This design comes from an exercise in tuning for small area, a short achievable clock period and few clock cycles per item on the open sky130 flow, not from production work. At most, simulation tests tie the RTL to the original design; equivalence was not proved. The series may have gaps, and a smaller design here may also do less where the tests do not look. No functional check of the RTL was part of runs 3 and 6.

==> flow/design.v, too long to show whole: its modules and the start of the top module <==
// module WbRegs: 55 lines
// module iir_core: 3738 lines
// module IIR: 106 lines
module IIR #(
    parameter DW = 24,
    parameter CFGAW = 32,
    parameter CFGDW = 32,
    parameter COEFW = 18,
    parameter COEFQ = 16,
    parameter ORDER = 6,
    parameter STAGE_ORDER = 2
) (
    input  logic clk,
    input  logic rst,
    input  logic signed [DW-1:0] s_axis_tdata,
    input  logic s_axis_tvalid,
    output logic s_axis_tready,
    output logic signed [DW-1:0] m_axis_tdata,
    output logic m_axis_tvalid,
    input  logic m_axis_tready,
    input  logic cyc_i,
    input  logic stb_i,
    input  logic we_i,
    output logic ack_o,
    output logic stall_o,
    input  logic [CFGAW-1:0] addr_i,
    input  logic signed [CFGDW-1:0] data_i,
    output logic signed [CFGDW-1:0] data_o
);
  // ...
==> flow/run.sh <==
#!/bin/bash
# synth_recipe.tcl (not shown) runs the flow's synth.tcl, then flattens the netlist and writes it again
# the make line also repeats each setting of config.mk as NAME=value (left out here)
make -C /OpenROAD-flow-scripts/flow DESIGN_CONFIG=/design/flow/config.mk WORK_HOME=/design/flow/orfs CLKGATE_MAP_FILE= SYNTH_SCRIPT=/design/flow/synth_recipe.tcl finish
==> flow/config.mk <==
export PLATFORM = sky130hd
export DESIGN_NAME = IIR
export DESIGN_NICKNAME = IIR
export VERILOG_FILES = /design/flow/design.v
export SDC_FILE = /design/flow/constraint.sdc
export NUM_CORES = 4
export LEC_CHECK = 0
export CAP_MARGIN = 20
export CORE_MARGIN = 2
export CORE_UTILIZATION = 40
export SLEW_MARGIN = 20
==> flow/constraint.sdc <==
create_clock -name core_clock -period 8.0 [get_ports {clk}]
set_input_delay 1.6000 -clock core_clock [delete_from_list [all_inputs] [get_ports {clk}]]
set_output_delay 1.6000 -clock core_clock [all_outputs]
set_load 0.01 [all_outputs]
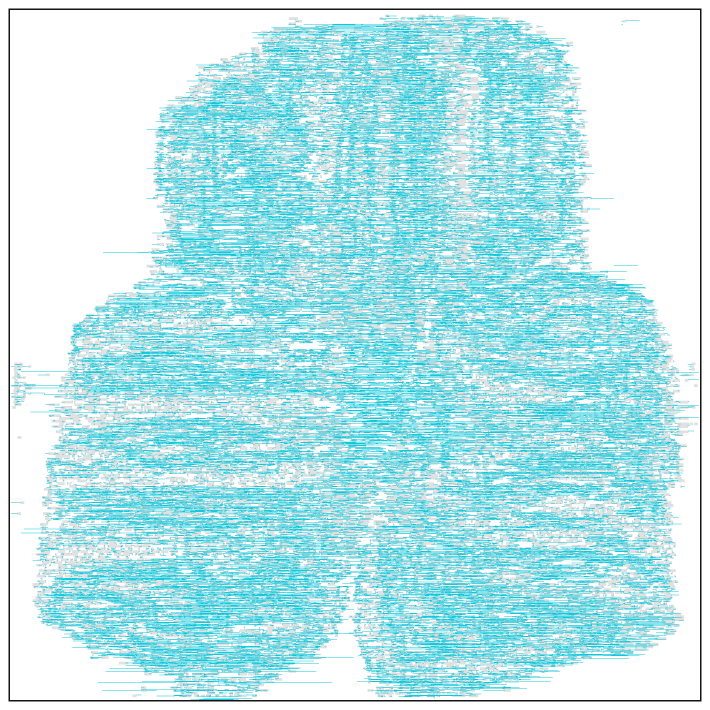
Figure 1: run 1, M1 wires.
Drawn at 1 px/µm.
share of all routed wire = 39%
wire length on this layer = 276 mm
main direction = horizontal
longest straight run = 168 µm
met1 usage: 0.382
detailed-route wire length: 703000 µm
via count: 149000

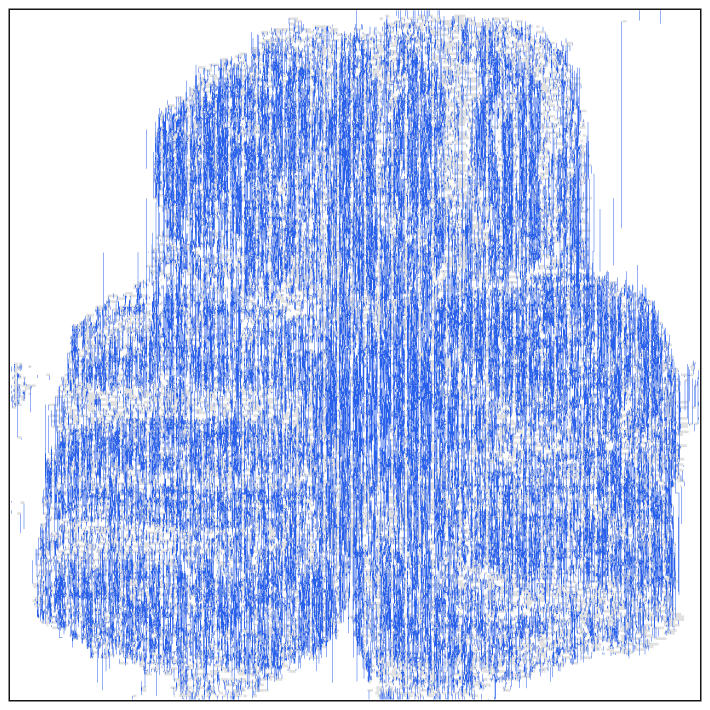
Figure 2: run 1, met2 routing.
Drawn at 1 px/µm.
nets with wire on the layer = 19639
main direction = vertical
wire length on this layer = 318 mm
met2 usage in global routing: 0.465

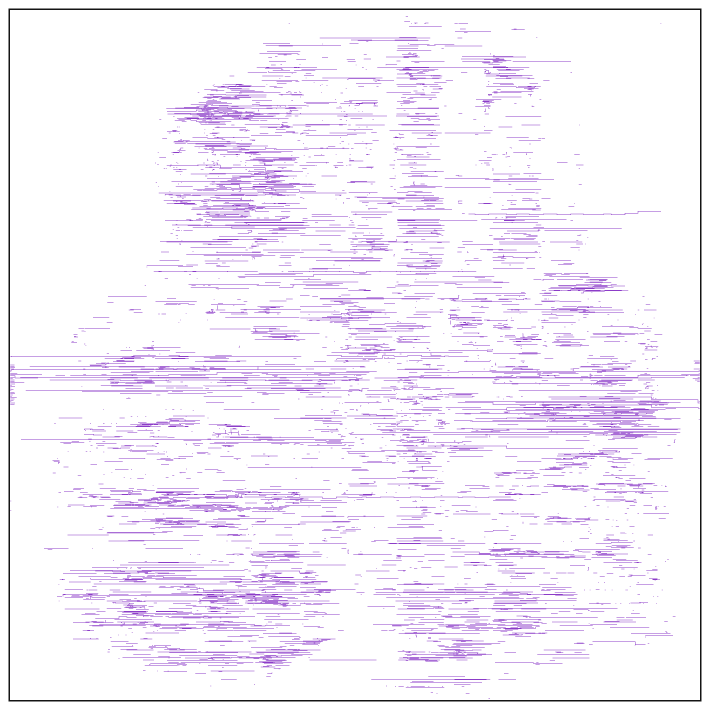
Figure 3: run 1, metal 3.
Drawn at 1 px/µm.
longest straight run = 337 µm
main direction = horizontal

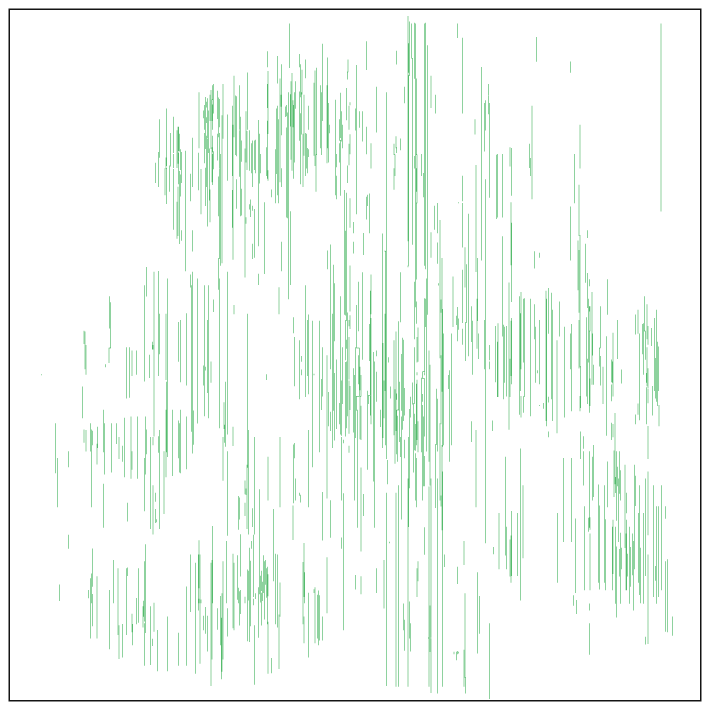
Figure 4: run 1, metal 4.
Drawn at 1 px/µm.
share of all routed wire = 6.2%
main direction = vertical
nets with wire on the layer = 595
wire length on this layer = 43.7 mm

==> results.json, run 1 <==
{
  "cts_buffer_depth": 4,
  "postCtsSetupBuffers": 0,
  "synth-seq-cells": 1070,
  "pre_cts_ws_ns": 0.567,
  "globalplace.congestion": 0.997,
  "die_w_um": 690,
  "outcome": "complete, no violations",
  "drt-initial-drc-count": 16600,
  "arrival_ns": 8.24,
  "nets": 23100,
  "postSynthCellCount": 20000,
  "die_area_mm2": 0.476,
  "critPathSlowestCell": "o21ai_1",
  "layout_commonest_cell": "fa_1",
  "path_class": "reg2reg",
  "reg2reg_depth": 24,
  "largest_register_ffs": 324,
  "clock.fmax_ghz": 0.134,
  "clock_skew_ns": 0.123,
  "core_mm2": 0.468,
  "fin_ws_ns": 0.538,
  "r2r_slack_ns": 0.54,
  "cts_made_buffers": 141,
  "drc_errors": 0,
  "synth_fp_nets": 23800,
  "yosysSeqAreaShare": 0.145,
  "clk_root_buffer_cell": "clkbuf_16",
  "antenna_found_initial": 27,
  "path_delay_family": "compound AO/OA/AOI/OAI gates",
  "path_clk_slew_ns": 0.06,
  "cts_tree": "built",
  "crit_chain": "nand2b_1, o21ai_1, a22oi_1, fa_1, inv_1, fa_1, fa_1, inv_1, fa_1, inv_1, ha_1, o21a_1, o211ai_1, a21oi_1, o32ai_1, buf_4, o21ai_1, a211oi_2, nor3_1, a2111oi_1, buf_4, o21ai_0, or4_1, a31oi_1",
  "slew_viol_final": 0,
  "synth_area_mm2": 0.188,
  "via_per_inst": 5.82,
  "critPathMaxStageDelay_ns": 0.91,
  "row_count": 251,
  "crit_cells": 24,
  "syn_area_per_cell_um2": 9.43,
  "wl_met1_um": 276000,
  "cts_hold_buffers": 0,
  "fin_setup_tns_ns": 0,
  "clk_latency_ns": 0.95,
  "critPathMostFrequentCell": "fa_1",
  "start_util": 0.402,
  "max-slew-margin-rel": 0.123,
  "critical_path_buf_inv_count": 5,
  "yosysUniqueCellTypes": 93,
  "final_area_mm2": 0.202,
  "busiest_layer": "met2",
  "synth-edff-count": 582,
  "max-cap-violations": 0,
  "use_met3": 0.0583,
  "cts_resized": 0,
  "ys.flop_type": "edfxtp_1",
  "grt_max_degree": 133,
  "worstMarginPinSlew_ns": 1.30,
  "worst_hold_path.num_cells": 2,
  "first_pass_iters": 12
}
Testbench counts for the RTL of run 1, summed over its fixed seeds: cycles 2,104, items 2,048.
[run 1: area by class of cell]
type,count,area [µm²]
Antenna cell,14,35.0
Clock buffer,173,3820
Clock inverter,78,860
Fill cell,45600,266000
Inverter,2845,10700
Multi-Input combinational cell,14400,145000
Sequential cell,1070,27300
Tap cell,6198,7750
Timing Repair Buffer,824,6570
[run 1: cells in the mapped netlist (15+ instances only)]
master / n / area (µm²)
a21o_1: 62 / 465
xnor2_1: 1873 / 16400
mux2_2: 44 / 495
o21ai_1: 83 / 415
o22ai_1: 440 / 2750
nor2b_1: 145 / 907
mux2i_1: 176 / 1760
inv_1: 2813 / 10600
buf_1: 482 / 1810
a21oi_1: 1036 / 5180
a21boi_0: 34 / 255
ha_1: 476 / 5960
a22oi_1: 2081 / 15600
nand2_1: 1350 / 5070
o22a_1: 31 / 272
clkinv_1: 17 / 63.8
buf_2: 16 / 80.1
nor2_1: 689 / 2590
nand4_1: 21 / 131
clkbuf_1: 1124 / 4220
and2_1: 18 / 113
nand3b_1: 37 / 278
a31oi_1: 18 / 113
o21ai_0: 394 / 1970
o31ai_1: 15 / 113
nor3_1: 67 / 335
nor4_1: 16 / 100
a211oi_1: 39 / 293
or3_1: 25 / 156
dfxtp_1: 488 / 9770
inv_2: 15 / 56.3
fa_1: 3267 / 65400
nand2b_1: 67 / 419
a22o_1: 83 / 727
buf_4: 15 / 113
o21a_1: 112 / 841
nand3_1: 66 / 330
edfxtp_1: 582 / 17500
xor2_1: 1443 / 12600
[run 1: cells by family after synthesis]
logic type / Yosys count / share of synthesized area
other: 1 / 0.0000199
multiplexers: 232 / 0.0134
AND/OR/NAND/NOR: 2560 / 0.0580
adder cells (fa/ha/maj): 3743 / 0.379
buffers and inverters: 4483 / 0.0899
XOR/XNOR: 3316 / 0.154
AO/OA/AOI/OAI: 4553 / 0.160
flip-flops: 1070 / 0.145
[run 1: per-stage QoR]
step | util | instances
6_report | 0.432 | 25600
5_1_grt | 0.432 | 25600
4_1_cts | 0.432 | 25600
3_5_place_dp | 0.422 | 25300
3_3_place_gp | 0.422 | 25300
2_1_floorplan | - | 20000
[run 1: worst register-to-register path, delay by kind of cell, from the launching register on]
kind | cells | cell delay, ns
AOI/OAI and AO/OA | 11 | 3.18
adders and majority gates | 5 | 2.26
and+or+nand+nor | 3 | 0.73
DFF | 1 | 0.61
buffers and inverters | 5 | 0.54
## Run 2: what changed since run 1
--- a/flow/config.mk
+++ b/flow/config.mk
@@ -10,2 +10,3 @@
 export CORE_UTILIZATION = 40
+export SETUP_SLACK_MARGIN = 2.5
 export SLEW_MARGIN = 20
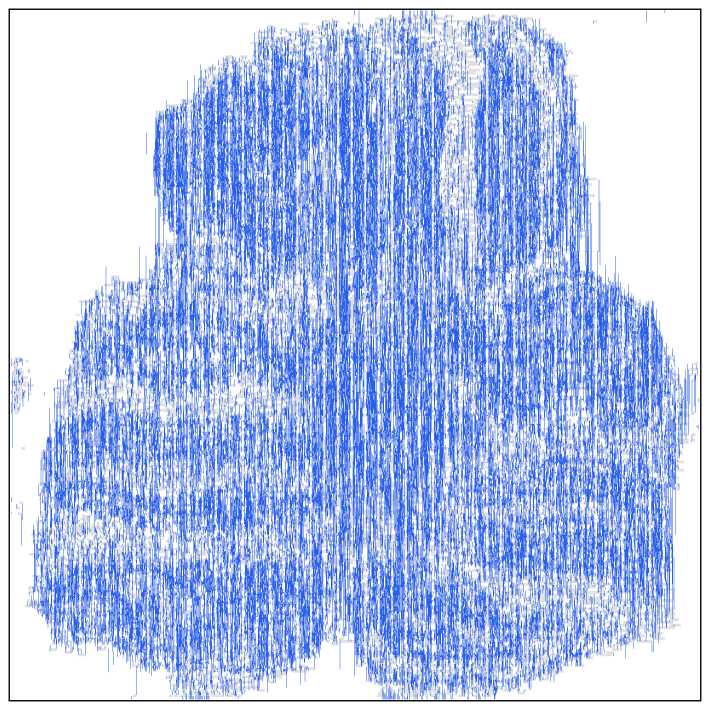
Figure 5: run 2, met2 routing.
Drawn at 1 px/µm.
longest straight run = 184 µm
wire length on this layer = 327 mm
share of all routed wire = 45%
via count: 152000
met2 usage in global routing: 0.472
detailed-route wire length: 723000 µm

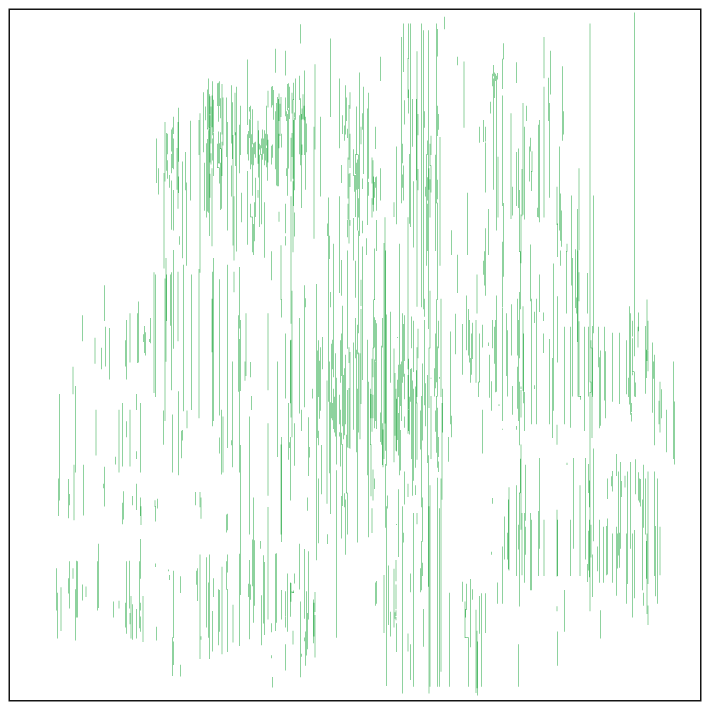
Figure 6: run 2, metal 4.
Drawn at 1 px/µm.
share of all routed wire = 6.6%
wire length on this layer = 48.0 mm
longest straight run = 358 µm

==> run 2 against run 1 <==
Net effect:
- sequential cell count stayed put
- highest routed layer unchanged
- sequential share of layout area is 0.57 points lower
- first-iteration DRC count is 1.5% higher
- cell area is 4.4% higher
- hold slack hardly changed
- critical path depth is 4 higher
- register-to-register slack better by 0.79 ns
- still clean
==> results.json, run 2 <==
{
  "outcome": "complete, no violations",
  "mostFrequentLayoutCells": "fa_1, inv_1, a22oi_1",
  "yosysMostFrequentCell": "fa_1",
  "fin_setup_tns_ns": 0,
  "critPathSlowestCell": "fa_1",
  "slew_viol_final": 0,
  "arrival_ns": 7.53,
  "cts_buffer_depth": 4,
  "start_util": 0.402,
  "grt_max_degree": 86,
  "numPortBuffers": 139,
  "layout_commonest_cell": "fa_1",
  "yosys_warnings": 14,
  "wl_per_cell_um": 27.7,
  "cts_max_level": 4,
  "r2r_slack_ns": 1.32,
  "core_mm2": 0.468,
  "max-cap-violations": 0,
  "post-route-period-util": 0.835,
  "cts_hold_buffers": 0,
  "final_cells": 26100,
  "drc_errors": 0,
  "fillers": 44800,
  "grt_pass1_wl_um": 1050000,
  "ys_top_cells_by_count": "fa_1, inv_1, a22oi_1",
  "cts_tree": "built",
  "synth_area_leaders": "fa_1, edfxtp_1, xnor2_1, a22oi_1, xor2_1",
  "drt-initial-drc-count": 16900,
  "hold_violations": 0,
  "multi_input_area_mm2": 0.149,
  "drive_gt1_frac": 0.117,
  "yosysTopAreaCellShare": 0.348,
  "via_per_inst": 5.83,
  "areaGrowthSynthToFinish_pct": 12.2,
  "dr_wl_met3_um": 68600,
  "first_global_vias": 155000,
  "path_delay_family": "adder cells",
  "clock.fmax_ghz": 0.150,
  "rsz0062_at_grt": "yes",
  "max-slew-margin-rel": 0.147,
  "ys.flop_type": "edfxtp_1",
  "die_w_um": 690,
  "die_y_um": 690,
  "hpwl_um": 565000,
  "synth_fp_nets": 23800,
  "cp-start-kind": "flop",
  "row_count": 251,
  "first_pass_iters": 6,
  "crit_path_end_kind": "flop",
  "pre_cts_ws_ns": 0.648,
  "finalSetupViolCount": 0,
  "critical_path_buf_inv_count": 8,
  "yosysSeqAreaShare": 0.145,
  "synth_area_mm2": 0.188,
  "crit_cells": 28,
  "worstMarginPinSlew_ns": 1.28,
  "path_class": "reg2reg",
  "netlist.top_cell.by_area": "fa_1",
  "nets": 23600,
  "highest_layer": "met5",
  "syn_area_per_cell_um2": 9.43,
  "grt-ovfl-total": 0,
  "largest_register_ffs": 324,
  "dp_cells": 25300,
  "cts_made_buffers": 143,
  "required_ns": 8.85,
  "wl_met1_um": 280000,
  "io_pins": 155,
  "register_area_mm2": 0.0273,
  "clk_root_buffer_cell": "clkbuf_16",
  "synth-seq-cells": 1070,
  "path_clk_slew_ns": 0.07,
  "die_area_mm2": 0.476,
  "antenna_found_initial": 26,
  "reg2reg_depth": 28,
  "synth-edff-count": 582,
  "worstPathMaxFanout": 5,
  "critPathMaxStageDelay_ns": 0.54,
  "yosysUniqueCellTypes": 93,
  "clock_skew_ns": 0.127,
  "postSynthCellCount": 20000,
  "ys_async_sr_fraction": 0,
  "whs_ns": 0.450,
  "period_minus_slack_ns": 6.68,
  "clk_latency_ns": 0.94,
  "grt_usage": 0.299,
  "worst_hold_path.num_cells": 2,
  "fin_ws_ns": 1.32,
  "critPathMostFrequentCell": "fa_1",
  "globalplace.congestion": 0.978
}
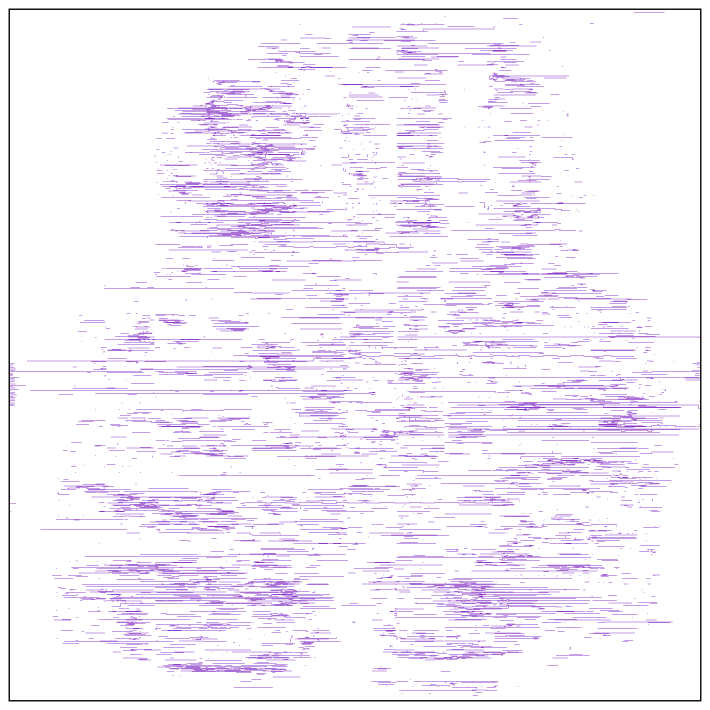
Figure 7: run 2, metal 3.
Drawn at 1 px/µm.
main direction = horizontal
nets with wire on the layer = 2203

-- run 2: cell types whose count changed in the layout (fill, tap and decap cells not counted), sizes merged --
| cell | change |
|---|---|
| buf | +433 |
| bufbuf | +1 |
| inv | -9 |
| clkdlybuf4s50 | -1 |
| o21ai | +1 |
| a21oi | +1 |
| nor2b | +25 |
| dlymetal6s2s | +1 |
| clkinv | -15 |
| diode | +12 |
| bufinv | +5 |
| clkinvlp | +17 |
| clkbuf | +10 |
-- run 2: metrics by stage --
| step | utilization | instance area [µm²] |
|---|---|---|
| floorplan | - | 189000 |
| global placement | 0.423 | 198000 |
| detailed placement | 0.423 | 198000 |
| CTS | 0.443 | 207000 |
| global route | 0.451 | 211000 |
| finish | 0.451 | 211000 |
-- run 2: repair_timing --
| item | CTS | global route |
|---|---|---|
| gates cloned | 22 | 13 |
| setup buffers | 191 | 272 |
| setup endpoints to repair | 233 | 246 |
| pin swaps | 190 | 134 |
| gates resized for setup | 513 | 307 |
-- run 2: kinds of logic after synthesis --
group,after synthesis,share of synthesized area
DFF,1070,0.145
buffers and inverters,4483,0.0899
adders and majority gates,3743,0.379
AOI/OAI and AO/OA,4553,0.160
muxes,232,0.0134
xor gates and xnor gates,3316,0.154
other,1,0.0000199
and+or+nand+nor,2560,0.0580
-- run 2: layer usage --
layer	GRT usage	vias up
li1	-	64800
met1	0.385	77200
met2	0.472	8174
met3	0.0615	1917
met4	0.160	20
met5	0	-
-- run 2: cell type report --
class                           count  area share
Timing Repair Buffer             1259      0.0524
Timing Repair inverter              5    0.000219
Sequential cell                  1070       0.129
Multi-Input combinational cell  14400       0.707
Inverter                         2845      0.0512
Clock inverter                     71     0.00432
Tap cell                         6198      0.0367
Clock buffer                      182      0.0187
Antenna cell                       26    0.000308
-- run 2: tightest hold or removal path: cells and delay by family (launching register included) --
| family | cells | cell delay [ns] |
|---|---|---|
| AOI/OAI and AO/OA | 1 | 0.05 |
| DFF | 1 | 0.31 |
| and+or+nand+nor | 1 | 0.05 |
## Run 3: large edit since run 2, in outline
flow/design.v: 3899 -> 3978 lines; modules unchanged: 0
  WbRegs: edited, 55 -> 81 lines
  iir_core: edited, 3738 -> 3788 lines
  IIR: edited, 106 -> 109 lines
==> module IIR as of run 3 <==
module IIR #(
    parameter DW = 24,
    parameter CFGAW = 32,
    parameter CFGDW = 32,
    parameter COEFW = 18,
    parameter COEFQ = 16,
    parameter ORDER = 6,
    parameter STAGE_ORDER = 2
) (
    input  logic clk,
    input  logic rst,
    input  logic signed [DW-1:0] s_axis_tdata,
    input  logic s_axis_tvalid,
    output logic s_axis_tready,
    output logic signed [DW-1:0] m_axis_tdata,
    output logic m_axis_tvalid,
    input  logic m_axis_tready,
    input  logic cyc_i,
    input  logic stb_i,
    input  logic we_i,
    output logic ack_o,
    output logic stall_o,
    input  logic [CFGAW-1:0] addr_i,
    input  logic signed [CFGDW-1:0] data_i,
    output logic signed [CFGDW-1:0] data_o
);
localparam NS = ORDER / STAGE_ORDER;
localparam CPS = 2 * (STAGE_ORDER + 1);
logic [NS*CPS*COEFW-1:0] coefs;
logic [NS*2*COEFW-1:0] sels;
WbRegs #(
    .CFGAW(CFGAW),
    .CFGDW(CFGDW),
    .REGW(COEFW),
    .N_CTL(NS*CPS)
) wb_regs_i (
    .clk,
    .cyc_i,
    .stb_i,
    .we_i,
    .ack_o,
    .stall_o,
    .addr_i,
    .data_i,
    .data_o,
    .ctl_regs(coefs),
    .sel_regs(sels)
);
logic vin;
logic [NS-1:0] vq, vl;
logic adv;
assign adv = !vl[NS-1] || m_axis_tready;
assign s_axis_tready = adv;
assign m_axis_tvalid = vl[NS-1];
logic [DW-1:0] xin, xh1;
always @(posedge clk) begin
    if (adv) begin
        vin <= s_axis_tvalid;
    end
    if (s_axis_tvalid && adv) begin
        xin <= s_axis_tdata;
        xh1 <= xin;
    end
    if (adv) begin
        vq <= {vl[NS-2:0], vin};
        vl <= vq;
    end
    if (rst) begin
        vin <= 1'b0;
        vq <= '0;
        vl <= '0;
        xin <= '0;
        xh1 <= '0;
    end
end
logic [NS*DW-1:0] y1, y2;
generate
    for (genvar s = 0; s < NS; s = s + 1) begin : sos
        logic [DW-1:0] x, x1;
        logic vx;
        if (s == 0) begin : first
            assign x = xin;
            assign x1 = xh1;
            assign vx = vin;
        end else begin : chained
            assign x = y1[(s-1)*DW +: DW];
            assign x1 = y2[(s-1)*DW +: DW];
            assign vx = vl[s-1];
        end
        iir_core #(
            .DW(DW),
            .COEFW(COEFW)
        ) iir_core_i (
            .clk,
            .rst,
            .adv,
            .vx,
            .vq(vq[s]),
            .x,
            .xh1(x1),
            .coefs(coefs[s*CPS*COEFW +: CPS*COEFW]),
            .sels(sels[s*2*COEFW +: 2*COEFW]),
            .yo(y1[s*DW +: DW]),
            .y2(y2[s*DW +: DW])
        );
    end
endgenerate
assign m_axis_tdata = y1[(NS-1)*DW +: DW];
endmodule
==> module WbRegs as of run 3 <==
module WbRegs #(
    parameter CFGAW = 32,
    parameter CFGDW = 32,
    parameter REGW = 18,
    parameter N_CTL = 18
) (
    input  logic clk,
    input  logic cyc_i,
    input  logic stb_i,
    input  logic we_i,
    output logic ack_o,
    output logic stall_o,
    input  logic [CFGAW-1:0] addr_i,
    input  logic [CFGDW-1:0] data_i,
    output logic [CFGDW-1:0] data_o,
    output logic [N_CTL*REGW-1:0] ctl_regs,
    output logic [N_CTL/3*REGW-1:0] sel_regs
);
assign stall_o = 1'b0;
function automatic logic is_neg(input int i);
    is_neg = (i % 6) > 3;
endfunction
function automatic logic [REGW-1:0] enc(input logic [REGW-1:0] c);
    enc = c;
    for (int j = 1; j < REGW / 2; j++)
        enc[2*j] = c[2*j] ^ c[2*j-1];
endfunction
function automatic logic [REGW-1:0] dec(input logic [REGW-1:0] e);
    dec = e;
    for (int j = 1; j < REGW / 2; j++)
        dec[2*j] = e[2*j] ^ e[2*j-1];
endfunction
function automatic logic [REGW-1:0] bsel(input logic [REGW-1:0] e);
    logic lo;
    for (int j = 0; j < REGW / 2; j++) begin
        lo = (j > 0) ? e[2*j-1] : 1'b0;
        bsel[j] = ~e[2*j] & (e[2*j+1] ^ lo);
        bsel[REGW/2 + j] = e[2*j+1] & ~(~e[2*j] & lo);
    end
endfunction
logic [REGW-1:0] regs [N_CTL];
logic [REGW-1:0] sels [N_CTL/3];
logic [REGW-1:0] rd_raw;
logic rd_neg;
logic [REGW-1:0] do_r;
always_comb begin
    rd_raw = '0;
    rd_neg = 1'b0;
    for (int i = 0; i < N_CTL; i++) begin
        if (addr_i == CFGAW'(i)) begin
            rd_raw = dec(regs[i]);
            rd_neg = is_neg(i);
        end
    end
end
always @(posedge clk) begin
    ack_o <= cyc_i & stb_i;
    if (cyc_i && stb_i) begin
        if (we_i && addr_i < CFGAW'(N_CTL)) begin
            for (int i = 0; i < N_CTL; i++) begin
                if (addr_i == CFGAW'(i)) begin
                    regs[i] <= enc(is_neg(i) ? -data_i[REGW-1:0] : data_i[REGW-1:0]);
                    if (is_neg(i))
                        sels[(i / 6) * 2 + (i % 6) - 4] <= bsel(enc(-data_i[REGW-1:0]));
                end
            end
        end else begin
            do_r <= rd_neg ? -rd_raw : rd_raw;
        end
    end
end
assign data_o = {{(CFGDW-REGW){do_r[REGW-1]}}, do_r};
generate
    for (genvar i = 0; i < N_CTL; i = i + 1) begin : flat
        assign ctl_regs[i*REGW +: REGW] = regs[i];
    end
    for (genvar i = 0; i < N_CTL / 3; i = i + 1) begin : flat_sel
        assign sel_regs[i*REGW +: REGW] = sels[i];
    end
endgenerate
endmodule
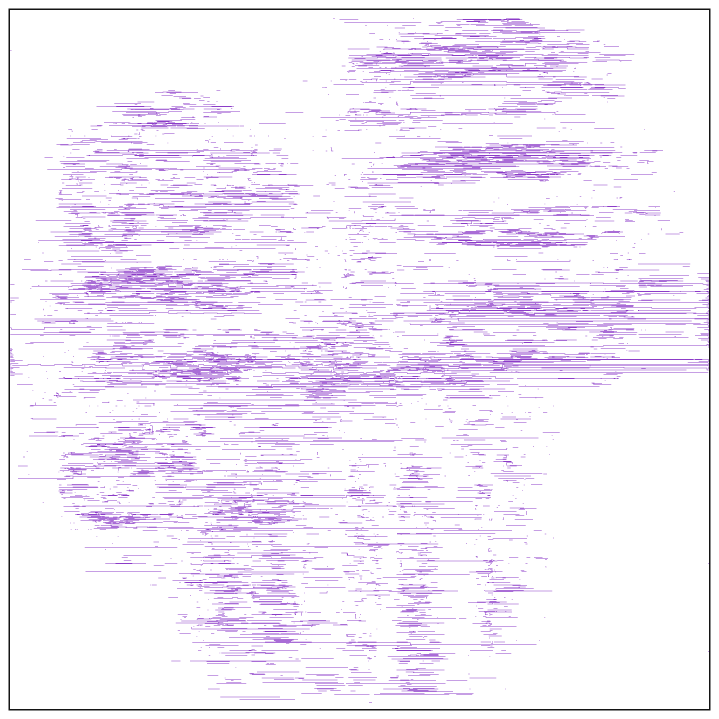
Figure 8: run 3, metal 3.
Drawn at 1 px/µm.
nets with wire on the layer = 2550
longest straight run = 294 µm
via count: 159000
detailed-route wire length: 764000 µm
met3 global-route usage: 0.0769

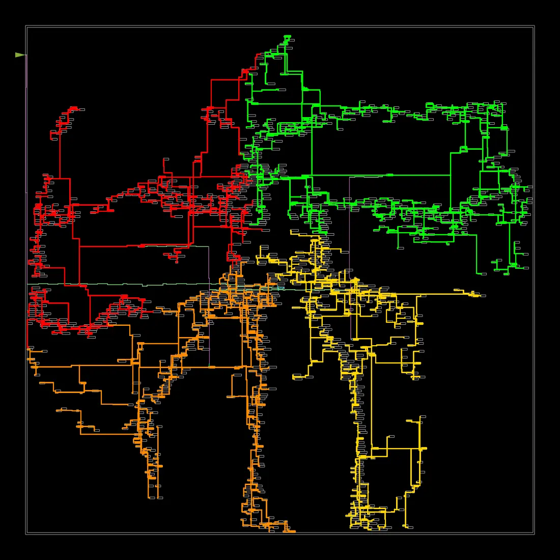
Figure 9: run 3, the clock tree on the layout.
CTS H-tree lvls: 4
CTS root buf: clkbuf_16
Inserted Clock Buffers: 160

==> run 3 against run 2 <==
Net effect:
- still clean
- clock skew fell by 0.029 ns
- area after synthesis grew 2.7%
- cell area is 3.9% higher
- clock-buffer cell count up 29
==> results.json, run 3 <==
{
  "ant_nets": 0,
  "worstPathMaxFanout": 8,
  "multi_input_area_mm2": 0.151,
  "post-route-period-util": 0.745,
  "ys_top_cells_by_count": "fa_1, inv_1, a22oi_1",
  "grt_max_degree": 110,
  "cp-start-kind": "flop",
  "routed-wl-met2_um": 336000,
  "fillers": 45800,
  "numPortBuffers": 139,
  "yosysUniqueCellTypes": 84,
  "synth_fa_ha_area_frac": 0.369,
  "synth_compound_area_frac": 0.177,
  "path_clk_slew_ns": 0.06,
  "max-slew-margin-rel": 0.164,
  "yosysTopAreaCellShare": 0.339,
  "crit_path_end_kind": "flop",
  "yosysMostFrequentCell": "fa_1",
  "row_count": 255,
  "synth_area_leaders": "fa_1, edfxtp_1, xnor2_1, a22oi_1, dfxtp_1",
  "hold_violations": 0,
  "ys_async_sr_fraction": 0,
  "pre_cts_ws_ns": 0.872,
  "ys.flop_type": "edfxtp_1",
  "clock.fmax_ghz": 0.168,
  "r2r_slack_ns": 2.04,
  "drive_gt1_frac": 0.133,
  "grt-ovfl-total": 0,
  "grt_usage": 0.304,
  "areaGrowthSynthToFinish_pct": 13.6,
  "period_minus_slack_ns": 5.96,
  "yosysSeqAreaShare": 0.156,
  "synth-edff-count": 633,
  "layout_commonest_cell": "fa_1",
  "io_pins": 155,
  "nets": 23800,
  "synth.area.mux_share": 0.0121,
  "synthSimpleGateAreaFrac": 0.0478,
  "finalSetupViolCount": 0,
  "cts_buffer_depth": 4,
  "dp_cells": 25500,
  "core_mm2": 0.482,
  "cts_hold_buffers": 0,
  "min_path_type": "reg2reg",
  "synth-seq-cells": 1193,
  "postSynthCellCount": 20200,
  "clk_latency_ns": 0.95,
  "rsz0062_at_grt": "yes",
  "fin_ws_ns": 2.04,
  "hpwl_um": 582000,
  "wl_per_cell_um": 28.7,
  "highest_layer": "met5",
  "die_area_mm2": 0.489,
  "wl_met1_um": 287000,
  "path_class": "reg2reg",
  "dr_wl_met3_um": 84000,
  "required_ns": 8.77,
  "die_w_um": 699,
  "die_y_um": 699,
  "globalplace.congestion": 0.997,
  "first_global_vias": 160000,
  "antenna_found_initial": 49,
  "max-cap-violations": 0,
  "start_util": 0.401,
  "numClockSinks": 1193,
  "drc_errors": 0,
  "cts_tree": "built",
  "drt-initial-drc-count": 19600,
  "reg2reg_depth": 26,
  "mostFrequentLayoutCells": "fa_1, inv_1, a22oi_1",
  "yosys_warnings": 15,
  "worstMarginPinSlew_ns": 1.25,
  "final_area_mm2": 0.220,
  "largest_register_ffs": 324,
  "syn_area_per_cell_um2": 9.59,
  "worst_hold_path.num_cells": 2,
  "fin_setup_tns_ns": 0,
  "arrival_ns": 6.74,
  "synth_top_family_by_area": "adder cells",
  "clock_skew_ns": 0.0979,
  "via_per_inst": 5.98,
  "slew_viol_final": 0,
  "synth_fp_nets": 24000,
  "utilization": 0.456,
  "register_area_mm2": 0.0303,
  "outcome": "complete, no violations",
  "dpl_cell_area_mm2": 0.202,
  "first_pass_iters": 9,
  "whs_ns": 0.450,
  "netlist.top_cell.by_area": "fa_1",
  "synth_xor_area_frac": 0.146,
  "final_cells": 26600,
  "synth_area_mm2": 0.193,
  "grt_pass1_wl_um": 1100000
}
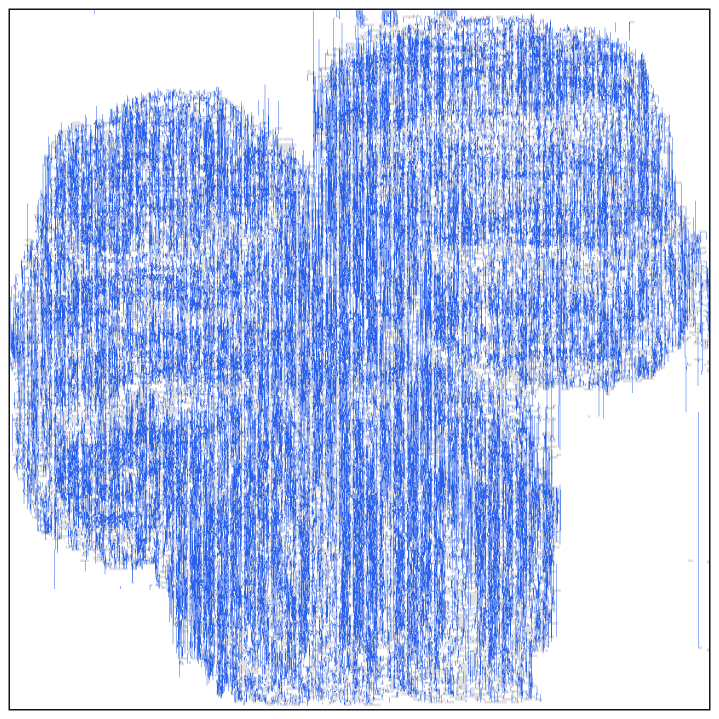
Figure 10: run 3, met2 routing.
Drawn at 1 px/µm.
share of all routed wire = 44%
wire length on this layer = 336 mm
main direction = vertical
nets with wire on the layer = 20356
longest straight run = 247 µm

==> run 3: cell types whose count changed in the layout (fill, tap and decap cells not counted), sizes merged, moves of 73 or more <==
cell and change:
xor2 -332, nand2 -317, a22o +305, a22oi +259
a21oi -247, buf +245, xnor2 +230, o22ai -128
a221o +114, a221oi +73
==> run 3: cell families (layout without fill, tap and decap cells) <==
| family | Yosys count | in the layout |
|---|---|---|
| mux | 218 | 218 |
| buf+inv | 4740 | 4654 |
| simple gates | 2189 | 2225 |
| xor+xnor | 3214 | 3214 |
| fa+ha+maj | 3736 | 3736 |
| compound gates | 4865 | 4865 |
| other cells | 1 | 47 |
| flops | 1193 | 1193 |
==> run 3: timing repair <==
item | CTS | global route
hold endpoints to repair | 0 | 0
gates cloned | 44 | 7
pin swaps | 255 | 295
buffers inserted | 345 | 330
resized for setup | 749 | 467
setup endpoints to repair | 490 | 356
==> run 3: worst max-delay path, cell delays in order, from the launching register on <==
cell and delay, ns:
edfxtp_1 0.45, buf_12 0.18, buf_16 0.17, buf_12 0.17, xor2_4 0.16, a22oi_2 0.18, fa_1 0.45, inv_2 0.08
fa_1 0.45, fa_2 0.38, fa_1 0.49, inv_1 0.05, fa_1 0.49, inv_2 0.05, ha_4 0.24, a21o_1 0.18
a21oi_2 0.15, o21ai_2 0.07, a21o_1 0.18, a41oi_2 0.17, buf_6 0.17, o31a_1 0.29, buf_4 0.16, o21ai_2 0.05
a21oi_1 0.12, o21ai_1 0.13, a21o_1 0.17
==> run 3: cell type report <==
cell class,count,area share
flip-flops and latches,1193,0.138
well taps,6425,0.0366
repair inverters,7,0.000257
clock inverters,80,0.00454
diodes,46,0.000524
repair buffers,1506,0.0644
clock buffers,211,0.0204
multi-input cells,14300,0.686
inverters,2850,0.0494
==> run 3: layer usage <==
| metal | global-route usage | up-vias |
|---|---|---|
| met5 | 0 | - |
| met2 | 0.468 | 9822 |
| met3 | 0.0769 | 2116 |
| met1 | 0.387 | 80500 |
| met4 | 0.183 | 22 |
| li1 | - | 66400 |
## Run 4: what changed since run 3
--- a/flow/design.v
+++ b/flow/design.v
@@ -254,38 +254,40 @@
 logic [8:0] cn1_one, cn1_two, cn1_xn, cn1_nc;
+logic [17:0] cn1_sel;
+assign cn1_sel = sels[0 +: 18];
 assign cn1_one[0] = cn1[0];
-assign cn1_two[0] = sels[0 +: 18][0];
-assign cn1_xn[0] = sels[0 +: 18][9];
-assign cn1_nc[0] = sels[0 +: 18][9];
+assign cn1_two[0] = cn1_sel[0];
+assign cn1_xn[0] = cn1_sel[9];
+assign cn1_nc[0] = cn1_sel[9];
 assign cn1_one[1] = cn1[2];
-assign cn1_two[1] = sels[0 +: 18][1];
-assign cn1_xn[1] = sels[0 +: 18][10];
-assign cn1_nc[1] = sels[0 +: 18][10];
+assign cn1_two[1] = cn1_sel[1];
+assign cn1_xn[1] = cn1_sel[10];
+assign cn1_nc[1] = cn1_sel[10];
 assign cn1_one[2] = cn1[4];
-assign cn1_two[2] = sels[0 +: 18][2];
-assign cn1_xn[2] = sels[0 +: 18][11];
-assign cn1_nc[2] = sels[0 +: 18][11];
+assign cn1_two[2] = cn1_sel[2];
+assign cn1_xn[2] = cn1_sel[11];
+assign cn1_nc[2] = cn1_sel[11];
 assign cn1_one[3] = cn1[6];
-assign cn1_two[3] = sels[0 +: 18][3];
-assign cn1_xn[3] = sels[0 +: 18][12];
-assign cn1_nc[3] = sels[0 +: 18][12];
+assign cn1_two[3] = cn1_sel[3];
+assign cn1_xn[3] = cn1_sel[12];
+assign cn1_nc[3] = cn1_sel[12];
 assign cn1_one[4] = cn1[8];
-assign cn1_two[4] = sels[0 +: 18][4];
-assign cn1_xn[4] = sels[0 +: 18][13];
-assign cn1_nc[4] = sels[0 +: 18][13];
+assign cn1_two[4] = cn1_sel[4];
+assign cn1_xn[4] = cn1_sel[13];
+assign cn1_nc[4] = cn1_sel[13];
 assign cn1_one[5] = cn1[10];
-assign cn1_two[5] = sels[0 +: 18][5];
-assign cn1_xn[5] = sels[0 +: 18][14];
-assign cn1_nc[5] = sels[0 +: 18][14];
+assign cn1_two[5] = cn1_sel[5];
+assign cn1_xn[5] = cn1_sel[14];
+assign cn1_nc[5] = cn1_sel[14];
 assign cn1_one[6] = cn1[12];
-assign cn1_two[6] = sels[0 +: 18][6];
-assign cn1_xn[6] = sels[0 +: 18][15];
-assign cn1_nc[6] = sels[0 +: 18][15];
+assign cn1_two[6] = cn1_sel[6];
+assign cn1_xn[6] = cn1_sel[15];
+assign cn1_nc[6] = cn1_sel[15];
 assign cn1_one[7] = cn1[14];
-assign cn1_two[7] = sels[0 +: 18][7];
-assign cn1_xn[7] = sels[0 +: 18][16];
-assign cn1_nc[7] = sels[0 +: 18][16];
+assign cn1_two[7] = cn1_sel[7];
+assign cn1_xn[7] = cn1_sel[16];
+assign cn1_nc[7] = cn1_sel[16];
 assign cn1_one[8] = cn1[16];
-assign cn1_two[8] = sels[0 +: 18][8];
-assign cn1_xn[8] = sels[0 +: 18][17];
-assign cn1_nc[8] = sels[0 +: 18][17];
+assign cn1_two[8] = cn1_sel[8];
+assign cn1_xn[8] = cn1_sel[17];
+assign cn1_nc[8] = cn1_sel[17];
 logic [DW-1:0] yq;
--- a/flow/config.mk
+++ b/flow/config.mk
@@ -10,3 +10,3 @@
 export CORE_UTILIZATION = 40
-export SETUP_SLACK_MARGIN = 2.5
+export SETUP_SLACK_MARGIN = 1.9
 export SLEW_MARGIN = 20
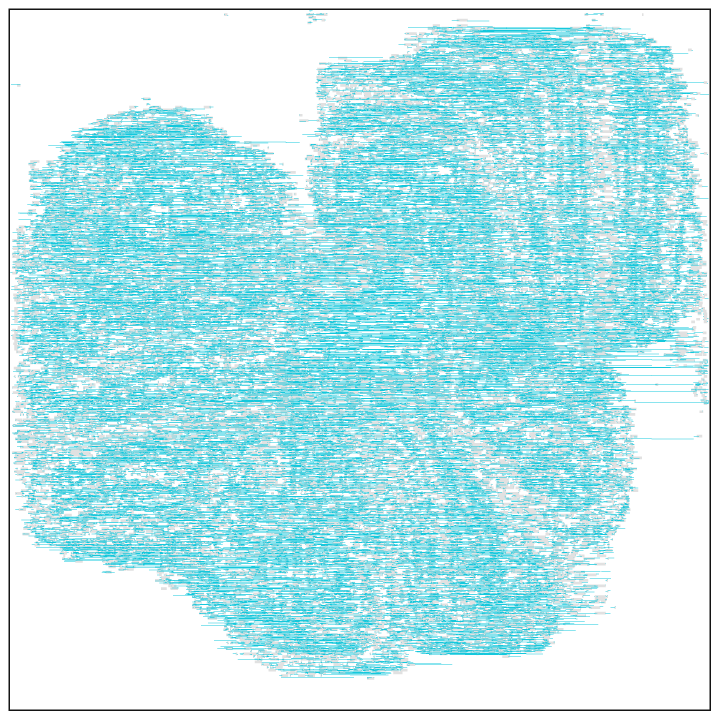
Figure 11: run 4, M1 wires.
Drawn at 1 px/µm.
share of all routed wire = 39%
longest straight run = 165 µm

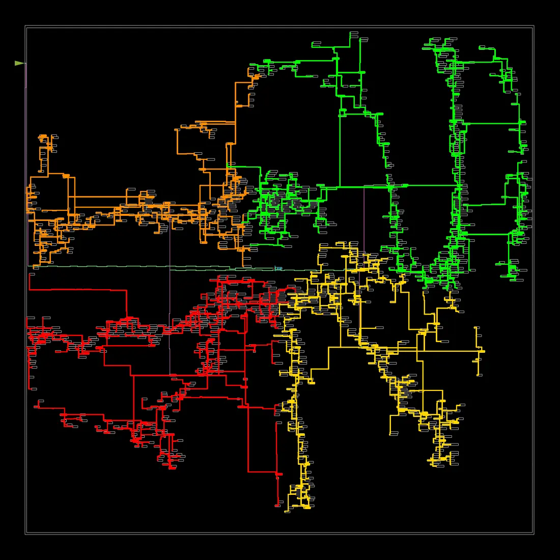
Figure 12: run 4, the clock tree on the layout.
CTS sink cnt: 1193
seq_cells: 1193
Inserted Clock Buffers: 161

==> run 4 against run 3 <==
Net effect:
- final cell count decreased by 2.5%
- sequential cell count did not move
- largest cell class unchanged
- register-to-register slack got worse by 0.15 ns
- critical path depth shrank 4
- critical path type unchanged
- highest routed layer unchanged
- cell area decreased by 4.1%
- hold slack about the same
- area after synthesis is 0.17% higher
- sequential share of layout area is 0.58 points higher
- still clean on timing, DRC and antenna
- first-iteration DRC count is 8.3% lower
- via count decreased by 2.5%
==> results.json, run 4 <==
{
  "outcome": "complete, no violations",
  "fin_ws_ns": 1.89,
  "path_clk_slew_ns": 0.06,
  "clk_root_buffer_cell": "clkbuf_16",
  "drive_gt1_frac": 0.0838,
  "row_count": 255,
  "ys_top_cells_by_count": "fa_1, inv_1, a22oi_1",
  "worst_hold_path.num_cells": 2,
  "rsz0062_at_grt": "yes",
  "yosysUniqueCellTypes": 94,
  "register_area_mm2": 0.0303,
  "postSynthCellCount": 20100,
  "max-slew-margin-rel": 0.174,
  "largest_register_ffs": 324,
  "finalSetupViolCount": 0,
  "areaGrowthSynthToFinish_pct": 8.72,
  "pre_cts_ws_ns": 0.622,
  "synth_area_mm2": 0.194,
  "ys.flop_type": "edfxtp_1",
  "clk_latency_ns": 1.00,
  "io_pins": 155,
  "mostFrequentLayoutCells": "fa_1, inv_1, a22oi_1",
  "synth-seq-cells": 1193,
  "via_per_inst": 5.98,
  "worstPathMaxFanout": 6,
  "synth_area_leaders": "fa_1, edfxtp_1, xnor2_1, a22oi_1, dfxtp_1",
  "drt-initial-drc-count": 18000,
  "ys_async_sr_fraction": 0,
  "syn_area_per_cell_um2": 9.65,
  "period_minus_slack_ns": 6.11,
  "grt_pass1_wl_um": 1080000,
  "core_mm2": 0.482,
  "fin_setup_tns_ns": 0,
  "hpwl_um": 585000,
  "fillers": 46700,
  "clock_skew_ns": 0.152,
  "grt-ovfl-total": 0,
  "cts_buffer_depth": 4,
  "start_util": 0.401,
  "antenna_found_initial": 50,
  "globalplace.congestion": 1.01,
  "ant_nets": 0,
  "layout_commonest_cell": "fa_1",
  "worstMarginPinSlew_ns": 1.24,
  "numPortBuffers": 139,
  "required_ns": 8.86,
  "path_class": "reg2reg",
  "crit_path_end_kind": "flop",
  "die_w_um": 700,
  "die_y_um": 700,
  "arrival_ns": 6.97,
  "cp-start-kind": "flop",
  "yosysTopAreaCellShare": 0.338,
  "netlist.top_cell.by_area": "fa_1",
  "wl_per_cell_um": 28.7,
  "first_pass_iters": 7,
  "min_path_type": "reg2reg",
  "die_area_mm2": 0.489,
  "multi_input_area_mm2": 0.148,
  "synth_fp_nets": 23900,
  "yosys_warnings": 15,
  "yosysMostFrequentCell": "fa_1",
  "slew_viol_final": 0,
  "utilization": 0.436,
  "final_area_mm2": 0.210,
  "max-cap-violations": 0,
  "drc_errors": 0,
  "cts_tree": "built",
  "first_global_vias": 160000,
  "dpl_cell_area_mm2": 0.202,
  "yosysSeqAreaShare": 0.156,
  "cts_max_level": 4,
  "post-route-period-util": 0.764,
  "nets": 23200,
  "clock.fmax_ghz": 0.164,
  "r2r_slack_ns": 1.89,
  "grt_max_degree": 87,
  "grt_usage": 0.297,
  "hold_violations": 0,
  "synth-edff-count": 633,
  "reg2reg_depth": 22
}
Testbench counts for the RTL of run 4, summed over its fixed seeds: cycles 2,104, items 2,048.
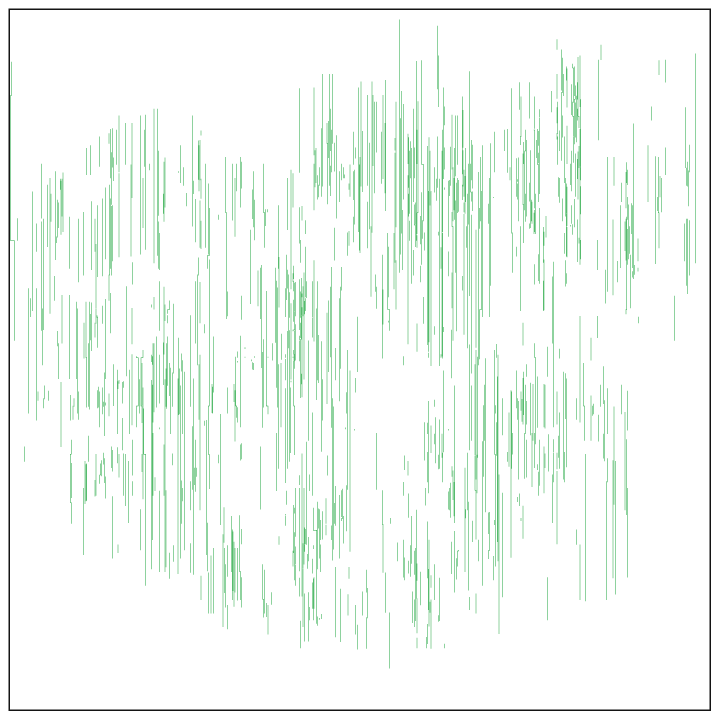
Figure 13: run 4, metal 4.
Drawn at 1 px/µm.
longest straight run = 253 µm
share of all routed wire = 6.2%
wire length on this layer = 46.3 mm
via count: 155000
detailed-route wire length: 745000 µm

## run 4: metrics by stage
stage | hold WS [ns] | std cells
floorplan | 0.425 | 20100
global placement | 0.439 | 25400
detailed placement | 0.445 | 25400
CTS | 0.451 | 25800
global route | 0.466 | 25900
finish | 0.449 | 25900
## run 4: what timing repair did
action / in CTS / in global routing
gates resized for setup: 98 / 223
pin swaps: 10 / 54
cloned: 9 / 9
endpoints found under the setup margin: 206 / 262
hold buffers: 0 / 0
setup buffers: 91 / 70
endpoints found under the hold margin: 0 / 0
## run 4: critical path, cell delays in order, from the launching register on
cell        delay [ns]
edfxtp_1          0.47
clkinvlp_4        0.25
buf_6             0.18
o22ai_2           0.16
o21ai_2           0.08
fa_1              0.57
fa_1              0.47
fa_2              0.39
fa_1              0.45
fa_1              0.51
inv_2             0.05
ha_4              0.23
a21o_1            0.16
a21oi_2           0.14
o21ai_2           0.08
a41o_1            0.24
or3_1             0.33
a41o_4            0.29
a41oi_4           0.31
o21ai_2           0.09
xor2_1            0.15
buf_4             0.16
a22o_1            0.19
## run 4: cells by family (layout without fill, tap and decap cells)
group	after synthesis	after routing	share of synthesized area
other	1	19	0.0000194
DFF	1193	1193	0.156
adders and majority gates	3736	3736	0.368
buffers and inverters	4716	4117	0.0920
muxes	277	277	0.0152
xor gates and xnor gates	3256	3256	0.147
and+or+nand+nor	2086	2097	0.0463
AOI/OAI and AO/OA	4788	4788	0.175
## run 4: cell type report
cell class                      instances  area share
Timing Repair inverter                  5    0.000167
Antenna cell                           18    0.000214
Inverter                             2856      0.0512
Tap cell                             6425      0.0382
Clock inverter                         82     0.00422
Sequential cell                      1193       0.144
Clock buffer                          209      0.0214
Multi-Input combinational cell      14200       0.702
Timing Repair Buffer                  965      0.0387
## run 4: routing by layer
layer	global-route usage	share of wire	up-vias	routed length, µm
met5	0	0.00026	-	195
met4	0.154	0.062	30	46300
met3	0.0777	0.11	2045	81000
met2	0.461	0.44	8777	329000
met1	0.381	0.39	79100	288000
li1	-	-	64900	-
## Run 5: what changed since run 4
--- a/flow/config.mk
+++ b/flow/config.mk
@@ -10,3 +10,3 @@
 export CORE_UTILIZATION = 40
-export SETUP_SLACK_MARGIN = 1.9
+export SETUP_SLACK_MARGIN = 2.5
 export SLEW_MARGIN = 20
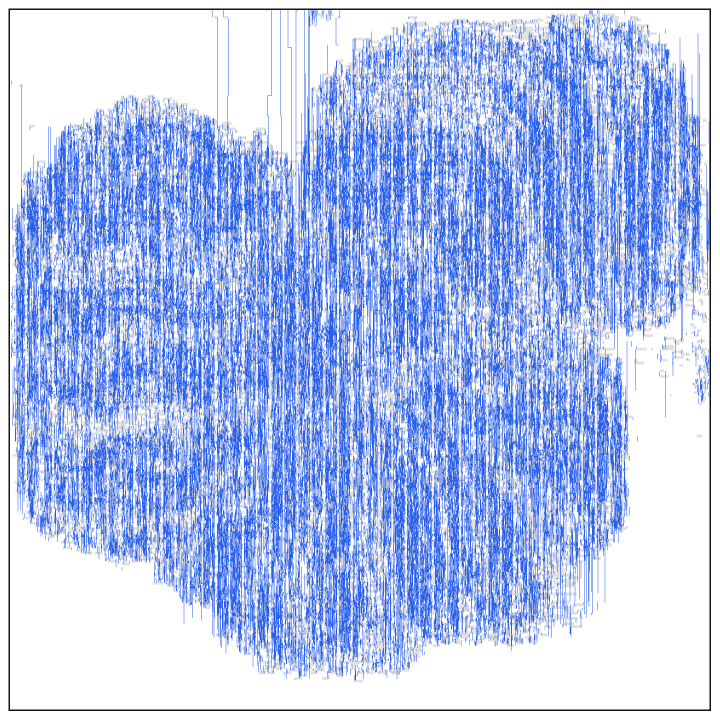
Figure 14: run 5, met2 routing.
Drawn at 1 px/µm.
nets with wire on the layer = 20505
wire length on this layer = 341 mm
share of all routed wire = 44%
main direction = vertical
longest straight run = 195 µm

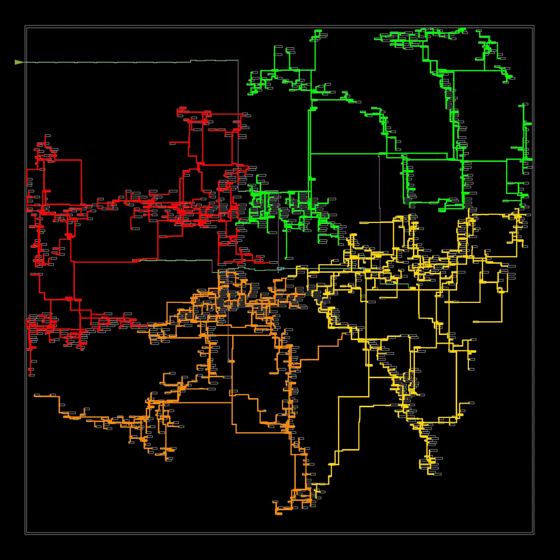
Figure 15: run 5, the clock tree on the layout.
Inserted Clock Buffers: 165

==> run 5 against run 4 <==
Net effect:
- die area unchanged
- fmax is 2.6% higher
- core utilization increased by 1.9 points
- final cell count is 2.4% higher
- highest routed layer unchanged
- critical path depth unchanged
- via count up 2.7%
- sequential cell count did not move
- hold slack lost 0.0017 ns
- clock skew fell by 0.084 ns
==> results.json, run 5 <==
{
  "mostFrequentLayoutCells": "fa_1, inv_1, a22oi_1",
  "synth_area_mm2": 0.194,
  "grt_max_degree": 84,
  "crit_path_end_kind": "flop",
  "period_minus_slack_ns": 5.95,
  "areaGrowthSynthToFinish_pct": 13.5,
  "final_cells": 26500,
  "arrival_ns": 6.74,
  "cts_tree": "built",
  "crit_chain": "buf_6, buf_12, buf_12, a221o_1, o21ai_1, fa_1, fa_1, fa_2, fa_1, fa_1, inv_1, ha_2, a21oi_2, o21ai_2, a41o_1, or3_4, a41o_4, nand4_1, o21ai_1, xor2_1, buf_4, a22o_1",
  "path_clk_slew_ns": 0.06,
  "dp_cells": 25400,
  "worstPathMaxFanout": 6,
  "crit_cells": 22,
  "globalplace.congestion": 1.01,
  "yosysSeqAreaShare": 0.156,
  "yosysTopAreaCellShare": 0.338,
  "cts_buffer_depth": 4,
  "postSynthCellCount": 20100,
  "clock.fmax_ghz": 0.168,
  "grt_usage": 0.306,
  "cts_max_level": 4,
  "cts_hold_buffers": 0,
  "drive_gt1_frac": 0.130,
  "hold_violations": 0,
  "via_per_inst": 6.00,
  "synth-edff-count": 633,
  "clock_skew_ns": 0.0674,
  "fin_ws_ns": 2.05,
  "ys_top_cells_by_count": "fa_1, inv_1, a22oi_1",
  "critical_path_buf_inv_count": 5,
  "first_global_vias": 162000,
  "path_class": "reg2reg",
  "path_delay_family": "adder cells",
  "antenna_found_initial": 51,
  "largest_register_ffs": 324,
  "synth_area_leaders": "fa_1, edfxtp_1, xnor2_1, a22oi_1, dfxtp_1",
  "row_count": 255,
  "vias": 159000,
  "ant_nets": 0,
  "critPathSlowestCell": "edfxtp_1",
  "drc_errors": 0,
  "critPathMaxStageDelay_ns": 0.50,
  "pre_cts_ws_ns": 1.19,
  "wl_per_cell_um": 29.0,
  "nets": 23800,
  "cp-start-kind": "flop",
  "die_w_um": 700,
  "hpwl_um": 583000,
  "drt-initial-drc-count": 19200,
  "core_mm2": 0.482,
  "outcome": "complete, no violations",
  "layout_commonest_cell": "fa_1",
  "critPathMostFrequentCell": "fa_1",
  "post-route-period-util": 0.744,
  "grt_pass1_wl_um": 1110000,
  "max-slew-margin-rel": 0.179,
  "syn_area_per_cell_um2": 9.65,
  "numPortBuffers": 139,
  "synth_fp_nets": 23900,
  "yosysUniqueCellTypes": 94,
  "worstMarginPinSlew_ns": 1.23,
  "die_y_um": 700,
  "finalWirelength_um": 769000,
  "ys.flop_type": "edfxtp_1",
  "required_ns": 8.79,
  "io_pins": 155,
  "worst_hold_path.num_cells": 2,
  "yosysMostFrequentCell": "fa_1",
  "netlist.top_cell.by_area": "fa_1",
  "first_pass_iters": 7,
  "max-cap-violations": 0,
  "start_util": 0.401,
  "fin_setup_tns_ns": 0,
  "r2r_slack_ns": 2.05,
  "numClockSinks": 1193,
  "slew_viol_final": 0,
  "die_area_mm2": 0.489,
  "min_path_type": "reg2reg",
  "ys_async_sr_fraction": 0,
  "reg2reg_depth": 22,
  "finalSetupViolCount": 0,
  "rsz0062_at_grt": "yes",
  "clk_latency_ns": 0.93,
  "clk_root_buffer_cell": "clkbuf_16",
  "grt-ovfl-total": 0,
  "synth-seq-cells": 1193,
  "yosys_warnings": 15
}
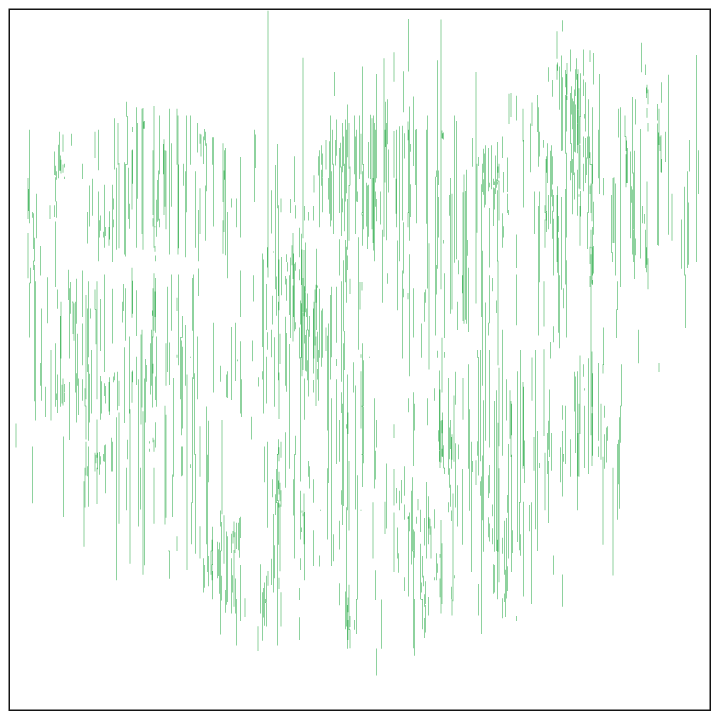
Figure 16: run 5, metal 4.
Drawn at 1 px/µm.
share of all routed wire = 6.4%
longest straight run = 269 µm
main direction = vertical
nets with wire on the layer = 735

run 5: changes by cell type in the layout (fill, tap and decap cells not counted), moves of 43 or more:
cell and delta:
xor2_1 -43, fa_1 -46, buf_12 +114, o21ai_0 -44
buf_6 +72, fa_2 +46, buf_4 +349
run 5: final cells by class:
cell class,instances,area (µm²)
sequential,1193,30300
inverter,2856,10800
clock inverter,100,1200
fill,45800,262000
tap,6425,8040
timing repair inverter,9,65.1
timing repair buffer,1521,14200
clock buffer,203,4490
multi-input combinational,14200,150000
antenna,37,92.6
run 5: repair_timing:
action	4_1_cts	5_1_grt
resized for setup	540	405
endpoints found under the setup margin	425	379
buffers inserted	358	325
gates cloned	47	5
pin swaps	188	169
run 5: through the flow:
| stage | hold WS [ns] | utilization | area (µm²) |
|---|---|---|---|
| finish | 0.448 | 0.456 | 220000 |
| global route | 0.466 | 0.456 | 220000 |
| CTS | 0.450 | 0.446 | 215000 |
| detailed placement | 0.443 | 0.420 | 202000 |
| global placement | 0.440 | 0.420 | 202000 |
| floorplan | 0.425 | - | 194000 |
run 5: routing by layer:
| metal | share of wire | global-route usage | up-vias | wire (µm) |
|---|---|---|---|---|
| met2 | 0.44 | 0.476 | 9879 | 341000 |
| li1 | - | - | 66100 | - |
| met3 | 0.11 | 0.0773 | 2183 | 84100 |
| met1 | 0.38 | 0.392 | 80900 | 295000 |
| met5 | 0.00052 | 0.00471 | - | 399 |
| met4 | 0.064 | 0.161 | 22 | 49100 |
run 5: worst min-delay path: stages, from the launching register on:
cell     delay, ns
dfxtp_1       0.30
nand2_1       0.05
a21oi_1       0.05
run 5: cells by family (layout without fill, tap and decap cells):
| kind of cell | count (synthesis) | count (layout) | share of synthesized area |
|---|---|---|---|
| and+or+nand+nor | 2086 | 2121 | 0.0463 |
| adders and majority gates | 3736 | 3736 | 0.368 |
| buffers and inverters | 4716 | 4689 | 0.0920 |
| DFF | 1193 | 1193 | 0.156 |
| muxes | 277 | 277 | 0.0152 |
| AOI/OAI and AO/OA | 4788 | 4788 | 0.175 |
| xor gates and xnor gates | 3256 | 3256 | 0.147 |
| other | 1 | 38 | 0.0000194 |
## Run 6: what changed since run 5
--- a/flow/design.v
+++ b/flow/design.v
@@ -97,4 +97,4 @@
 );
-logic [DW-1:0] y1, y1n;
-assign yo = ~y1n;
+logic [DW-1:0] y1;
+assign yo = y1;
 logic [COEFW-1:0] cb0, cb1, cb2, cn1, cn2;
@@ -3856,3 +3856,2 @@
             y1 <= acc[39:16];
-            y1n <= ~acc[39:16];
             y2 <= yo;
@@ -3865,3 +3864,2 @@
         y1 <= '0;
-        y1n <= '1;
         y2 <= '0;
--- a/flow/config.mk
+++ b/flow/config.mk
@@ -10,3 +10,3 @@
 export CORE_UTILIZATION = 40
-export SETUP_SLACK_MARGIN = 2.5
+export SETUP_SLACK_MARGIN = 1.9
 export SLEW_MARGIN = 20
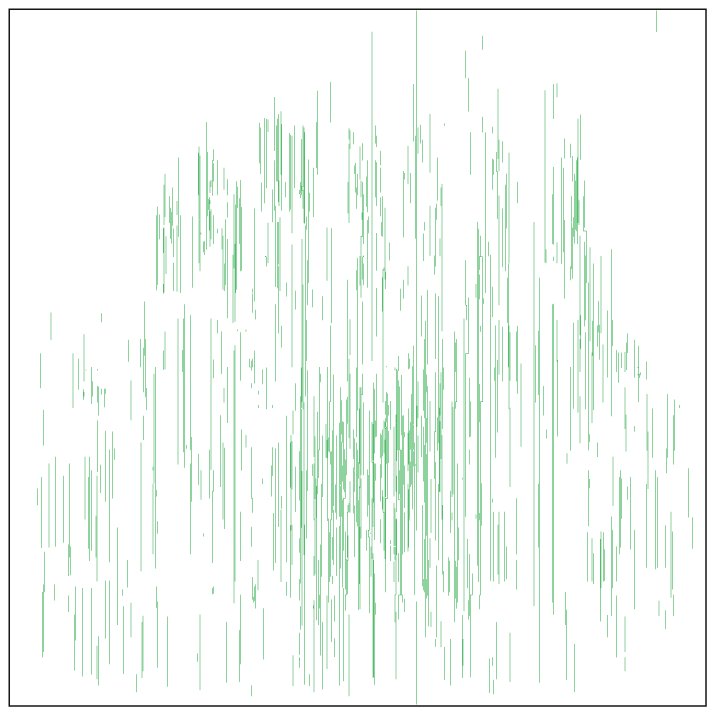
Figure 17: run 6, metal 4.
Drawn at 1 px/µm.
main direction = vertical
longest straight run = 520 µm
wire length on this layer = 44.0 mm
share of all routed wire = 6.0%
via count: 154000
detailed-route wire length: 732000 µm

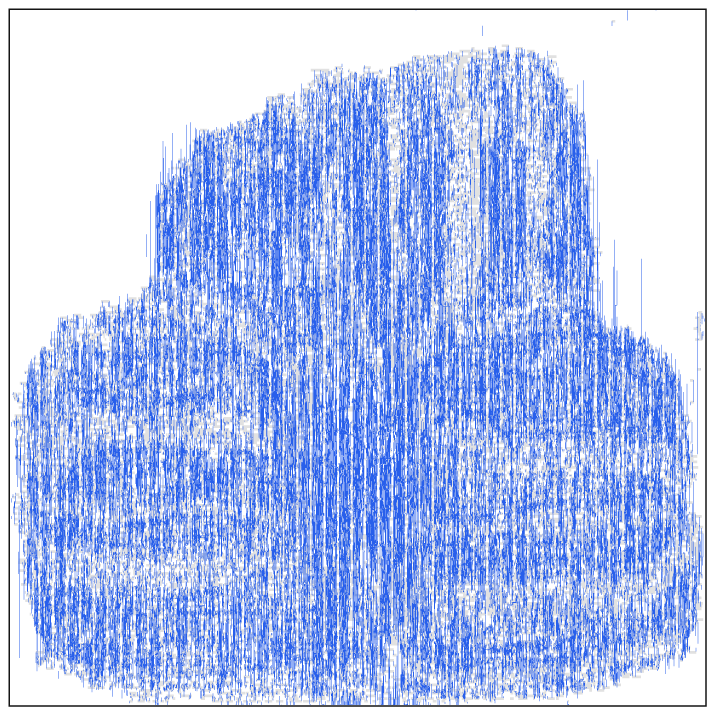
Figure 18: run 6, met2 routing.
Drawn at 1 px/µm.
main direction = vertical
nets with wire on the layer = 19971
share of all routed wire = 45%

==> run 6 against run 5 <==
Net effect:
- first-iteration DRC count fell by 2.7%
- sequential share of layout area about the same
- die area down 1.2%
- fmax shrank 3.6%
- hold slack improved by 0.0015 ns
==> results.json, run 6 <==
{
  "outcome": "complete, no violations",
  "yosysMostFrequentCell": "fa_1",
  "utilization": 0.440,
  "rsz0062_at_grt": "yes",
  "syn_area_per_cell_um2": 9.56,
  "synth_fp_nets": 23800,
  "cts_tree": "built",
  "cp-start-kind": "flop",
  "clock.fmax_ghz": 0.162,
  "postSynthCellCount": 20000,
  "drc_errors": 0,
  "cts_made_buffers": 153,
  "finalSetupViolCount": 0,
  "synth_area_leaders": "fa_1, edfxtp_1, a22oi_1, xor2_1, xnor2_1",
  "clock_skew_ns": 0.106,
  "cts_hold_buffers": 0,
  "numPortBuffers": 139,
  "wl_per_cell_um": 28.2,
  "ys_top_cells_by_count": "fa_1, inv_1, a22oi_1",
  "synth_xor_area_frac": 0.156,
  "period_minus_slack_ns": 6.18,
  "antenna_found_initial": 39,
  "r2r_slack_ns": 1.82,
  "cts_max_level": 4,
  "synth_fa_ha_area_frac": 0.373,
  "grt_pass1_wl_um": 1070000,
  "fillers": 46000,
  "nets": 23300,
  "clk_root_buffer_cell": "clkbuf_16",
  "die_area_mm2": 0.484,
  "arrival_ns": 7.01,
  "grt_max_degree": 131,
  "die_y_um": 695,
  "cts_buffer_depth": 4,
  "path_clk_slew_ns": 0.07,
  "synth_top_family_by_area": "adder cells",
  "netlist.top_cell.by_area": "fa_1",
  "io_pins": 155,
  "synth-seq-cells": 1121,
  "yosys_warnings": 15,
  "ys_async_sr_fraction": 0,
  "synth.area.mux_share": 0.00910,
  "synth_compound_area_frac": 0.168,
  "synth_area_mm2": 0.191,
  "start_util": 0.402,
  "drive_gt1_frac": 0.0858,
  "layout_commonest_cell": "fa_1",
  "hpwl_um": 575000,
  "first_pass_iters": 7,
  "grt_usage": 0.297,
  "mostFrequentLayoutCells": "fa_1, inv_1, a22oi_1",
  "core_mm2": 0.475,
  "reg2reg_depth": 22,
  "hold_violations": 0,
  "worstPathMaxFanout": 5,
  "worstMarginPinSlew_ns": 1.24,
  "slew_viol_final": 0,
  "first_global_vias": 155000,
  "required_ns": 8.84,
  "ys.flop_type": "edfxtp_1",
  "crit_path_end_kind": "flop",
  "areaGrowthSynthToFinish_pct": 9.34,
  "yosysSeqAreaShare": 0.151,
  "path_class": "reg2reg",
  "fin_setup_tns_ns": 0,
  "yosysTopAreaCellShare": 0.342,
  "max-slew-margin-rel": 0.173,
  "drt-initial-drc-count": 18700,
  "yosysUniqueCellTypes": 102,
  "synthSimpleGateAreaFrac": 0.0541,
  "min_path_type": "reg2reg",
  "globalplace.congestion": 1.02,
  "post-route-period-util": 0.772,
  "max-cap-violations": 0,
  "numClockSinks": 1121,
  "ant_nets": 0,
  "grt-ovfl-total": 0,
  "synth-edff-count": 633,
  "clk_latency_ns": 0.96,
  "die_w_um": 695,
  "via_per_inst": 5.92,
  "largest_register_ffs": 324,
  "worst_hold_path.num_cells": 2,
  "row_count": 253
}
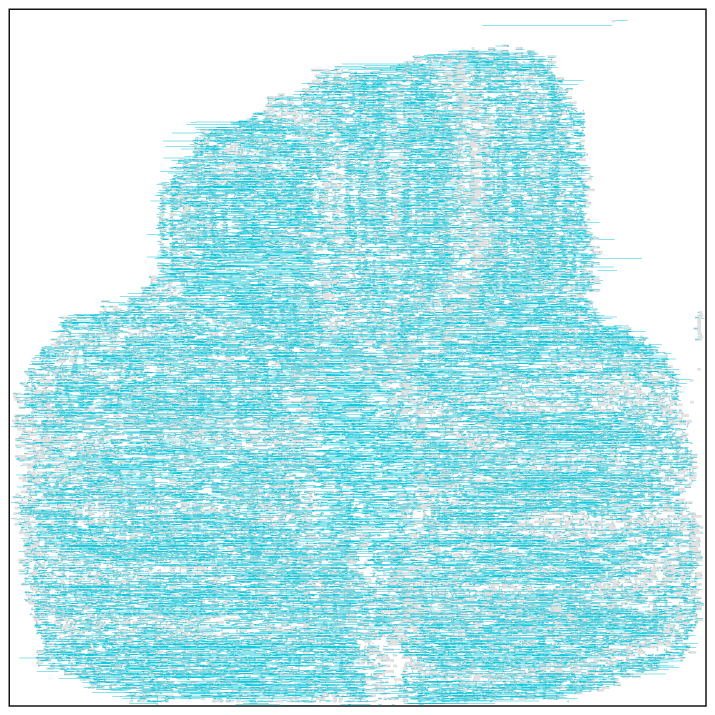
Figure 19: run 6, M1 wires.
Drawn at 1 px/µm.
nets with wire on the layer = 21615
wire length on this layer = 285 mm
longest straight run = 229 µm
share of all routed wire = 39%

[run 6: routing by layer]
layer  part of all wire  up-vias  GRT usage
met5            0.00025        -          0
met4              0.060       28      0.147
met3              0.097     1694     0.0592
met2               0.45     8657      0.471
met1               0.39    78500      0.387
li1                   -    64800          -
[run 6: critical path, cell delays in order (launching register included)]
cell and delay, ns:
edfxtp_1 0.47, buf_12 0.19, xor2_2 0.15, a22oi_2 0.11
fa_1 0.51, inv_1 0.05, fa_1 0.49, inv_2 0.05
fa_2 0.33, fa_1 0.45, fa_1 0.50, inv_2 0.05
ha_4 0.27, a211o_1 0.19, a211oi_4 0.07, and3_4 0.19
o21a_4 0.13, o41a_1 0.51, o211ai_1 0.45, a31oi_2 0.24
o31ai_2 0.32, mux2i_1 0.23, nand4_1 0.09
[run 6: per-stage QoR]
step           setup WS, ns  hold WS, ns  std cells  area, µm²
2_1_floorplan          1.77        0.432      20000     191000
3_5_place_dp          0.714        0.446      25400     200000
6_report               1.82        0.449      26000     209000
5_1_grt                1.64        0.469      25900     209000
4_1_cts                1.85        0.453      25800     207000
3_3_place_gp          0.779        0.440      25400     200000
[run 6: layout make-up]
| cell class | instances | area [µm²] | share of cell area |
|---|---|---|---|
| well taps | 6375 | 7980 | 0.0382 |
| multi-input cells | 14400 | 147000 | 0.705 |
| repair inverters | 2 | 12.5 | 0.0000599 |
| diodes | 37 | 92.6 | 0.000443 |
| repair buffers | 1039 | 8880 | 0.0425 |
| clock buffers | 193 | 4280 | 0.0205 |
| clock inverters | 88 | 1120 | 0.00534 |
| inverters | 2750 | 10400 | 0.0495 |
| flip-flops and latches | 1121 | 28900 | 0.138 |
[run 6: timing repair]
action / in CTS / in global routing
setup buffers: 109 / 111
resized for setup: 126 / 216
pin swaps: 27 / 79
setup endpoints to repair: 126 / 229
gates cloned: 2 / 7
endpoints found under the hold margin: 0 / 0
## Run 7: what changed since run 6
--- a/flow/design.v
+++ b/flow/design.v
@@ -60,7 +60,4 @@
             for (int i = 0; i < N_CTL; i++) begin
-                if (addr_i == CFGAW'(i)) begin
+                if (addr_i == CFGAW'(i))
                     regs[i] <= enc(is_neg(i) ? -data_i[REGW-1:0] : data_i[REGW-1:0]);
-                    if (is_neg(i))
-                        sels[(i / 6) * 2 + (i % 6) - 4] <= bsel(enc(-data_i[REGW-1:0]));
-                end
             end
@@ -72,2 +69,6 @@
 assign data_o = {{(CFGDW-REGW){do_r[REGW-1]}}, do_r};
+always @(posedge clk) begin
+    for (int k = 0; k < N_CTL / 3; k++)
+        sels[k] <= bsel(regs[(k / 2) * 6 + 4 + (k % 2)]);
+end
 generate
@@ -97,4 +98,4 @@
 );
-logic [DW-1:0] y1;
-assign yo = y1;
+logic [DW-1:0] y1, y1n;
+assign yo = ~y1n;
 logic [COEFW-1:0] cb0, cb1, cb2, cn1, cn2;
@@ -3856,2 +3857,3 @@
             y1 <= acc[39:16];
+            y1n <= ~acc[39:16];
             y2 <= yo;
@@ -3864,2 +3866,3 @@
         y1 <= '0;
+        y1n <= '1;
         y2 <= '0;
--- a/flow/config.mk
+++ b/flow/config.mk
@@ -9,3 +9,3 @@
 export CORE_MARGIN = 2
-export CORE_UTILIZATION = 40
+export CORE_UTILIZATION = 55
 export SETUP_SLACK_MARGIN = 1.9
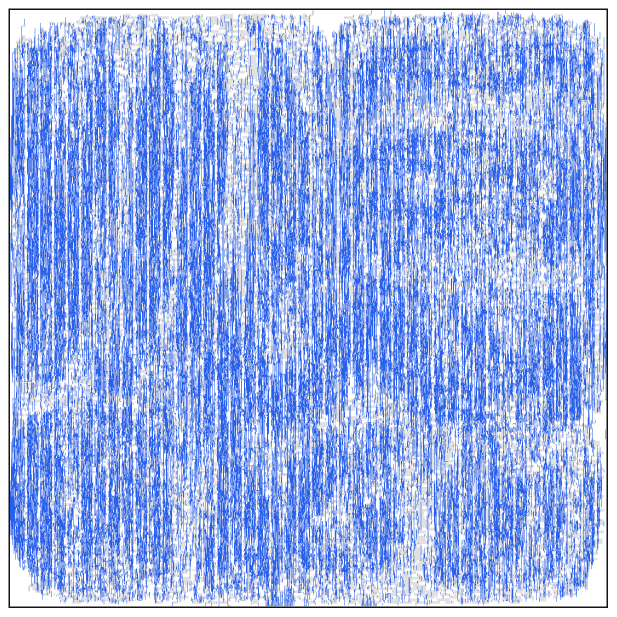
Figure 20: run 7, met2 routing.
Drawn at 1 px/µm.
wire length on this layer = 326 mm
longest straight run = 161 µm
nets with wire on the layer = 19525

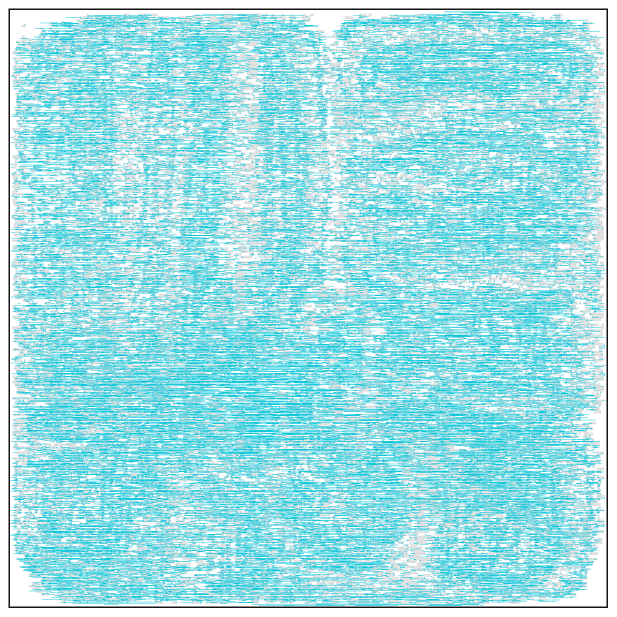
Figure 21: run 7, M1 wires.
Drawn at 1 px/µm.
longest straight run = 197 µm
wire length on this layer = 289 mm
nets with wire on the layer = 21748
share of all routed wire = 38%
main direction = horizontal

==> run 7 against run 6 <==
Net effect:
- clock-buffer cell count grew 2
- area after synthesis increased by 1.0%
- die area down 26%
- setup slack lost 0.087 ns
- highest routed layer unchanged
==> results.json, run 7 <==
{
  "outcome": "complete, no violations",
  "areaGrowthSynthToFinish_pct": 7.95,
  "yosysTopAreaCellShare": 0.339,
  "largest_register_ffs": 324,
  "rsz0062_at_grt": "yes",
  "crit_path_end_kind": "flop",
  "antenna_found_initial": 66,
  "globalplace.congestion": 1.03,
  "drt-initial-drc-count": 18700,
  "io_pins": 155,
  "yosysSeqAreaShare": 0.154,
  "finalSetupViolCount": 0,
  "grt_pass1_wl_um": 1090000,
  "max-cap-violations": 0,
  "mostFrequentLayoutCells": "fa_1, inv_1, a22oi_1",
  "yosysUniqueCellTypes": 97,
  "nets": 23200,
  "die_y_um": 597,
  "pre_cts_ws_ns": 0.766,
  "worst_hold_path.num_cells": 2,
  "first_pass_iters": 8,
  "clk_root_buffer_cell": "clkbuf_16",
  "r2r_slack_ns": 1.76,
  "postSynthCellCount": 20000,
  "max-slew-margin-rel": 0.168,
  "syn_area_per_cell_um2": 9.67,
  "worstPathMaxFanout": 10,
  "utilization": 0.597,
  "arrival_ns": 6.83,
  "slew_viol_final": 0,
  "synth_area_mm2": 0.193,
  "numPortBuffers": 139,
  "finalWirelength_um": 755000,
  "ys_async_sr_fraction": 0,
  "cts_buffer_depth": 4,
  "required_ns": 8.57,
  "clock_skew_ns": 0.0832,
  "period_minus_slack_ns": 6.26,
  "ys.flop_type": "dfxtp_1",
  "wl_per_cell_um": 31.3,
  "vias": 154000,
  "ant_nets": 0,
  "start_util": 0.553,
  "grt-ovfl-total": 0,
  "fillers": 30900,
  "hpwl_um": 595000,
  "die_w_um": 597,
  "grt_usage": 0.419,
  "cts_max_level": 4,
  "fin_setup_tns_ns": 0,
  "netlist.top_cell.by_area": "fa_1",
  "synth_fp_nets": 23800,
  "reg2reg_depth": 20,
  "synth_area_leaders": "fa_1, xnor2_1, a22oi_1, edfxtp_1, dfxtp_1",
  "clk_latency_ns": 0.93,
  "drc_errors": 0,
  "cp-start-kind": "input pin",
  "clock.fmax_ghz": 0.160,
  "yosys_warnings": 15,
  "via_per_inst": 6.41,
  "synth-seq-cells": 1196,
  "min_path_type": "reg2reg",
  "yosysMostFrequentCell": "fa_1",
  "first_global_vias": 158000,
  "worstMarginPinSlew_ns": 1.25,
  "fin_ws_ns": 1.74
}
Testbench counts for the RTL of run 7, summed over its fixed seeds: cycles 2,104, items 2,048.
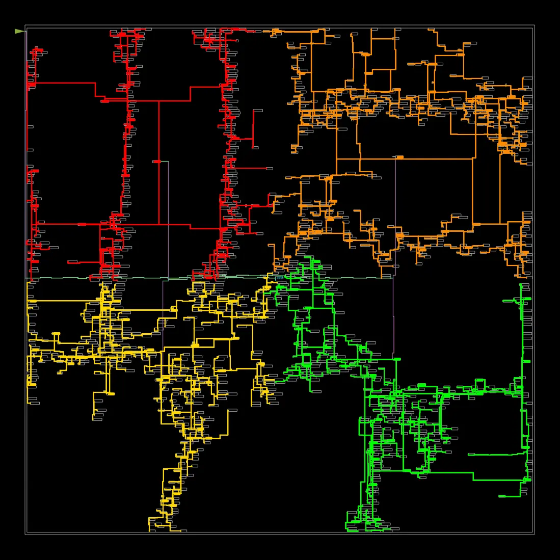
Figure 22: run 7, the clock tree on the layout.
seq_cells: 1196
CTS sink cnt: 1196
Inserted Clock Buffers: 158

-- run 7: logic make-up after synthesis --
family | count (synthesis) | share of synthesized area
buf+inv | 4654 | 0.0910
compound gates | 4689 | 0.173
other cells | 1 | 0.0000194
flops | 1196 | 0.154
simple gates | 2063 | 0.0468
mux | 145 | 0.00842
fa+ha+maj | 3751 | 0.370
xor+xnor | 3466 | 0.157
-- run 7: through the flow --
| step | hold slack (ns) | instances | instance area, µm² |
|---|---|---|---|
| after detailed placement | 0.444 | 23600 | 200000 |
| after floorplan | 0.430 | 20000 | 193000 |
| after global routing | 0.461 | 24100 | 208000 |
| after CTS | 0.451 | 24000 | 207000 |
| final | 0.449 | 24100 | 208000 |
| after global placement | 0.439 | 23600 | 200000 |
-- run 7: cell type report --
type / instances / area (µm²) / share of cell area
antenna: 44 / 110 / 0.000528
clock buffer: 195 / 4270 / 0.0205
clock inverter: 94 / 987 / 0.00473
inverter: 2849 / 10700 / 0.0514
multi-input combinational: 14100 / 148000 / 0.711
sequential: 1196 / 29900 / 0.144
tap: 4599 / 5750 / 0.0276
timing repair buffer: 1000 / 8370 / 0.0402
timing repair inverter: 3 / 25.0 / 0.000120
-- run 7: critical path: stages --
cell and delay, ns:
clkdlybuf4s50_1 0.70, or4_4 0.78, nor3_4 0.52, nand4_4 0.31, o2111ai_1 0.59, o211ai_1 0.25
o32ai_4 0.38, ha_1 0.26, inv_1 0.05, or2_4 0.27, o21ai_0 0.21, xor2_1 0.89
-- run 7: layer usage --
layer	vias up	track usage	wire, µm
met4	38	0.223	49500
met2	9304	0.634	326000
li1	64600	-	-
met1	78500	0.548	289000
met5	-	0.00297	412
met3	2103	0.119	89700
-- run 7: timing repair --
action	4_1_cts	5_1_grt
hold buffers	0	0
endpoints found under the setup margin	164	207
gates cloned	10	4
setup buffers	69	63
gates resized for setup	229	188
pin swaps	74	93
## Run 8: what changed since run 7
--- a/flow/config.mk
+++ b/flow/config.mk
@@ -9,3 +9,3 @@
 export CORE_MARGIN = 2
-export CORE_UTILIZATION = 55
+export CORE_UTILIZATION = 40
 export SETUP_SLACK_MARGIN = 1.9
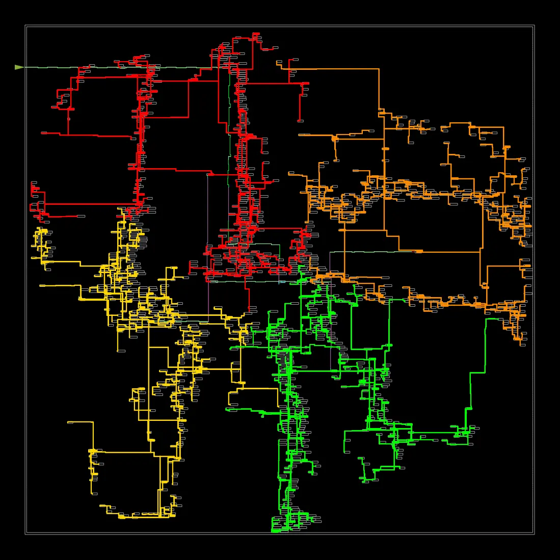
Figure 23: run 8, the clock tree on the layout.

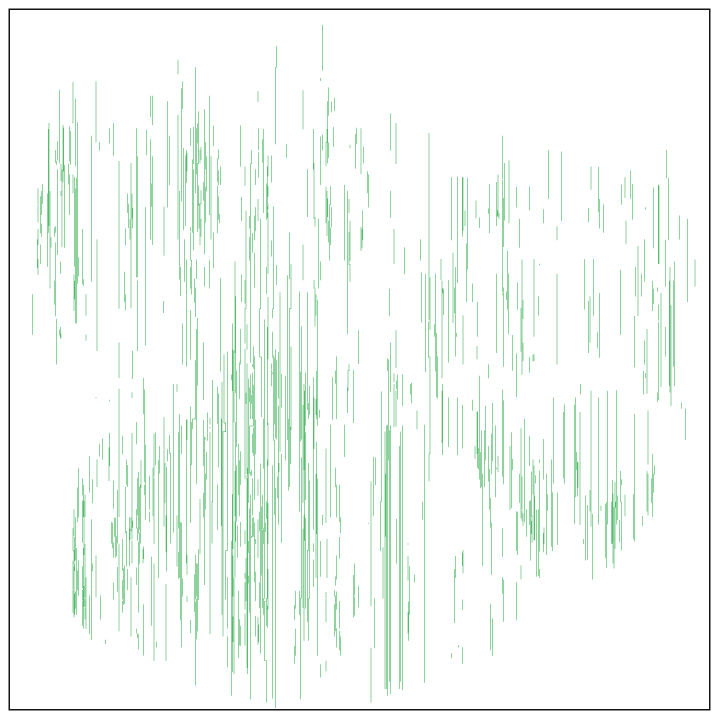
Figure 24: run 8, metal 4.
Drawn at 1 px/µm.
share of all routed wire = 5.9%
wire length on this layer = 43.3 mm
main direction = vertical
longest straight run = 279 µm
nets with wire on the layer = 586

==> run 8 against run 7 <==
Net effect:
- critical path type is now reg2reg
- core utilization shrank 16 points
- hold slack got worse by 0.0021 ns
- setup slack worse by 0.019 ns
- sequential cell count did not move
- clock-buffer cell count is 8 higher
- critical endpoint is now sos[2].iir_core_i.y1n[16]
==> results.json, run 8 <==
{
  "outcome": "complete, no violations",
  "dp_cells": 25400,
  "syn_area_per_cell_um2": 9.67,
  "hold_violations": 0,
  "synth-edff-count": 582,
  "row_count": 255,
  "cts_hold_buffers": 0,
  "synth_area_leaders": "fa_1, xnor2_1, a22oi_1, edfxtp_1, dfxtp_1",
  "min_path_type": "reg2reg",
  "layout_commonest_cell": "fa_1",
  "clock_skew_ns": 0.0757,
  "arrival_ns": 7.05,
  "die_y_um": 699,
  "yosysTopAreaCellShare": 0.339,
  "cts_made_buffers": 158,
  "finalSetupViolCount": 0,
  "grt_max_degree": 125,
  "mostFrequentLayoutCells": "fa_1, inv_1, a22oi_1",
  "grt_pass1_wl_um": 1070000,
  "final_area_mm2": 0.211,
  "numPortBuffers": 139,
  "die_area_mm2": 0.488,
  "cts_max_level": 4,
  "die_w_um": 699,
  "nets": 23200,
  "reg2reg_depth": 23,
  "grt_usage": 0.294,
  "dpl_cell_area_mm2": 0.202,
  "max-slew-margin-rel": 0.164,
  "grt-ovfl-total": 0,
  "via_per_inst": 5.93,
  "globalplace.congestion": 1.01,
  "clk_latency_ns": 0.97,
  "cts_buffer_depth": 4,
  "r2r_slack_ns": 1.72,
  "wl_per_cell_um": 28.4,
  "numClockSinks": 1196,
  "ant_nets": 0,
  "synth_area_mm2": 0.193,
  "yosysMostFrequentCell": "fa_1",
  "post-route-period-util": 0.785,
  "ys_async_sr_fraction": 0,
  "core_mm2": 0.481,
  "path_class": "reg2reg",
  "final_cells": 25900,
  "postSynthCellCount": 20000,
  "period_minus_slack_ns": 6.28,
  "hpwl_um": 584000,
  "ys.flop_type": "dfxtp_1",
  "crit_path_end_kind": "flop",
  "synth_fp_nets": 23800,
  "cp-start-kind": "flop",
  "cts_tree": "built",
  "largest_register_ffs": 324,
  "start_util": 0.401,
  "slew_viol_final": 0,
  "antenna_found_initial": 39,
  "first_global_vias": 157000,
  "areaGrowthSynthToFinish_pct": 9.40,
  "clk_root_buffer_cell": "clkbuf_16",
  "drt-initial-drc-count": 18500,
  "yosys_warnings": 15,
  "yosysUniqueCellTypes": 97,
  "rsz0062_at_grt": "yes",
  "drc_errors": 0,
  "clock.fmax_ghz": 0.159,
  "worstMarginPinSlew_ns": 1.24,
  "max-cap-violations": 0,
  "netlist.top_cell.by_area": "fa_1",
  "yosysSeqAreaShare": 0.154,
  "drive_gt1_frac": 0.0908,
  "worstPathMaxFanout": 5,
  "io_pins": 155,
  "ys_top_cells_by_count": "fa_1, inv_1, a22oi_1",
  "first_pass_iters": 9,
  "required_ns": 8.77
}
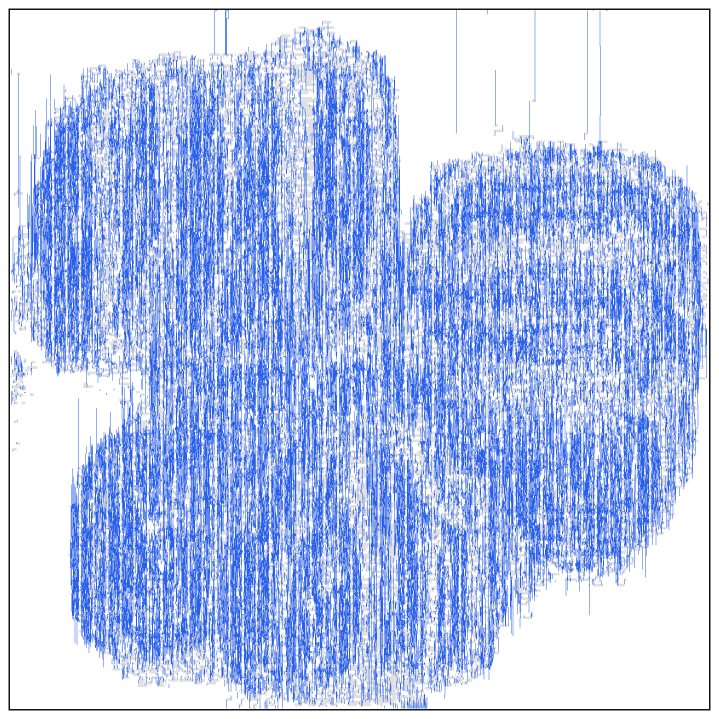
Figure 25: run 8, met2 routing.
Drawn at 1 px/µm.
wire length on this layer = 323 mm
main direction = vertical
share of all routed wire = 44%
detailed-route wire length: 737000 µm
via count: 154000
met2 usage in global routing: 0.456

==> run 8: worst max-delay path: stages (launching register included) <==
cell	delay, ns
edfxtp_1	0.49
buf_6	0.15
clkinvlp_4	0.09
buf_6	0.15
buf_4	0.16
o22ai_1	0.15
o21ai_1	0.09
fa_1	0.47
fa_1	0.52
fa_2	0.38
fa_1	0.45
fa_1	0.50
inv_1	0.07
ha_4	0.30
nand3_2	0.15
or4_4	0.60
o221ai_4	0.16
a21o_1	0.21
buf_6	0.13
o21bai_4	0.06
and2_4	0.18
o21ai_2	0.10
nand4b_1	0.27
a21boi_2	0.29
==> run 8: per-layer routing <==
metal  wire (µm)  global-route usage  vias up
met4       43300               0.139       18
li1            -                   -    64600
met2      323000               0.456     8757
met5         122                   0        -
met3       75700              0.0638     1906
met1      295000               0.393    78600
==> run 8: through the flow <==
stage               hold slack [ns]   util  setup WS, ns
finish                        0.447  0.439          1.72
global route                  0.465  0.439          1.52
CTS                           0.451  0.435          1.75
detailed placement            0.443  0.420         0.756
global placement              0.440  0.420         0.761
floorplan                     0.430      -          1.94
==> run 8: kinds of logic (layout without fill, tap and decap cells) <==
group                    count (synthesis)  in the layout  synth area share
AND/OR/NAND/NOR                       2063           2067            0.0468
adder cells (fa/ha/maj)               3751           3751             0.370
flip-flops                            1196           1196             0.154
multiplexers                           145            145           0.00842
XOR/XNOR                              3466           3466             0.157
other                                    1             25         0.0000194
AO/OA/AOI/OAI                         4689           4689             0.173
buffers and inverters                 4654           4185            0.0910
==> run 8: cell type report <==
| class | instances | area, µm² |
|---|---|---|
| Antenna cell | 24 | 60.1 |
| Clock buffer | 203 | 4390 |
| Clock inverter | 85 | 991 |
| Fill cell | 46200 | 270000 |
| Inverter | 2849 | 10700 |
| Multi-Input combinational cell | 14100 | 148000 |
| Sequential cell | 1196 | 29900 |
| Tap cell | 6425 | 8040 |
| Timing Repair Buffer | 1045 | 8810 |
| Timing Repair inverter | 3 | 22.5 |
==> run 8: repair_timing <==
item | in CTS | in global routing
cloned | 8 | 3
gates resized for setup | 249 | 206
endpoints found under the setup margin | 168 | 218
pin swaps | 68 | 84
setup buffers | 77 | 103
## Run 9: what changed since run 8
--- a/flow/design.v
+++ b/flow/design.v
@@ -16,3 +16,3 @@
     output logic [N_CTL*REGW-1:0] ctl_regs,
-    output logic [N_CTL/3*REGW-1:0] sel_regs
+    output logic [N_CTL/3*(REGW*3/2)-1:0] sel_regs
 );
@@ -32,3 +32,3 @@
 endfunction
-function automatic logic [REGW-1:0] bsel(input logic [REGW-1:0] e);
+function automatic logic [REGW*3/2-1:0] bsel(input logic [REGW-1:0] e);
     logic lo;
@@ -38,2 +38,3 @@
         bsel[REGW/2 + j] = e[2*j+1] & ~(~e[2*j] & lo);
+        bsel[REGW + j] = ~(e[2*j+1] & ~(~e[2*j] & lo));
     end
@@ -41,3 +42,3 @@
 logic [REGW-1:0] regs [N_CTL];
-logic [REGW-1:0] sels [N_CTL/3];
+logic [REGW*3/2-1:0] sels [N_CTL/3];
 logic [REGW-1:0] rd_raw;
@@ -78,3 +79,3 @@
     for (genvar i = 0; i < N_CTL / 3; i = i + 1) begin : flat_sel
-        assign sel_regs[i*REGW +: REGW] = sels[i];
+        assign sel_regs[i*(REGW*3/2) +: REGW*3/2] = sels[i];
     end
@@ -94,3 +95,3 @@
     input  logic [6*COEFW-1:0] coefs,
-    input  logic [2*COEFW-1:0] sels,
+    input  logic [3*COEFW-1:0] sels,
     output logic [DW-1:0] yo,
@@ -255,4 +256,5 @@
 logic [8:0] cn1_one, cn1_two, cn1_xn, cn1_nc;
-logic [17:0] cn1_sel;
-assign cn1_sel = sels[0 +: 18];
+logic [26:0] cn1_sel;
+logic [8:0] cn1_xnb;
+assign cn1_sel = sels[0 +: 27];
 assign cn1_one[0] = cn1[0];
@@ -261,2 +263,3 @@
 assign cn1_nc[0] = cn1_sel[9];
+assign cn1_xnb[0] = cn1_sel[18];
 assign cn1_one[1] = cn1[2];
@@ -265,2 +268,3 @@
 assign cn1_nc[1] = cn1_sel[10];
+assign cn1_xnb[1] = cn1_sel[19];
 assign cn1_one[2] = cn1[4];
@@ -269,2 +273,3 @@
 assign cn1_nc[2] = cn1_sel[11];
+assign cn1_xnb[2] = cn1_sel[20];
 assign cn1_one[3] = cn1[6];
@@ -273,2 +278,3 @@
 assign cn1_nc[3] = cn1_sel[12];
+assign cn1_xnb[3] = cn1_sel[21];
 assign cn1_one[4] = cn1[8];
@@ -277,2 +283,3 @@
 assign cn1_nc[4] = cn1_sel[13];
+assign cn1_xnb[4] = cn1_sel[22];
 assign cn1_one[5] = cn1[10];
@@ -281,2 +288,3 @@
 assign cn1_nc[5] = cn1_sel[14];
+assign cn1_xnb[5] = cn1_sel[23];
 assign cn1_one[6] = cn1[12];
@@ -285,2 +293,3 @@
 assign cn1_nc[6] = cn1_sel[15];
+assign cn1_xnb[6] = cn1_sel[24];
 assign cn1_one[7] = cn1[14];
@@ -289,2 +298,3 @@
 assign cn1_nc[7] = cn1_sel[16];
+assign cn1_xnb[7] = cn1_sel[25];
 assign cn1_one[8] = cn1[16];
@@ -293,2 +303,3 @@
 assign cn1_nc[8] = cn1_sel[17];
+assign cn1_xnb[8] = cn1_sel[26];
 logic [DW-1:0] yq;
@@ -3095,3 +3106,4 @@
 logic [23:0] pp_yn1_t [9];
-assign pp_yn1_t[0] = y1 ^ {24{cn1_xn[0]}};
+assign pp_yn1_t[0][11:0] = y1[11:0] ^ {12{cn1_xn[0]}};
+assign pp_yn1_t[0][23:12] = ~(y1[23:12] ^ {12{cn1_xnb[0]}});
 assign pp_yn1[0][0] = (cn1_one[0] & pp_yn1_t[0][0]) | (cn1_two[0] & cn1_xn[0]);
@@ -3121,3 +3133,4 @@
 assign pp_yn1[0][24] = (cn1_one[0] & pp_yn1_t[0][23]) | (cn1_two[0] & pp_yn1_t[0][23]);
-assign pp_yn1_t[1] = y1 ^ {24{cn1_xn[1]}};
+assign pp_yn1_t[1][11:0] = y1[11:0] ^ {12{cn1_xn[1]}};
+assign pp_yn1_t[1][23:12] = ~(y1[23:12] ^ {12{cn1_xnb[1]}});
 assign pp_yn1[1][0] = (cn1_one[1] & pp_yn1_t[1][0]) | (cn1_two[1] & cn1_xn[1]);
@@ -3147,3 +3160,4 @@
 assign pp_yn1[1][24] = (cn1_one[1] & pp_yn1_t[1][23]) | (cn1_two[1] & pp_yn1_t[1][23]);
-assign pp_yn1_t[2] = y1 ^ {24{cn1_xn[2]}};
+assign pp_yn1_t[2][11:0] = y1[11:0] ^ {12{cn1_xn[2]}};
+assign pp_yn1_t[2][23:12] = ~(y1[23:12] ^ {12{cn1_xnb[2]}});
 assign pp_yn1[2][0] = (cn1_one[2] & pp_yn1_t[2][0]) | (cn1_two[2] & cn1_xn[2]);
@@ -3173,3 +3187,4 @@
 assign pp_yn1[2][24] = (cn1_one[2] & pp_yn1_t[2][23]) | (cn1_two[2] & pp_yn1_t[2][23]);
-assign pp_yn1_t[3] = y1 ^ {24{cn1_xn[3]}};
+assign pp_yn1_t[3][11:0] = y1[11:0] ^ {12{cn1_xn[3]}};
+assign pp_yn1_t[3][23:12] = ~(y1[23:12] ^ {12{cn1_xnb[3]}});
 assign pp_yn1[3][0] = (cn1_one[3] & pp_yn1_t[3][0]) | (cn1_two[3] & cn1_xn[3]);
@@ -3199,3 +3214,4 @@
 assign pp_yn1[3][24] = (cn1_one[3] & pp_yn1_t[3][23]) | (cn1_two[3] & pp_yn1_t[3][23]);
-assign pp_yn1_t[4] = y1 ^ {24{cn1_xn[4]}};
+assign pp_yn1_t[4][11:0] = y1[11:0] ^ {12{cn1_xn[4]}};
+assign pp_yn1_t[4][23:12] = ~(y1[23:12] ^ {12{cn1_xnb[4]}});
 assign pp_yn1[4][0] = (cn1_one[4] & pp_yn1_t[4][0]) | (cn1_two[4] & cn1_xn[4]);
@@ -3225,3 +3241,4 @@
 assign pp_yn1[4][24] = (cn1_one[4] & pp_yn1_t[4][23]) | (cn1_two[4] & pp_yn1_t[4][23]);
-assign pp_yn1_t[5] = y1 ^ {24{cn1_xn[5]}};
+assign pp_yn1_t[5][11:0] = y1[11:0] ^ {12{cn1_xn[5]}};
+assign pp_yn1_t[5][23:12] = ~(y1[23:12] ^ {12{cn1_xnb[5]}});
 assign pp_yn1[5][0] = (cn1_one[5] & pp_yn1_t[5][0]) | (cn1_two[5] & cn1_xn[5]);
@@ -3251,3 +3268,4 @@
 assign pp_yn1[5][24] = (cn1_one[5] & pp_yn1_t[5][23]) | (cn1_two[5] & pp_yn1_t[5][23]);
-assign pp_yn1_t[6] = y1 ^ {24{cn1_xn[6]}};
+assign pp_yn1_t[6][11:0] = y1[11:0] ^ {12{cn1_xn[6]}};
+assign pp_yn1_t[6][23:12] = ~(y1[23:12] ^ {12{cn1_xnb[6]}});
 assign pp_yn1[6][0] = (cn1_one[6] & pp_yn1_t[6][0]) | (cn1_two[6] & cn1_xn[6]);
@@ -3277,3 +3295,4 @@
 assign pp_yn1[6][24] = (cn1_one[6] & pp_yn1_t[6][23]) | (cn1_two[6] & pp_yn1_t[6][23]);
-assign pp_yn1_t[7] = y1 ^ {24{cn1_xn[7]}};
+assign pp_yn1_t[7][11:0] = y1[11:0] ^ {12{cn1_xn[7]}};
+assign pp_yn1_t[7][23:12] = ~(y1[23:12] ^ {12{cn1_xnb[7]}});
 assign pp_yn1[7][0] = (cn1_one[7] & pp_yn1_t[7][0]) | (cn1_two[7] & cn1_xn[7]);
@@ -3303,3 +3322,4 @@
 assign pp_yn1[7][24] = (cn1_one[7] & pp_yn1_t[7][23]) | (cn1_two[7] & pp_yn1_t[7][23]);
-assign pp_yn1_t[8] = y1 ^ {24{cn1_xn[8]}};
+assign pp_yn1_t[8][11:0] = y1[11:0] ^ {12{cn1_xn[8]}};
+assign pp_yn1_t[8][23:12] = ~(y1[23:12] ^ {12{cn1_xnb[8]}});
 assign pp_yn1[8][0] = (cn1_one[8] & pp_yn1_t[8][0]) | (cn1_two[8] & cn1_xn[8]);
@@ -3901,3 +3921,3 @@
 logic [NS*CPS*COEFW-1:0] coefs;
-logic [NS*2*COEFW-1:0] sels;
+logic [NS*3*COEFW-1:0] sels;
 WbRegs #(
@@ -3973,3 +3993,3 @@
             .coefs(coefs[s*CPS*COEFW +: CPS*COEFW]),
-            .sels(sels[s*2*COEFW +: 2*COEFW]),
+            .sels(sels[s*3*COEFW +: 3*COEFW]),
             .yo(y1[s*DW +: DW]),
--- a/flow/config.mk
+++ b/flow/config.mk
@@ -10,3 +10,3 @@
 export CORE_UTILIZATION = 40
-export SETUP_SLACK_MARGIN = 1.9
+export SETUP_SLACK_MARGIN = 1.5
 export SLEW_MARGIN = 20
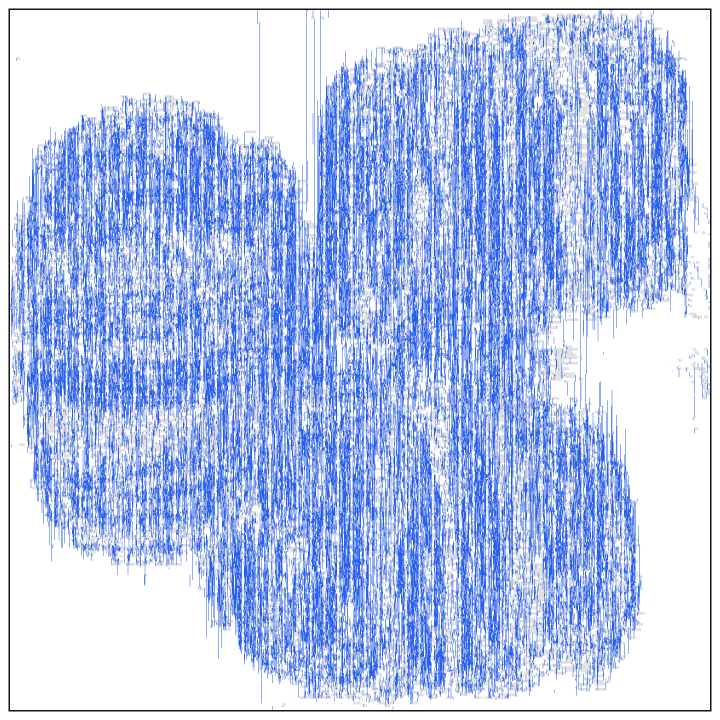
Figure 26: run 9, met2 routing.
Drawn at 1 px/µm.
nets with wire on the layer = 19346
main direction = vertical
wire length on this layer = 319 mm

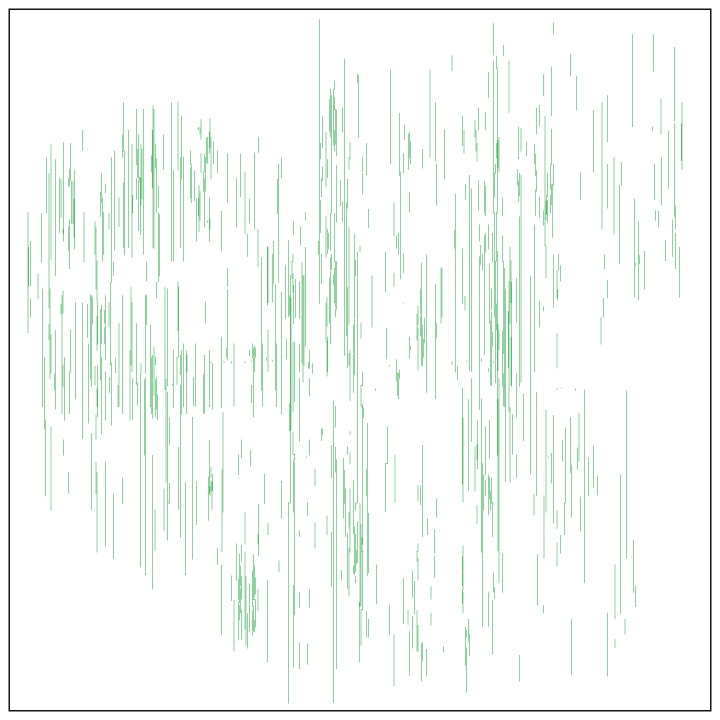
Figure 27: run 9, metal 4.
Drawn at 1 px/µm.
share of all routed wire = 4.9%
main direction = vertical
nets with wire on the layer = 493
wire length on this layer = 34.9 mm

==> run 9 against run 8 <==
Net effect:
- first-iteration DRC count fell by 10%
- final cell count barely moved
- fmax fell by 0.70%
- global-route usage fell by 0.92 points
- area after synthesis rose by 0.29%
- critical endpoint is now sos[2].iir_core_i.y1[21]
==> results.json, run 9 <==
{
  "yosysMostFrequentCell": "fa_1",
  "ys.flop_type": "dfxtp_1",
  "final_area_mm2": 0.209,
  "cp-start-kind": "flop",
  "via_per_inst": 5.84,
  "fillers": 46900,
  "start_util": 0.402,
  "yosysUniqueCellTypes": 92,
  "path_class": "reg2reg",
  "grt_max_degree": 83,
  "clk_latency_ns": 0.99,
  "antenna_found_initial": 41,
  "numClockSinks": 1223,
  "synth_area_leaders": "fa_1, xnor2_1, a22oi_1, edfxtp_1, dfxtp_1",
  "die_y_um": 700,
  "hold_violations": 0,
  "wl_per_cell_um": 27.5,
  "min_path_type": "reg2reg",
  "max-slew-margin-rel": 0.179,
  "cts_hold_buffers": 0,
  "path_clk_slew_ns": 0.07,
  "max-cap-violations": 0,
  "fin_ws_ns": 1.67,
  "synth-seq-cells": 1223,
  "mostFrequentLayoutCells": "fa_1, inv_1, a22oi_1",
  "utilization": 0.433,
  "r2r_slack_ns": 1.67,
  "globalplace.congestion": 1.00,
  "synthSimpleGateAreaFrac": 0.0469,
  "synth_xor_area_frac": 0.155,
  "pre_cts_ws_ns": 1.05,
  "first_pass_iters": 8,
  "core_mm2": 0.482,
  "reg2reg_depth": 23,
  "post-route-period-util": 0.791,
  "io_pins": 155,
  "outcome": "complete, no violations",
  "row_count": 255,
  "drive_gt1_frac": 0.0707,
  "synth_fa_ha_area_frac": 0.369,
  "ys_top_cells_by_count": "fa_1, inv_1, a22oi_1",
  "drt-initial-drc-count": 16500,
  "largest_register_ffs": 324,
  "cts_max_level": 4,
  "hpwl_um": 575000,
  "worstPathMaxFanout": 8,
  "synth_top_family_by_area": "adder cells",
  "whs_ns": 0.449,
  "nets": 23200,
  "grt-ovfl-total": 0,
  "final_cells": 25900,
  "synth.area.mux_share": 0.00800,
  "die_area_mm2": 0.490,
  "clock.fmax_ghz": 0.158,
  "postSynthCellCount": 20100,
  "synth_fp_nets": 24000,
  "rsz0062_at_grt": "no",
  "clock_skew_ns": 0.140,
  "yosysTopAreaCellShare": 0.338,
  "grt_pass1_wl_um": 1050000,
  "finalSetupViolCount": 0,
  "die_w_um": 700,
  "fin_setup_tns_ns": 0,
  "period_minus_slack_ns": 6.33,
  "dpl_cell_area_mm2": 0.202,
  "clk_root_buffer_cell": "clkbuf_16",
  "cts_buffer_depth": 4,
  "first_global_vias": 156000,
  "slew_viol_final": 0,
  "netlist.top_cell.by_area": "fa_1",
  "cts_made_buffers": 159,
  "synth_area_mm2": 0.194,
  "dp_cells": 25600,
  "yosys_warnings": 15,
  "areaGrowthSynthToFinish_pct": 7.80,
  "ant_nets": 0,
  "required_ns": 8.78,
  "syn_area_per_cell_um2": 9.62,
  "layout_commonest_cell": "fa_1",
  "cts_tree": "built",
  "drc_errors": 0,
  "worst_hold_path.num_cells": 2,
  "crit_path_end_kind": "flop",
  "numPortBuffers": 139,
  "synth_compound_area_frac": 0.173,
  "synth-edff-count": 582,
  "ys_async_sr_fraction": 0
}
Testbench counts for the RTL of run 9, summed over its fixed seeds: cycles 2,104, items 2,048.
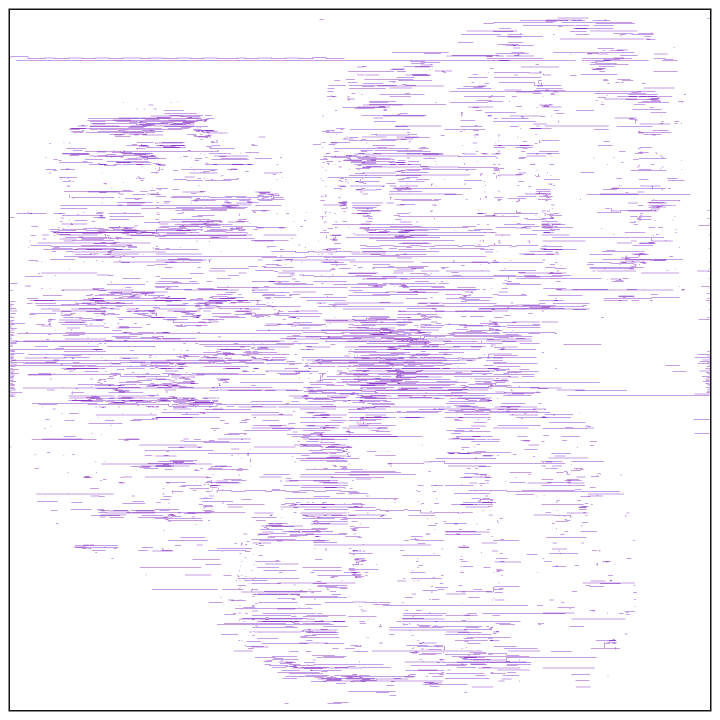
Figure 28: run 9, metal 3.
Drawn at 1 px/µm.
longest straight run = 472 µm
main direction = horizontal
share of all routed wire = 9.6%
via count: 152000
detailed-route wire length: 713000 µm
met3 global-route usage: 0.0624

[run 9: changes by cell type after synthesis, moves of 25 or more]
cell,delta
a221oi_1,+25
a22oi_1,-31
dfxtp_1,+27
inv_1,+61
nand2_1,+46
nand2b_1,+30
nor2_1,+93
nor2b_1,-48
nor3_1,-35
o21ai_0,+63
o22ai_1,+66
o2bb2ai_1,-32
xnor2_1,+230
xor2_1,-260
[run 9: repair_timing]
item,4_1_cts,5_1_grt
buffers inserted,25,27
endpoints found under the hold margin,0,0
gates resized for setup,63,91
setup endpoints to repair,61,64
gates cloned,1,0
pin swaps,2,14
[run 9: final cells by class]
type | count | area [µm²] | area share
Inverter | 2904 | 10900 | 0.0523
Sequential cell | 1223 | 30400 | 0.146
Timing Repair inverter | 1 | 7.51 | 0.0000360
Tap cell | 6425 | 8040 | 0.0385
Antenna cell | 12 | 30.0 | 0.000144
Clock buffer | 204 | 4340 | 0.0208
Multi-Input combinational cell | 14200 | 147000 | 0.704
Clock inverter | 87 | 1090 | 0.00521
Timing Repair Buffer | 859 | 6990 | 0.0335
[run 9: layer usage]
layer / vias to the layer above / part of all wire / global-route usage
li1: 64700 / - / -
met1: 77500 / 0.41 / 0.380
met2: 7671 / 0.45 / 0.450
met3: 1557 / 0.096 / 0.0624
met4: 24 / 0.049 / 0.117
met5: - / 0.00023 / 0
[run 9: critical path, stage by stage, from the launching register on]
cell and delay [ns]:
edfxtp_1 0.41, clkinvlp_4 0.18, buf_6 0.18, buf_4 0.15
o22ai_1 0.12, o21ai_1 0.10, fa_1 0.49, fa_1 0.56
fa_1 0.42, fa_1 0.41, fa_1 0.52, inv_1 0.07
ha_4 0.26, a21oi_2 0.14, o211ai_1 0.21, a2111oi_4 0.31
o21a_2 0.24, o211ai_1 0.18, and3_1 0.24, a2111oi_2 0.33
buf_4 0.17, a21oi_1 0.09, xnor2_2 0.23, o22ai_1 0.10
[run 9: logic make-up after synthesis]
logic type,after synthesis
other cells,1
buf+inv,4697
mux,133
compound gates,4755
fa+ha+maj,3751
simple gates,2133
flops,1223
xor+xnor,3436
## Run 10: what changed since run 9
--- a/flow/config.mk
+++ b/flow/config.mk
@@ -10,3 +10,3 @@
 export CORE_UTILIZATION = 40
-export SETUP_SLACK_MARGIN = 1.5
+export SETUP_SLACK_MARGIN = 2.2
 export SLEW_MARGIN = 20
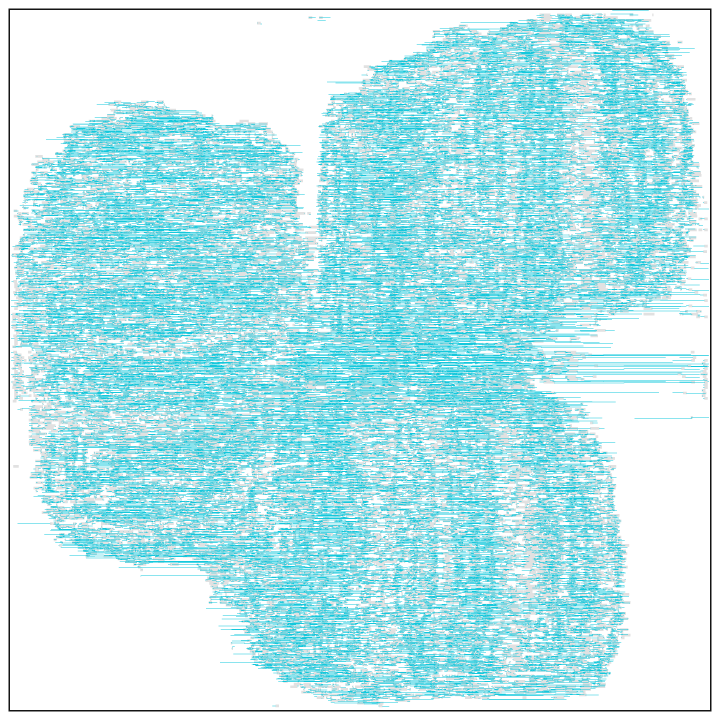
Figure 29: run 10, M1 wires.
Drawn at 1 px/µm.
main direction = horizontal
longest straight run = 182 µm
nets with wire on the layer = 22025
wire length on this layer = 287 mm
share of all routed wire = 39%

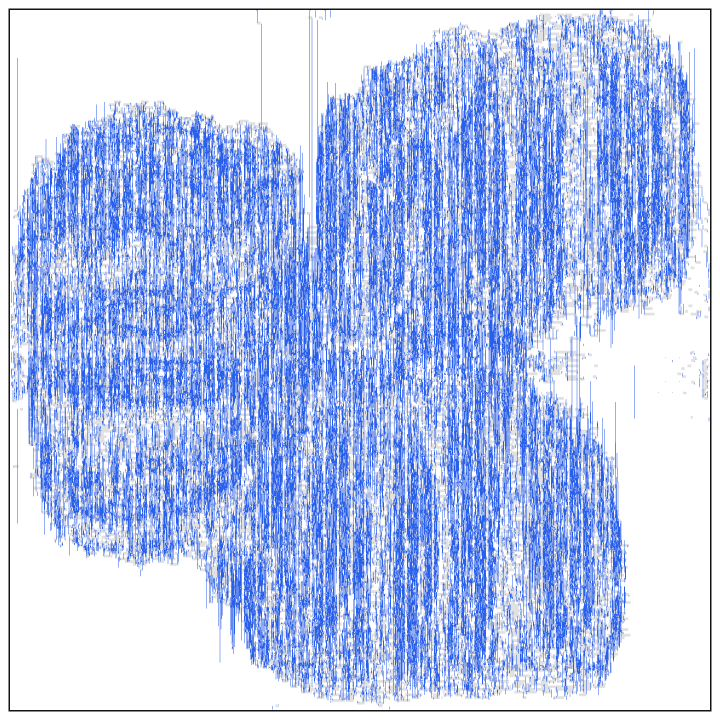
Figure 30: run 10, met2 routing.
Drawn at 1 px/µm.
wire length on this layer = 324 mm
main direction = vertical
detailed-route wire length: 729000 µm
met2 usage in global routing: 0.453
via count: 155000

==> run 10 against run 9 <==
Net effect:
- still clean
- die area stayed put
- critical path type unchanged
- highest routed layer unchanged
==> results.json, run 10 <==
{
  "critPathMostFrequentCell": "fa_2",
  "cts_max_level": 4,
  "core_mm2": 0.482,
  "yosysTopAreaCellShare": 0.338,
  "outcome": "complete, no violations",
  "clk_root_buffer_cell": "clkbuf_16",
  "whs_ns": 0.448,
  "netlist.top_cell.by_area": "fa_1",
  "pre_cts_ws_ns": 0.956,
  "cts_tree": "built",
  "first_pass_iters": 9,
  "post-route-period-util": 0.744,
  "globalplace.congestion": 1.04,
  "io_pins": 155,
  "synth_area_mm2": 0.194,
  "min_path_type": "reg2reg",
  "crit_cells": 24,
  "cp-start-kind": "flop",
  "final_area_mm2": 0.214,
  "path_class": "reg2reg",
  "finalSetupViolCount": 0,
  "synth_fp_nets": 24000,
  "worstMarginPinSlew_ns": 1.33,
  "die_y_um": 700,
  "ys_top_cells_by_count": "fa_1, inv_1, a22oi_1",
  "row_count": 255,
  "ys.flop_type": "dfxtp_1",
  "dpl_cell_area_mm2": 0.202,
  "postSynthCellCount": 20100,
  "drt-initial-drc-count": 18500,
  "rsz0062_at_grt": "yes",
  "clock_skew_ns": 0.0852,
  "wl_per_cell_um": 27.8,
  "grt_max_degree": 84,
  "fin_ws_ns": 2.05,
  "yosysMostFrequentCell": "fa_1",
  "die_w_um": 700,
  "first_global_vias": 158000,
  "drc_errors": 0,
  "grt-ovfl-total": 0,
  "worstPathMaxFanout": 10,
  "via_per_inst": 5.90,
  "reg2reg_depth": 24,
  "period_minus_slack_ns": 5.95,
  "critPathMaxStageDelay_ns": 0.54,
  "dp_cells": 25600,
  "cts_buffer_depth": 4,
  "required_ns": 8.83,
  "path_clk_slew_ns": 0.06
}
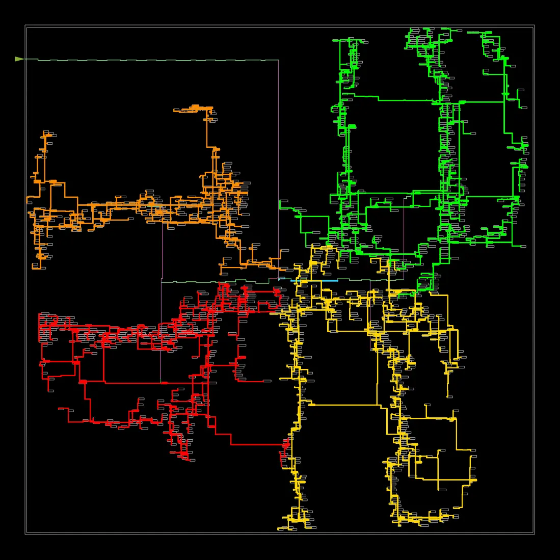
Figure 31: run 10, the clock tree on the layout.
seq_cells: 1223
Inserted Clock Buffers: 161

## run 10: cell types whose count changed in the layout (fill, tap and decap cells not counted), sizes merged, moves of 3 or more
cell | previous run | this run
buf | 723 | 966
nor2b | 100 | 114
diode | 12 | 21
clkbuf | 205 | 212
nor2 | 642 | 649
bufinv | 16 | 10
clkinvlp | 15 | 18
## run 10: cell families (layout without fill, tap and decap cells)
family	Yosys count	count (layout)	synth area share
AO/OA/AOI/OAI	4755	4755	0.173
buffers and inverters	4697	4302	0.0915
adder cells (fa/ha/maj)	3751	3751	0.369
XOR/XNOR	3436	3436	0.155
AND/OR/NAND/NOR	2133	2154	0.0469
flip-flops	1223	1223	0.156
multiplexers	133	133	0.00800
other	1	22	0.0000194
## run 10: metal layers
metal	wire, µm	global-route usage
met1	287000	0.379
met2	324000	0.453
met3	75800	0.0669
met4	41200	0.128
met5	416	0
## run 10: layout make-up
| cell class | instances | area share |
|---|---|---|
| repair buffers | 1104 | 0.0444 |
| inverters | 2904 | 0.0513 |
| flip-flops and latches | 1223 | 0.143 |
| clock inverters | 82 | 0.00426 |
| well taps | 6425 | 0.0376 |
| clock buffers | 210 | 0.0211 |
| diodes | 21 | 0.000246 |
| repair inverters | 2 | 0.0000585 |
| multi-input cells | 14200 | 0.698 |
## run 10: worst reg2reg max path, stage by stage, from the launching register on
cell        delay, ns
dfxtp_4          0.36
buf_12           0.12
clkinvlp_4       0.09
buf_8            0.15
o22ai_2          0.16
o21ai_2          0.08
fa_2             0.51
inv_1            0.05
fa_1             0.51
inv_2            0.05
fa_2             0.34
fa_2             0.54
fa_1             0.42
inv_2            0.08
ha_4             0.21
a21o_1           0.19
a22o_4           0.29
a2111oi_4        0.32
o21a_4           0.21
o211ai_1         0.17
and3_4           0.21
a2111oi_4        0.32
buf_4            0.18
xnor2_2          0.07
a22o_1           0.21
## run 10: timing repair
action	in CTS	in global routing
buffers inserted	149	131
pin swaps	71	114
gates resized for setup	391	298
endpoints found under the setup margin	353	248
gates cloned	9	19

==> gallery <==
M1 wires.
Drawn at 1 px/µm.
panel A
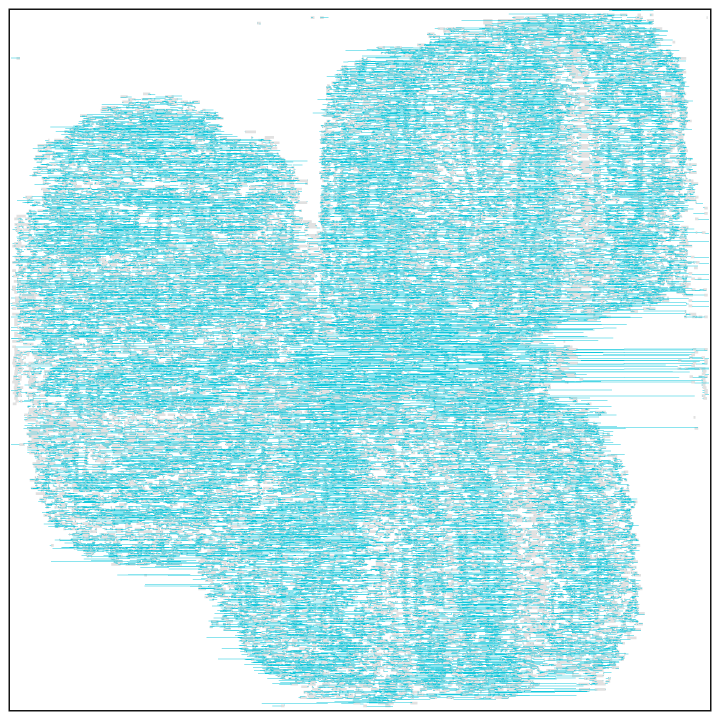
panel B
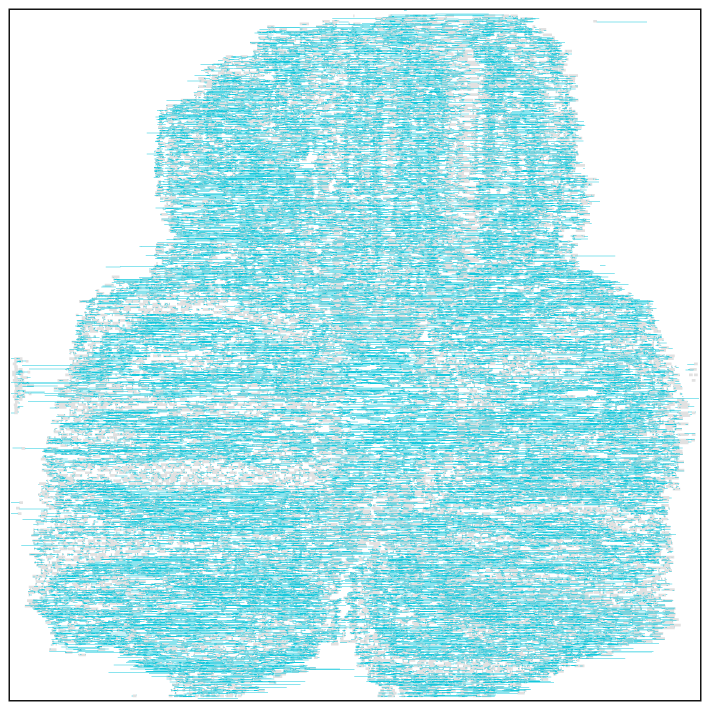
panel C
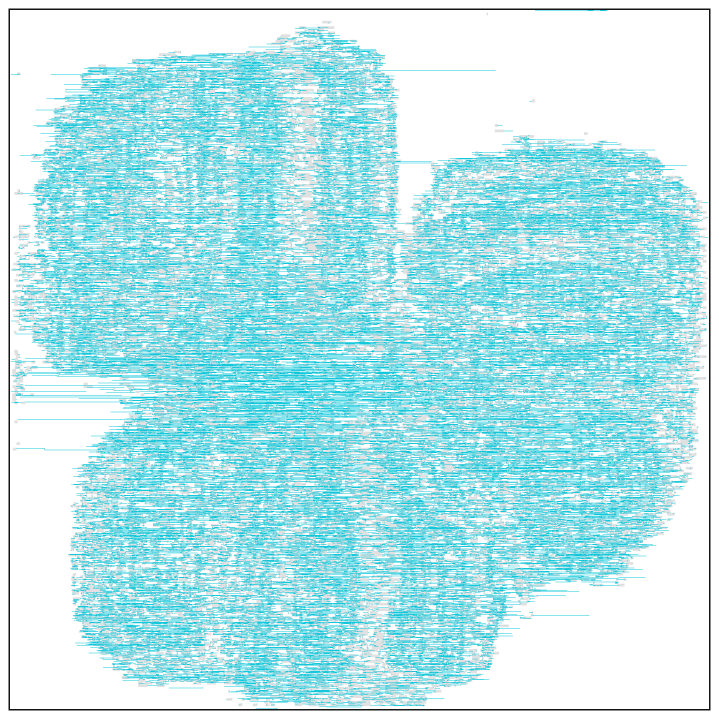
| picture | from |
|---|---|
| panel C | run 8 |
| panel B | run 2 |
| panel A | run 9 |

Key to panel A:
longest straight run = 146 µm
main direction = horizontal
wire length on this layer = 290 mm
share of all routed wire = 41%

## static timing again, ports no longer ideal
The flow's constraints put no driver on any port. The routed layouts listed below were extracted and timed again, unchanged, in two steps.
Step 1: set_driving_cell puts a clkbuf_16 on clk and a buf_2 on each other input, an assumption about the parent block.
Step 2 moves the port delays by t, midway between the first and last clock arrival at a register: inputs arrive t later, outputs are due t later. That takes back most of the time a late clock gives input paths.
Three values: no drivers, after step 1, after step 2; two values: the first two.
run | t (ns) | slack for setup (ns) | worst slew at a driven data input, ns
run 1 | 1.015 | 0.538 / 0.538 / 0.538 | 0.30
run 2 | 1.006 | 1.324 / 1.324 / 1.324 | 0.35
run 3 | 1.036 | 2.037 / 2.037 / 1.337 | 0.39
run 4 | 1.057 | 1.891 / 1.891 / 1.021 | 0.32
run 5 | 1.016 | 2.048 / 2.048 / 1.266 | 0.35
run 6 | 1.028 | 1.825 / 1.825 / 0.809 | 0.51
run 7 | 1.019 | 1.738 / 1.762 / 0.742 | 0.23
run 8 | 1.050 | 1.719 / 1.719 / 1.074 | 0.25
run 9 | 1.048 | 1.674 / 1.674 / 1.071 | 0.29
run 10 | 1.026 | 2.052 / 2.010 / 0.984 | 0.33
After both steps setup and hold are still met in every run listed. For run 10, which loses most, drivers alone change the setup slack by -0.042 ns; drivers and shift together by -1.068 ns.
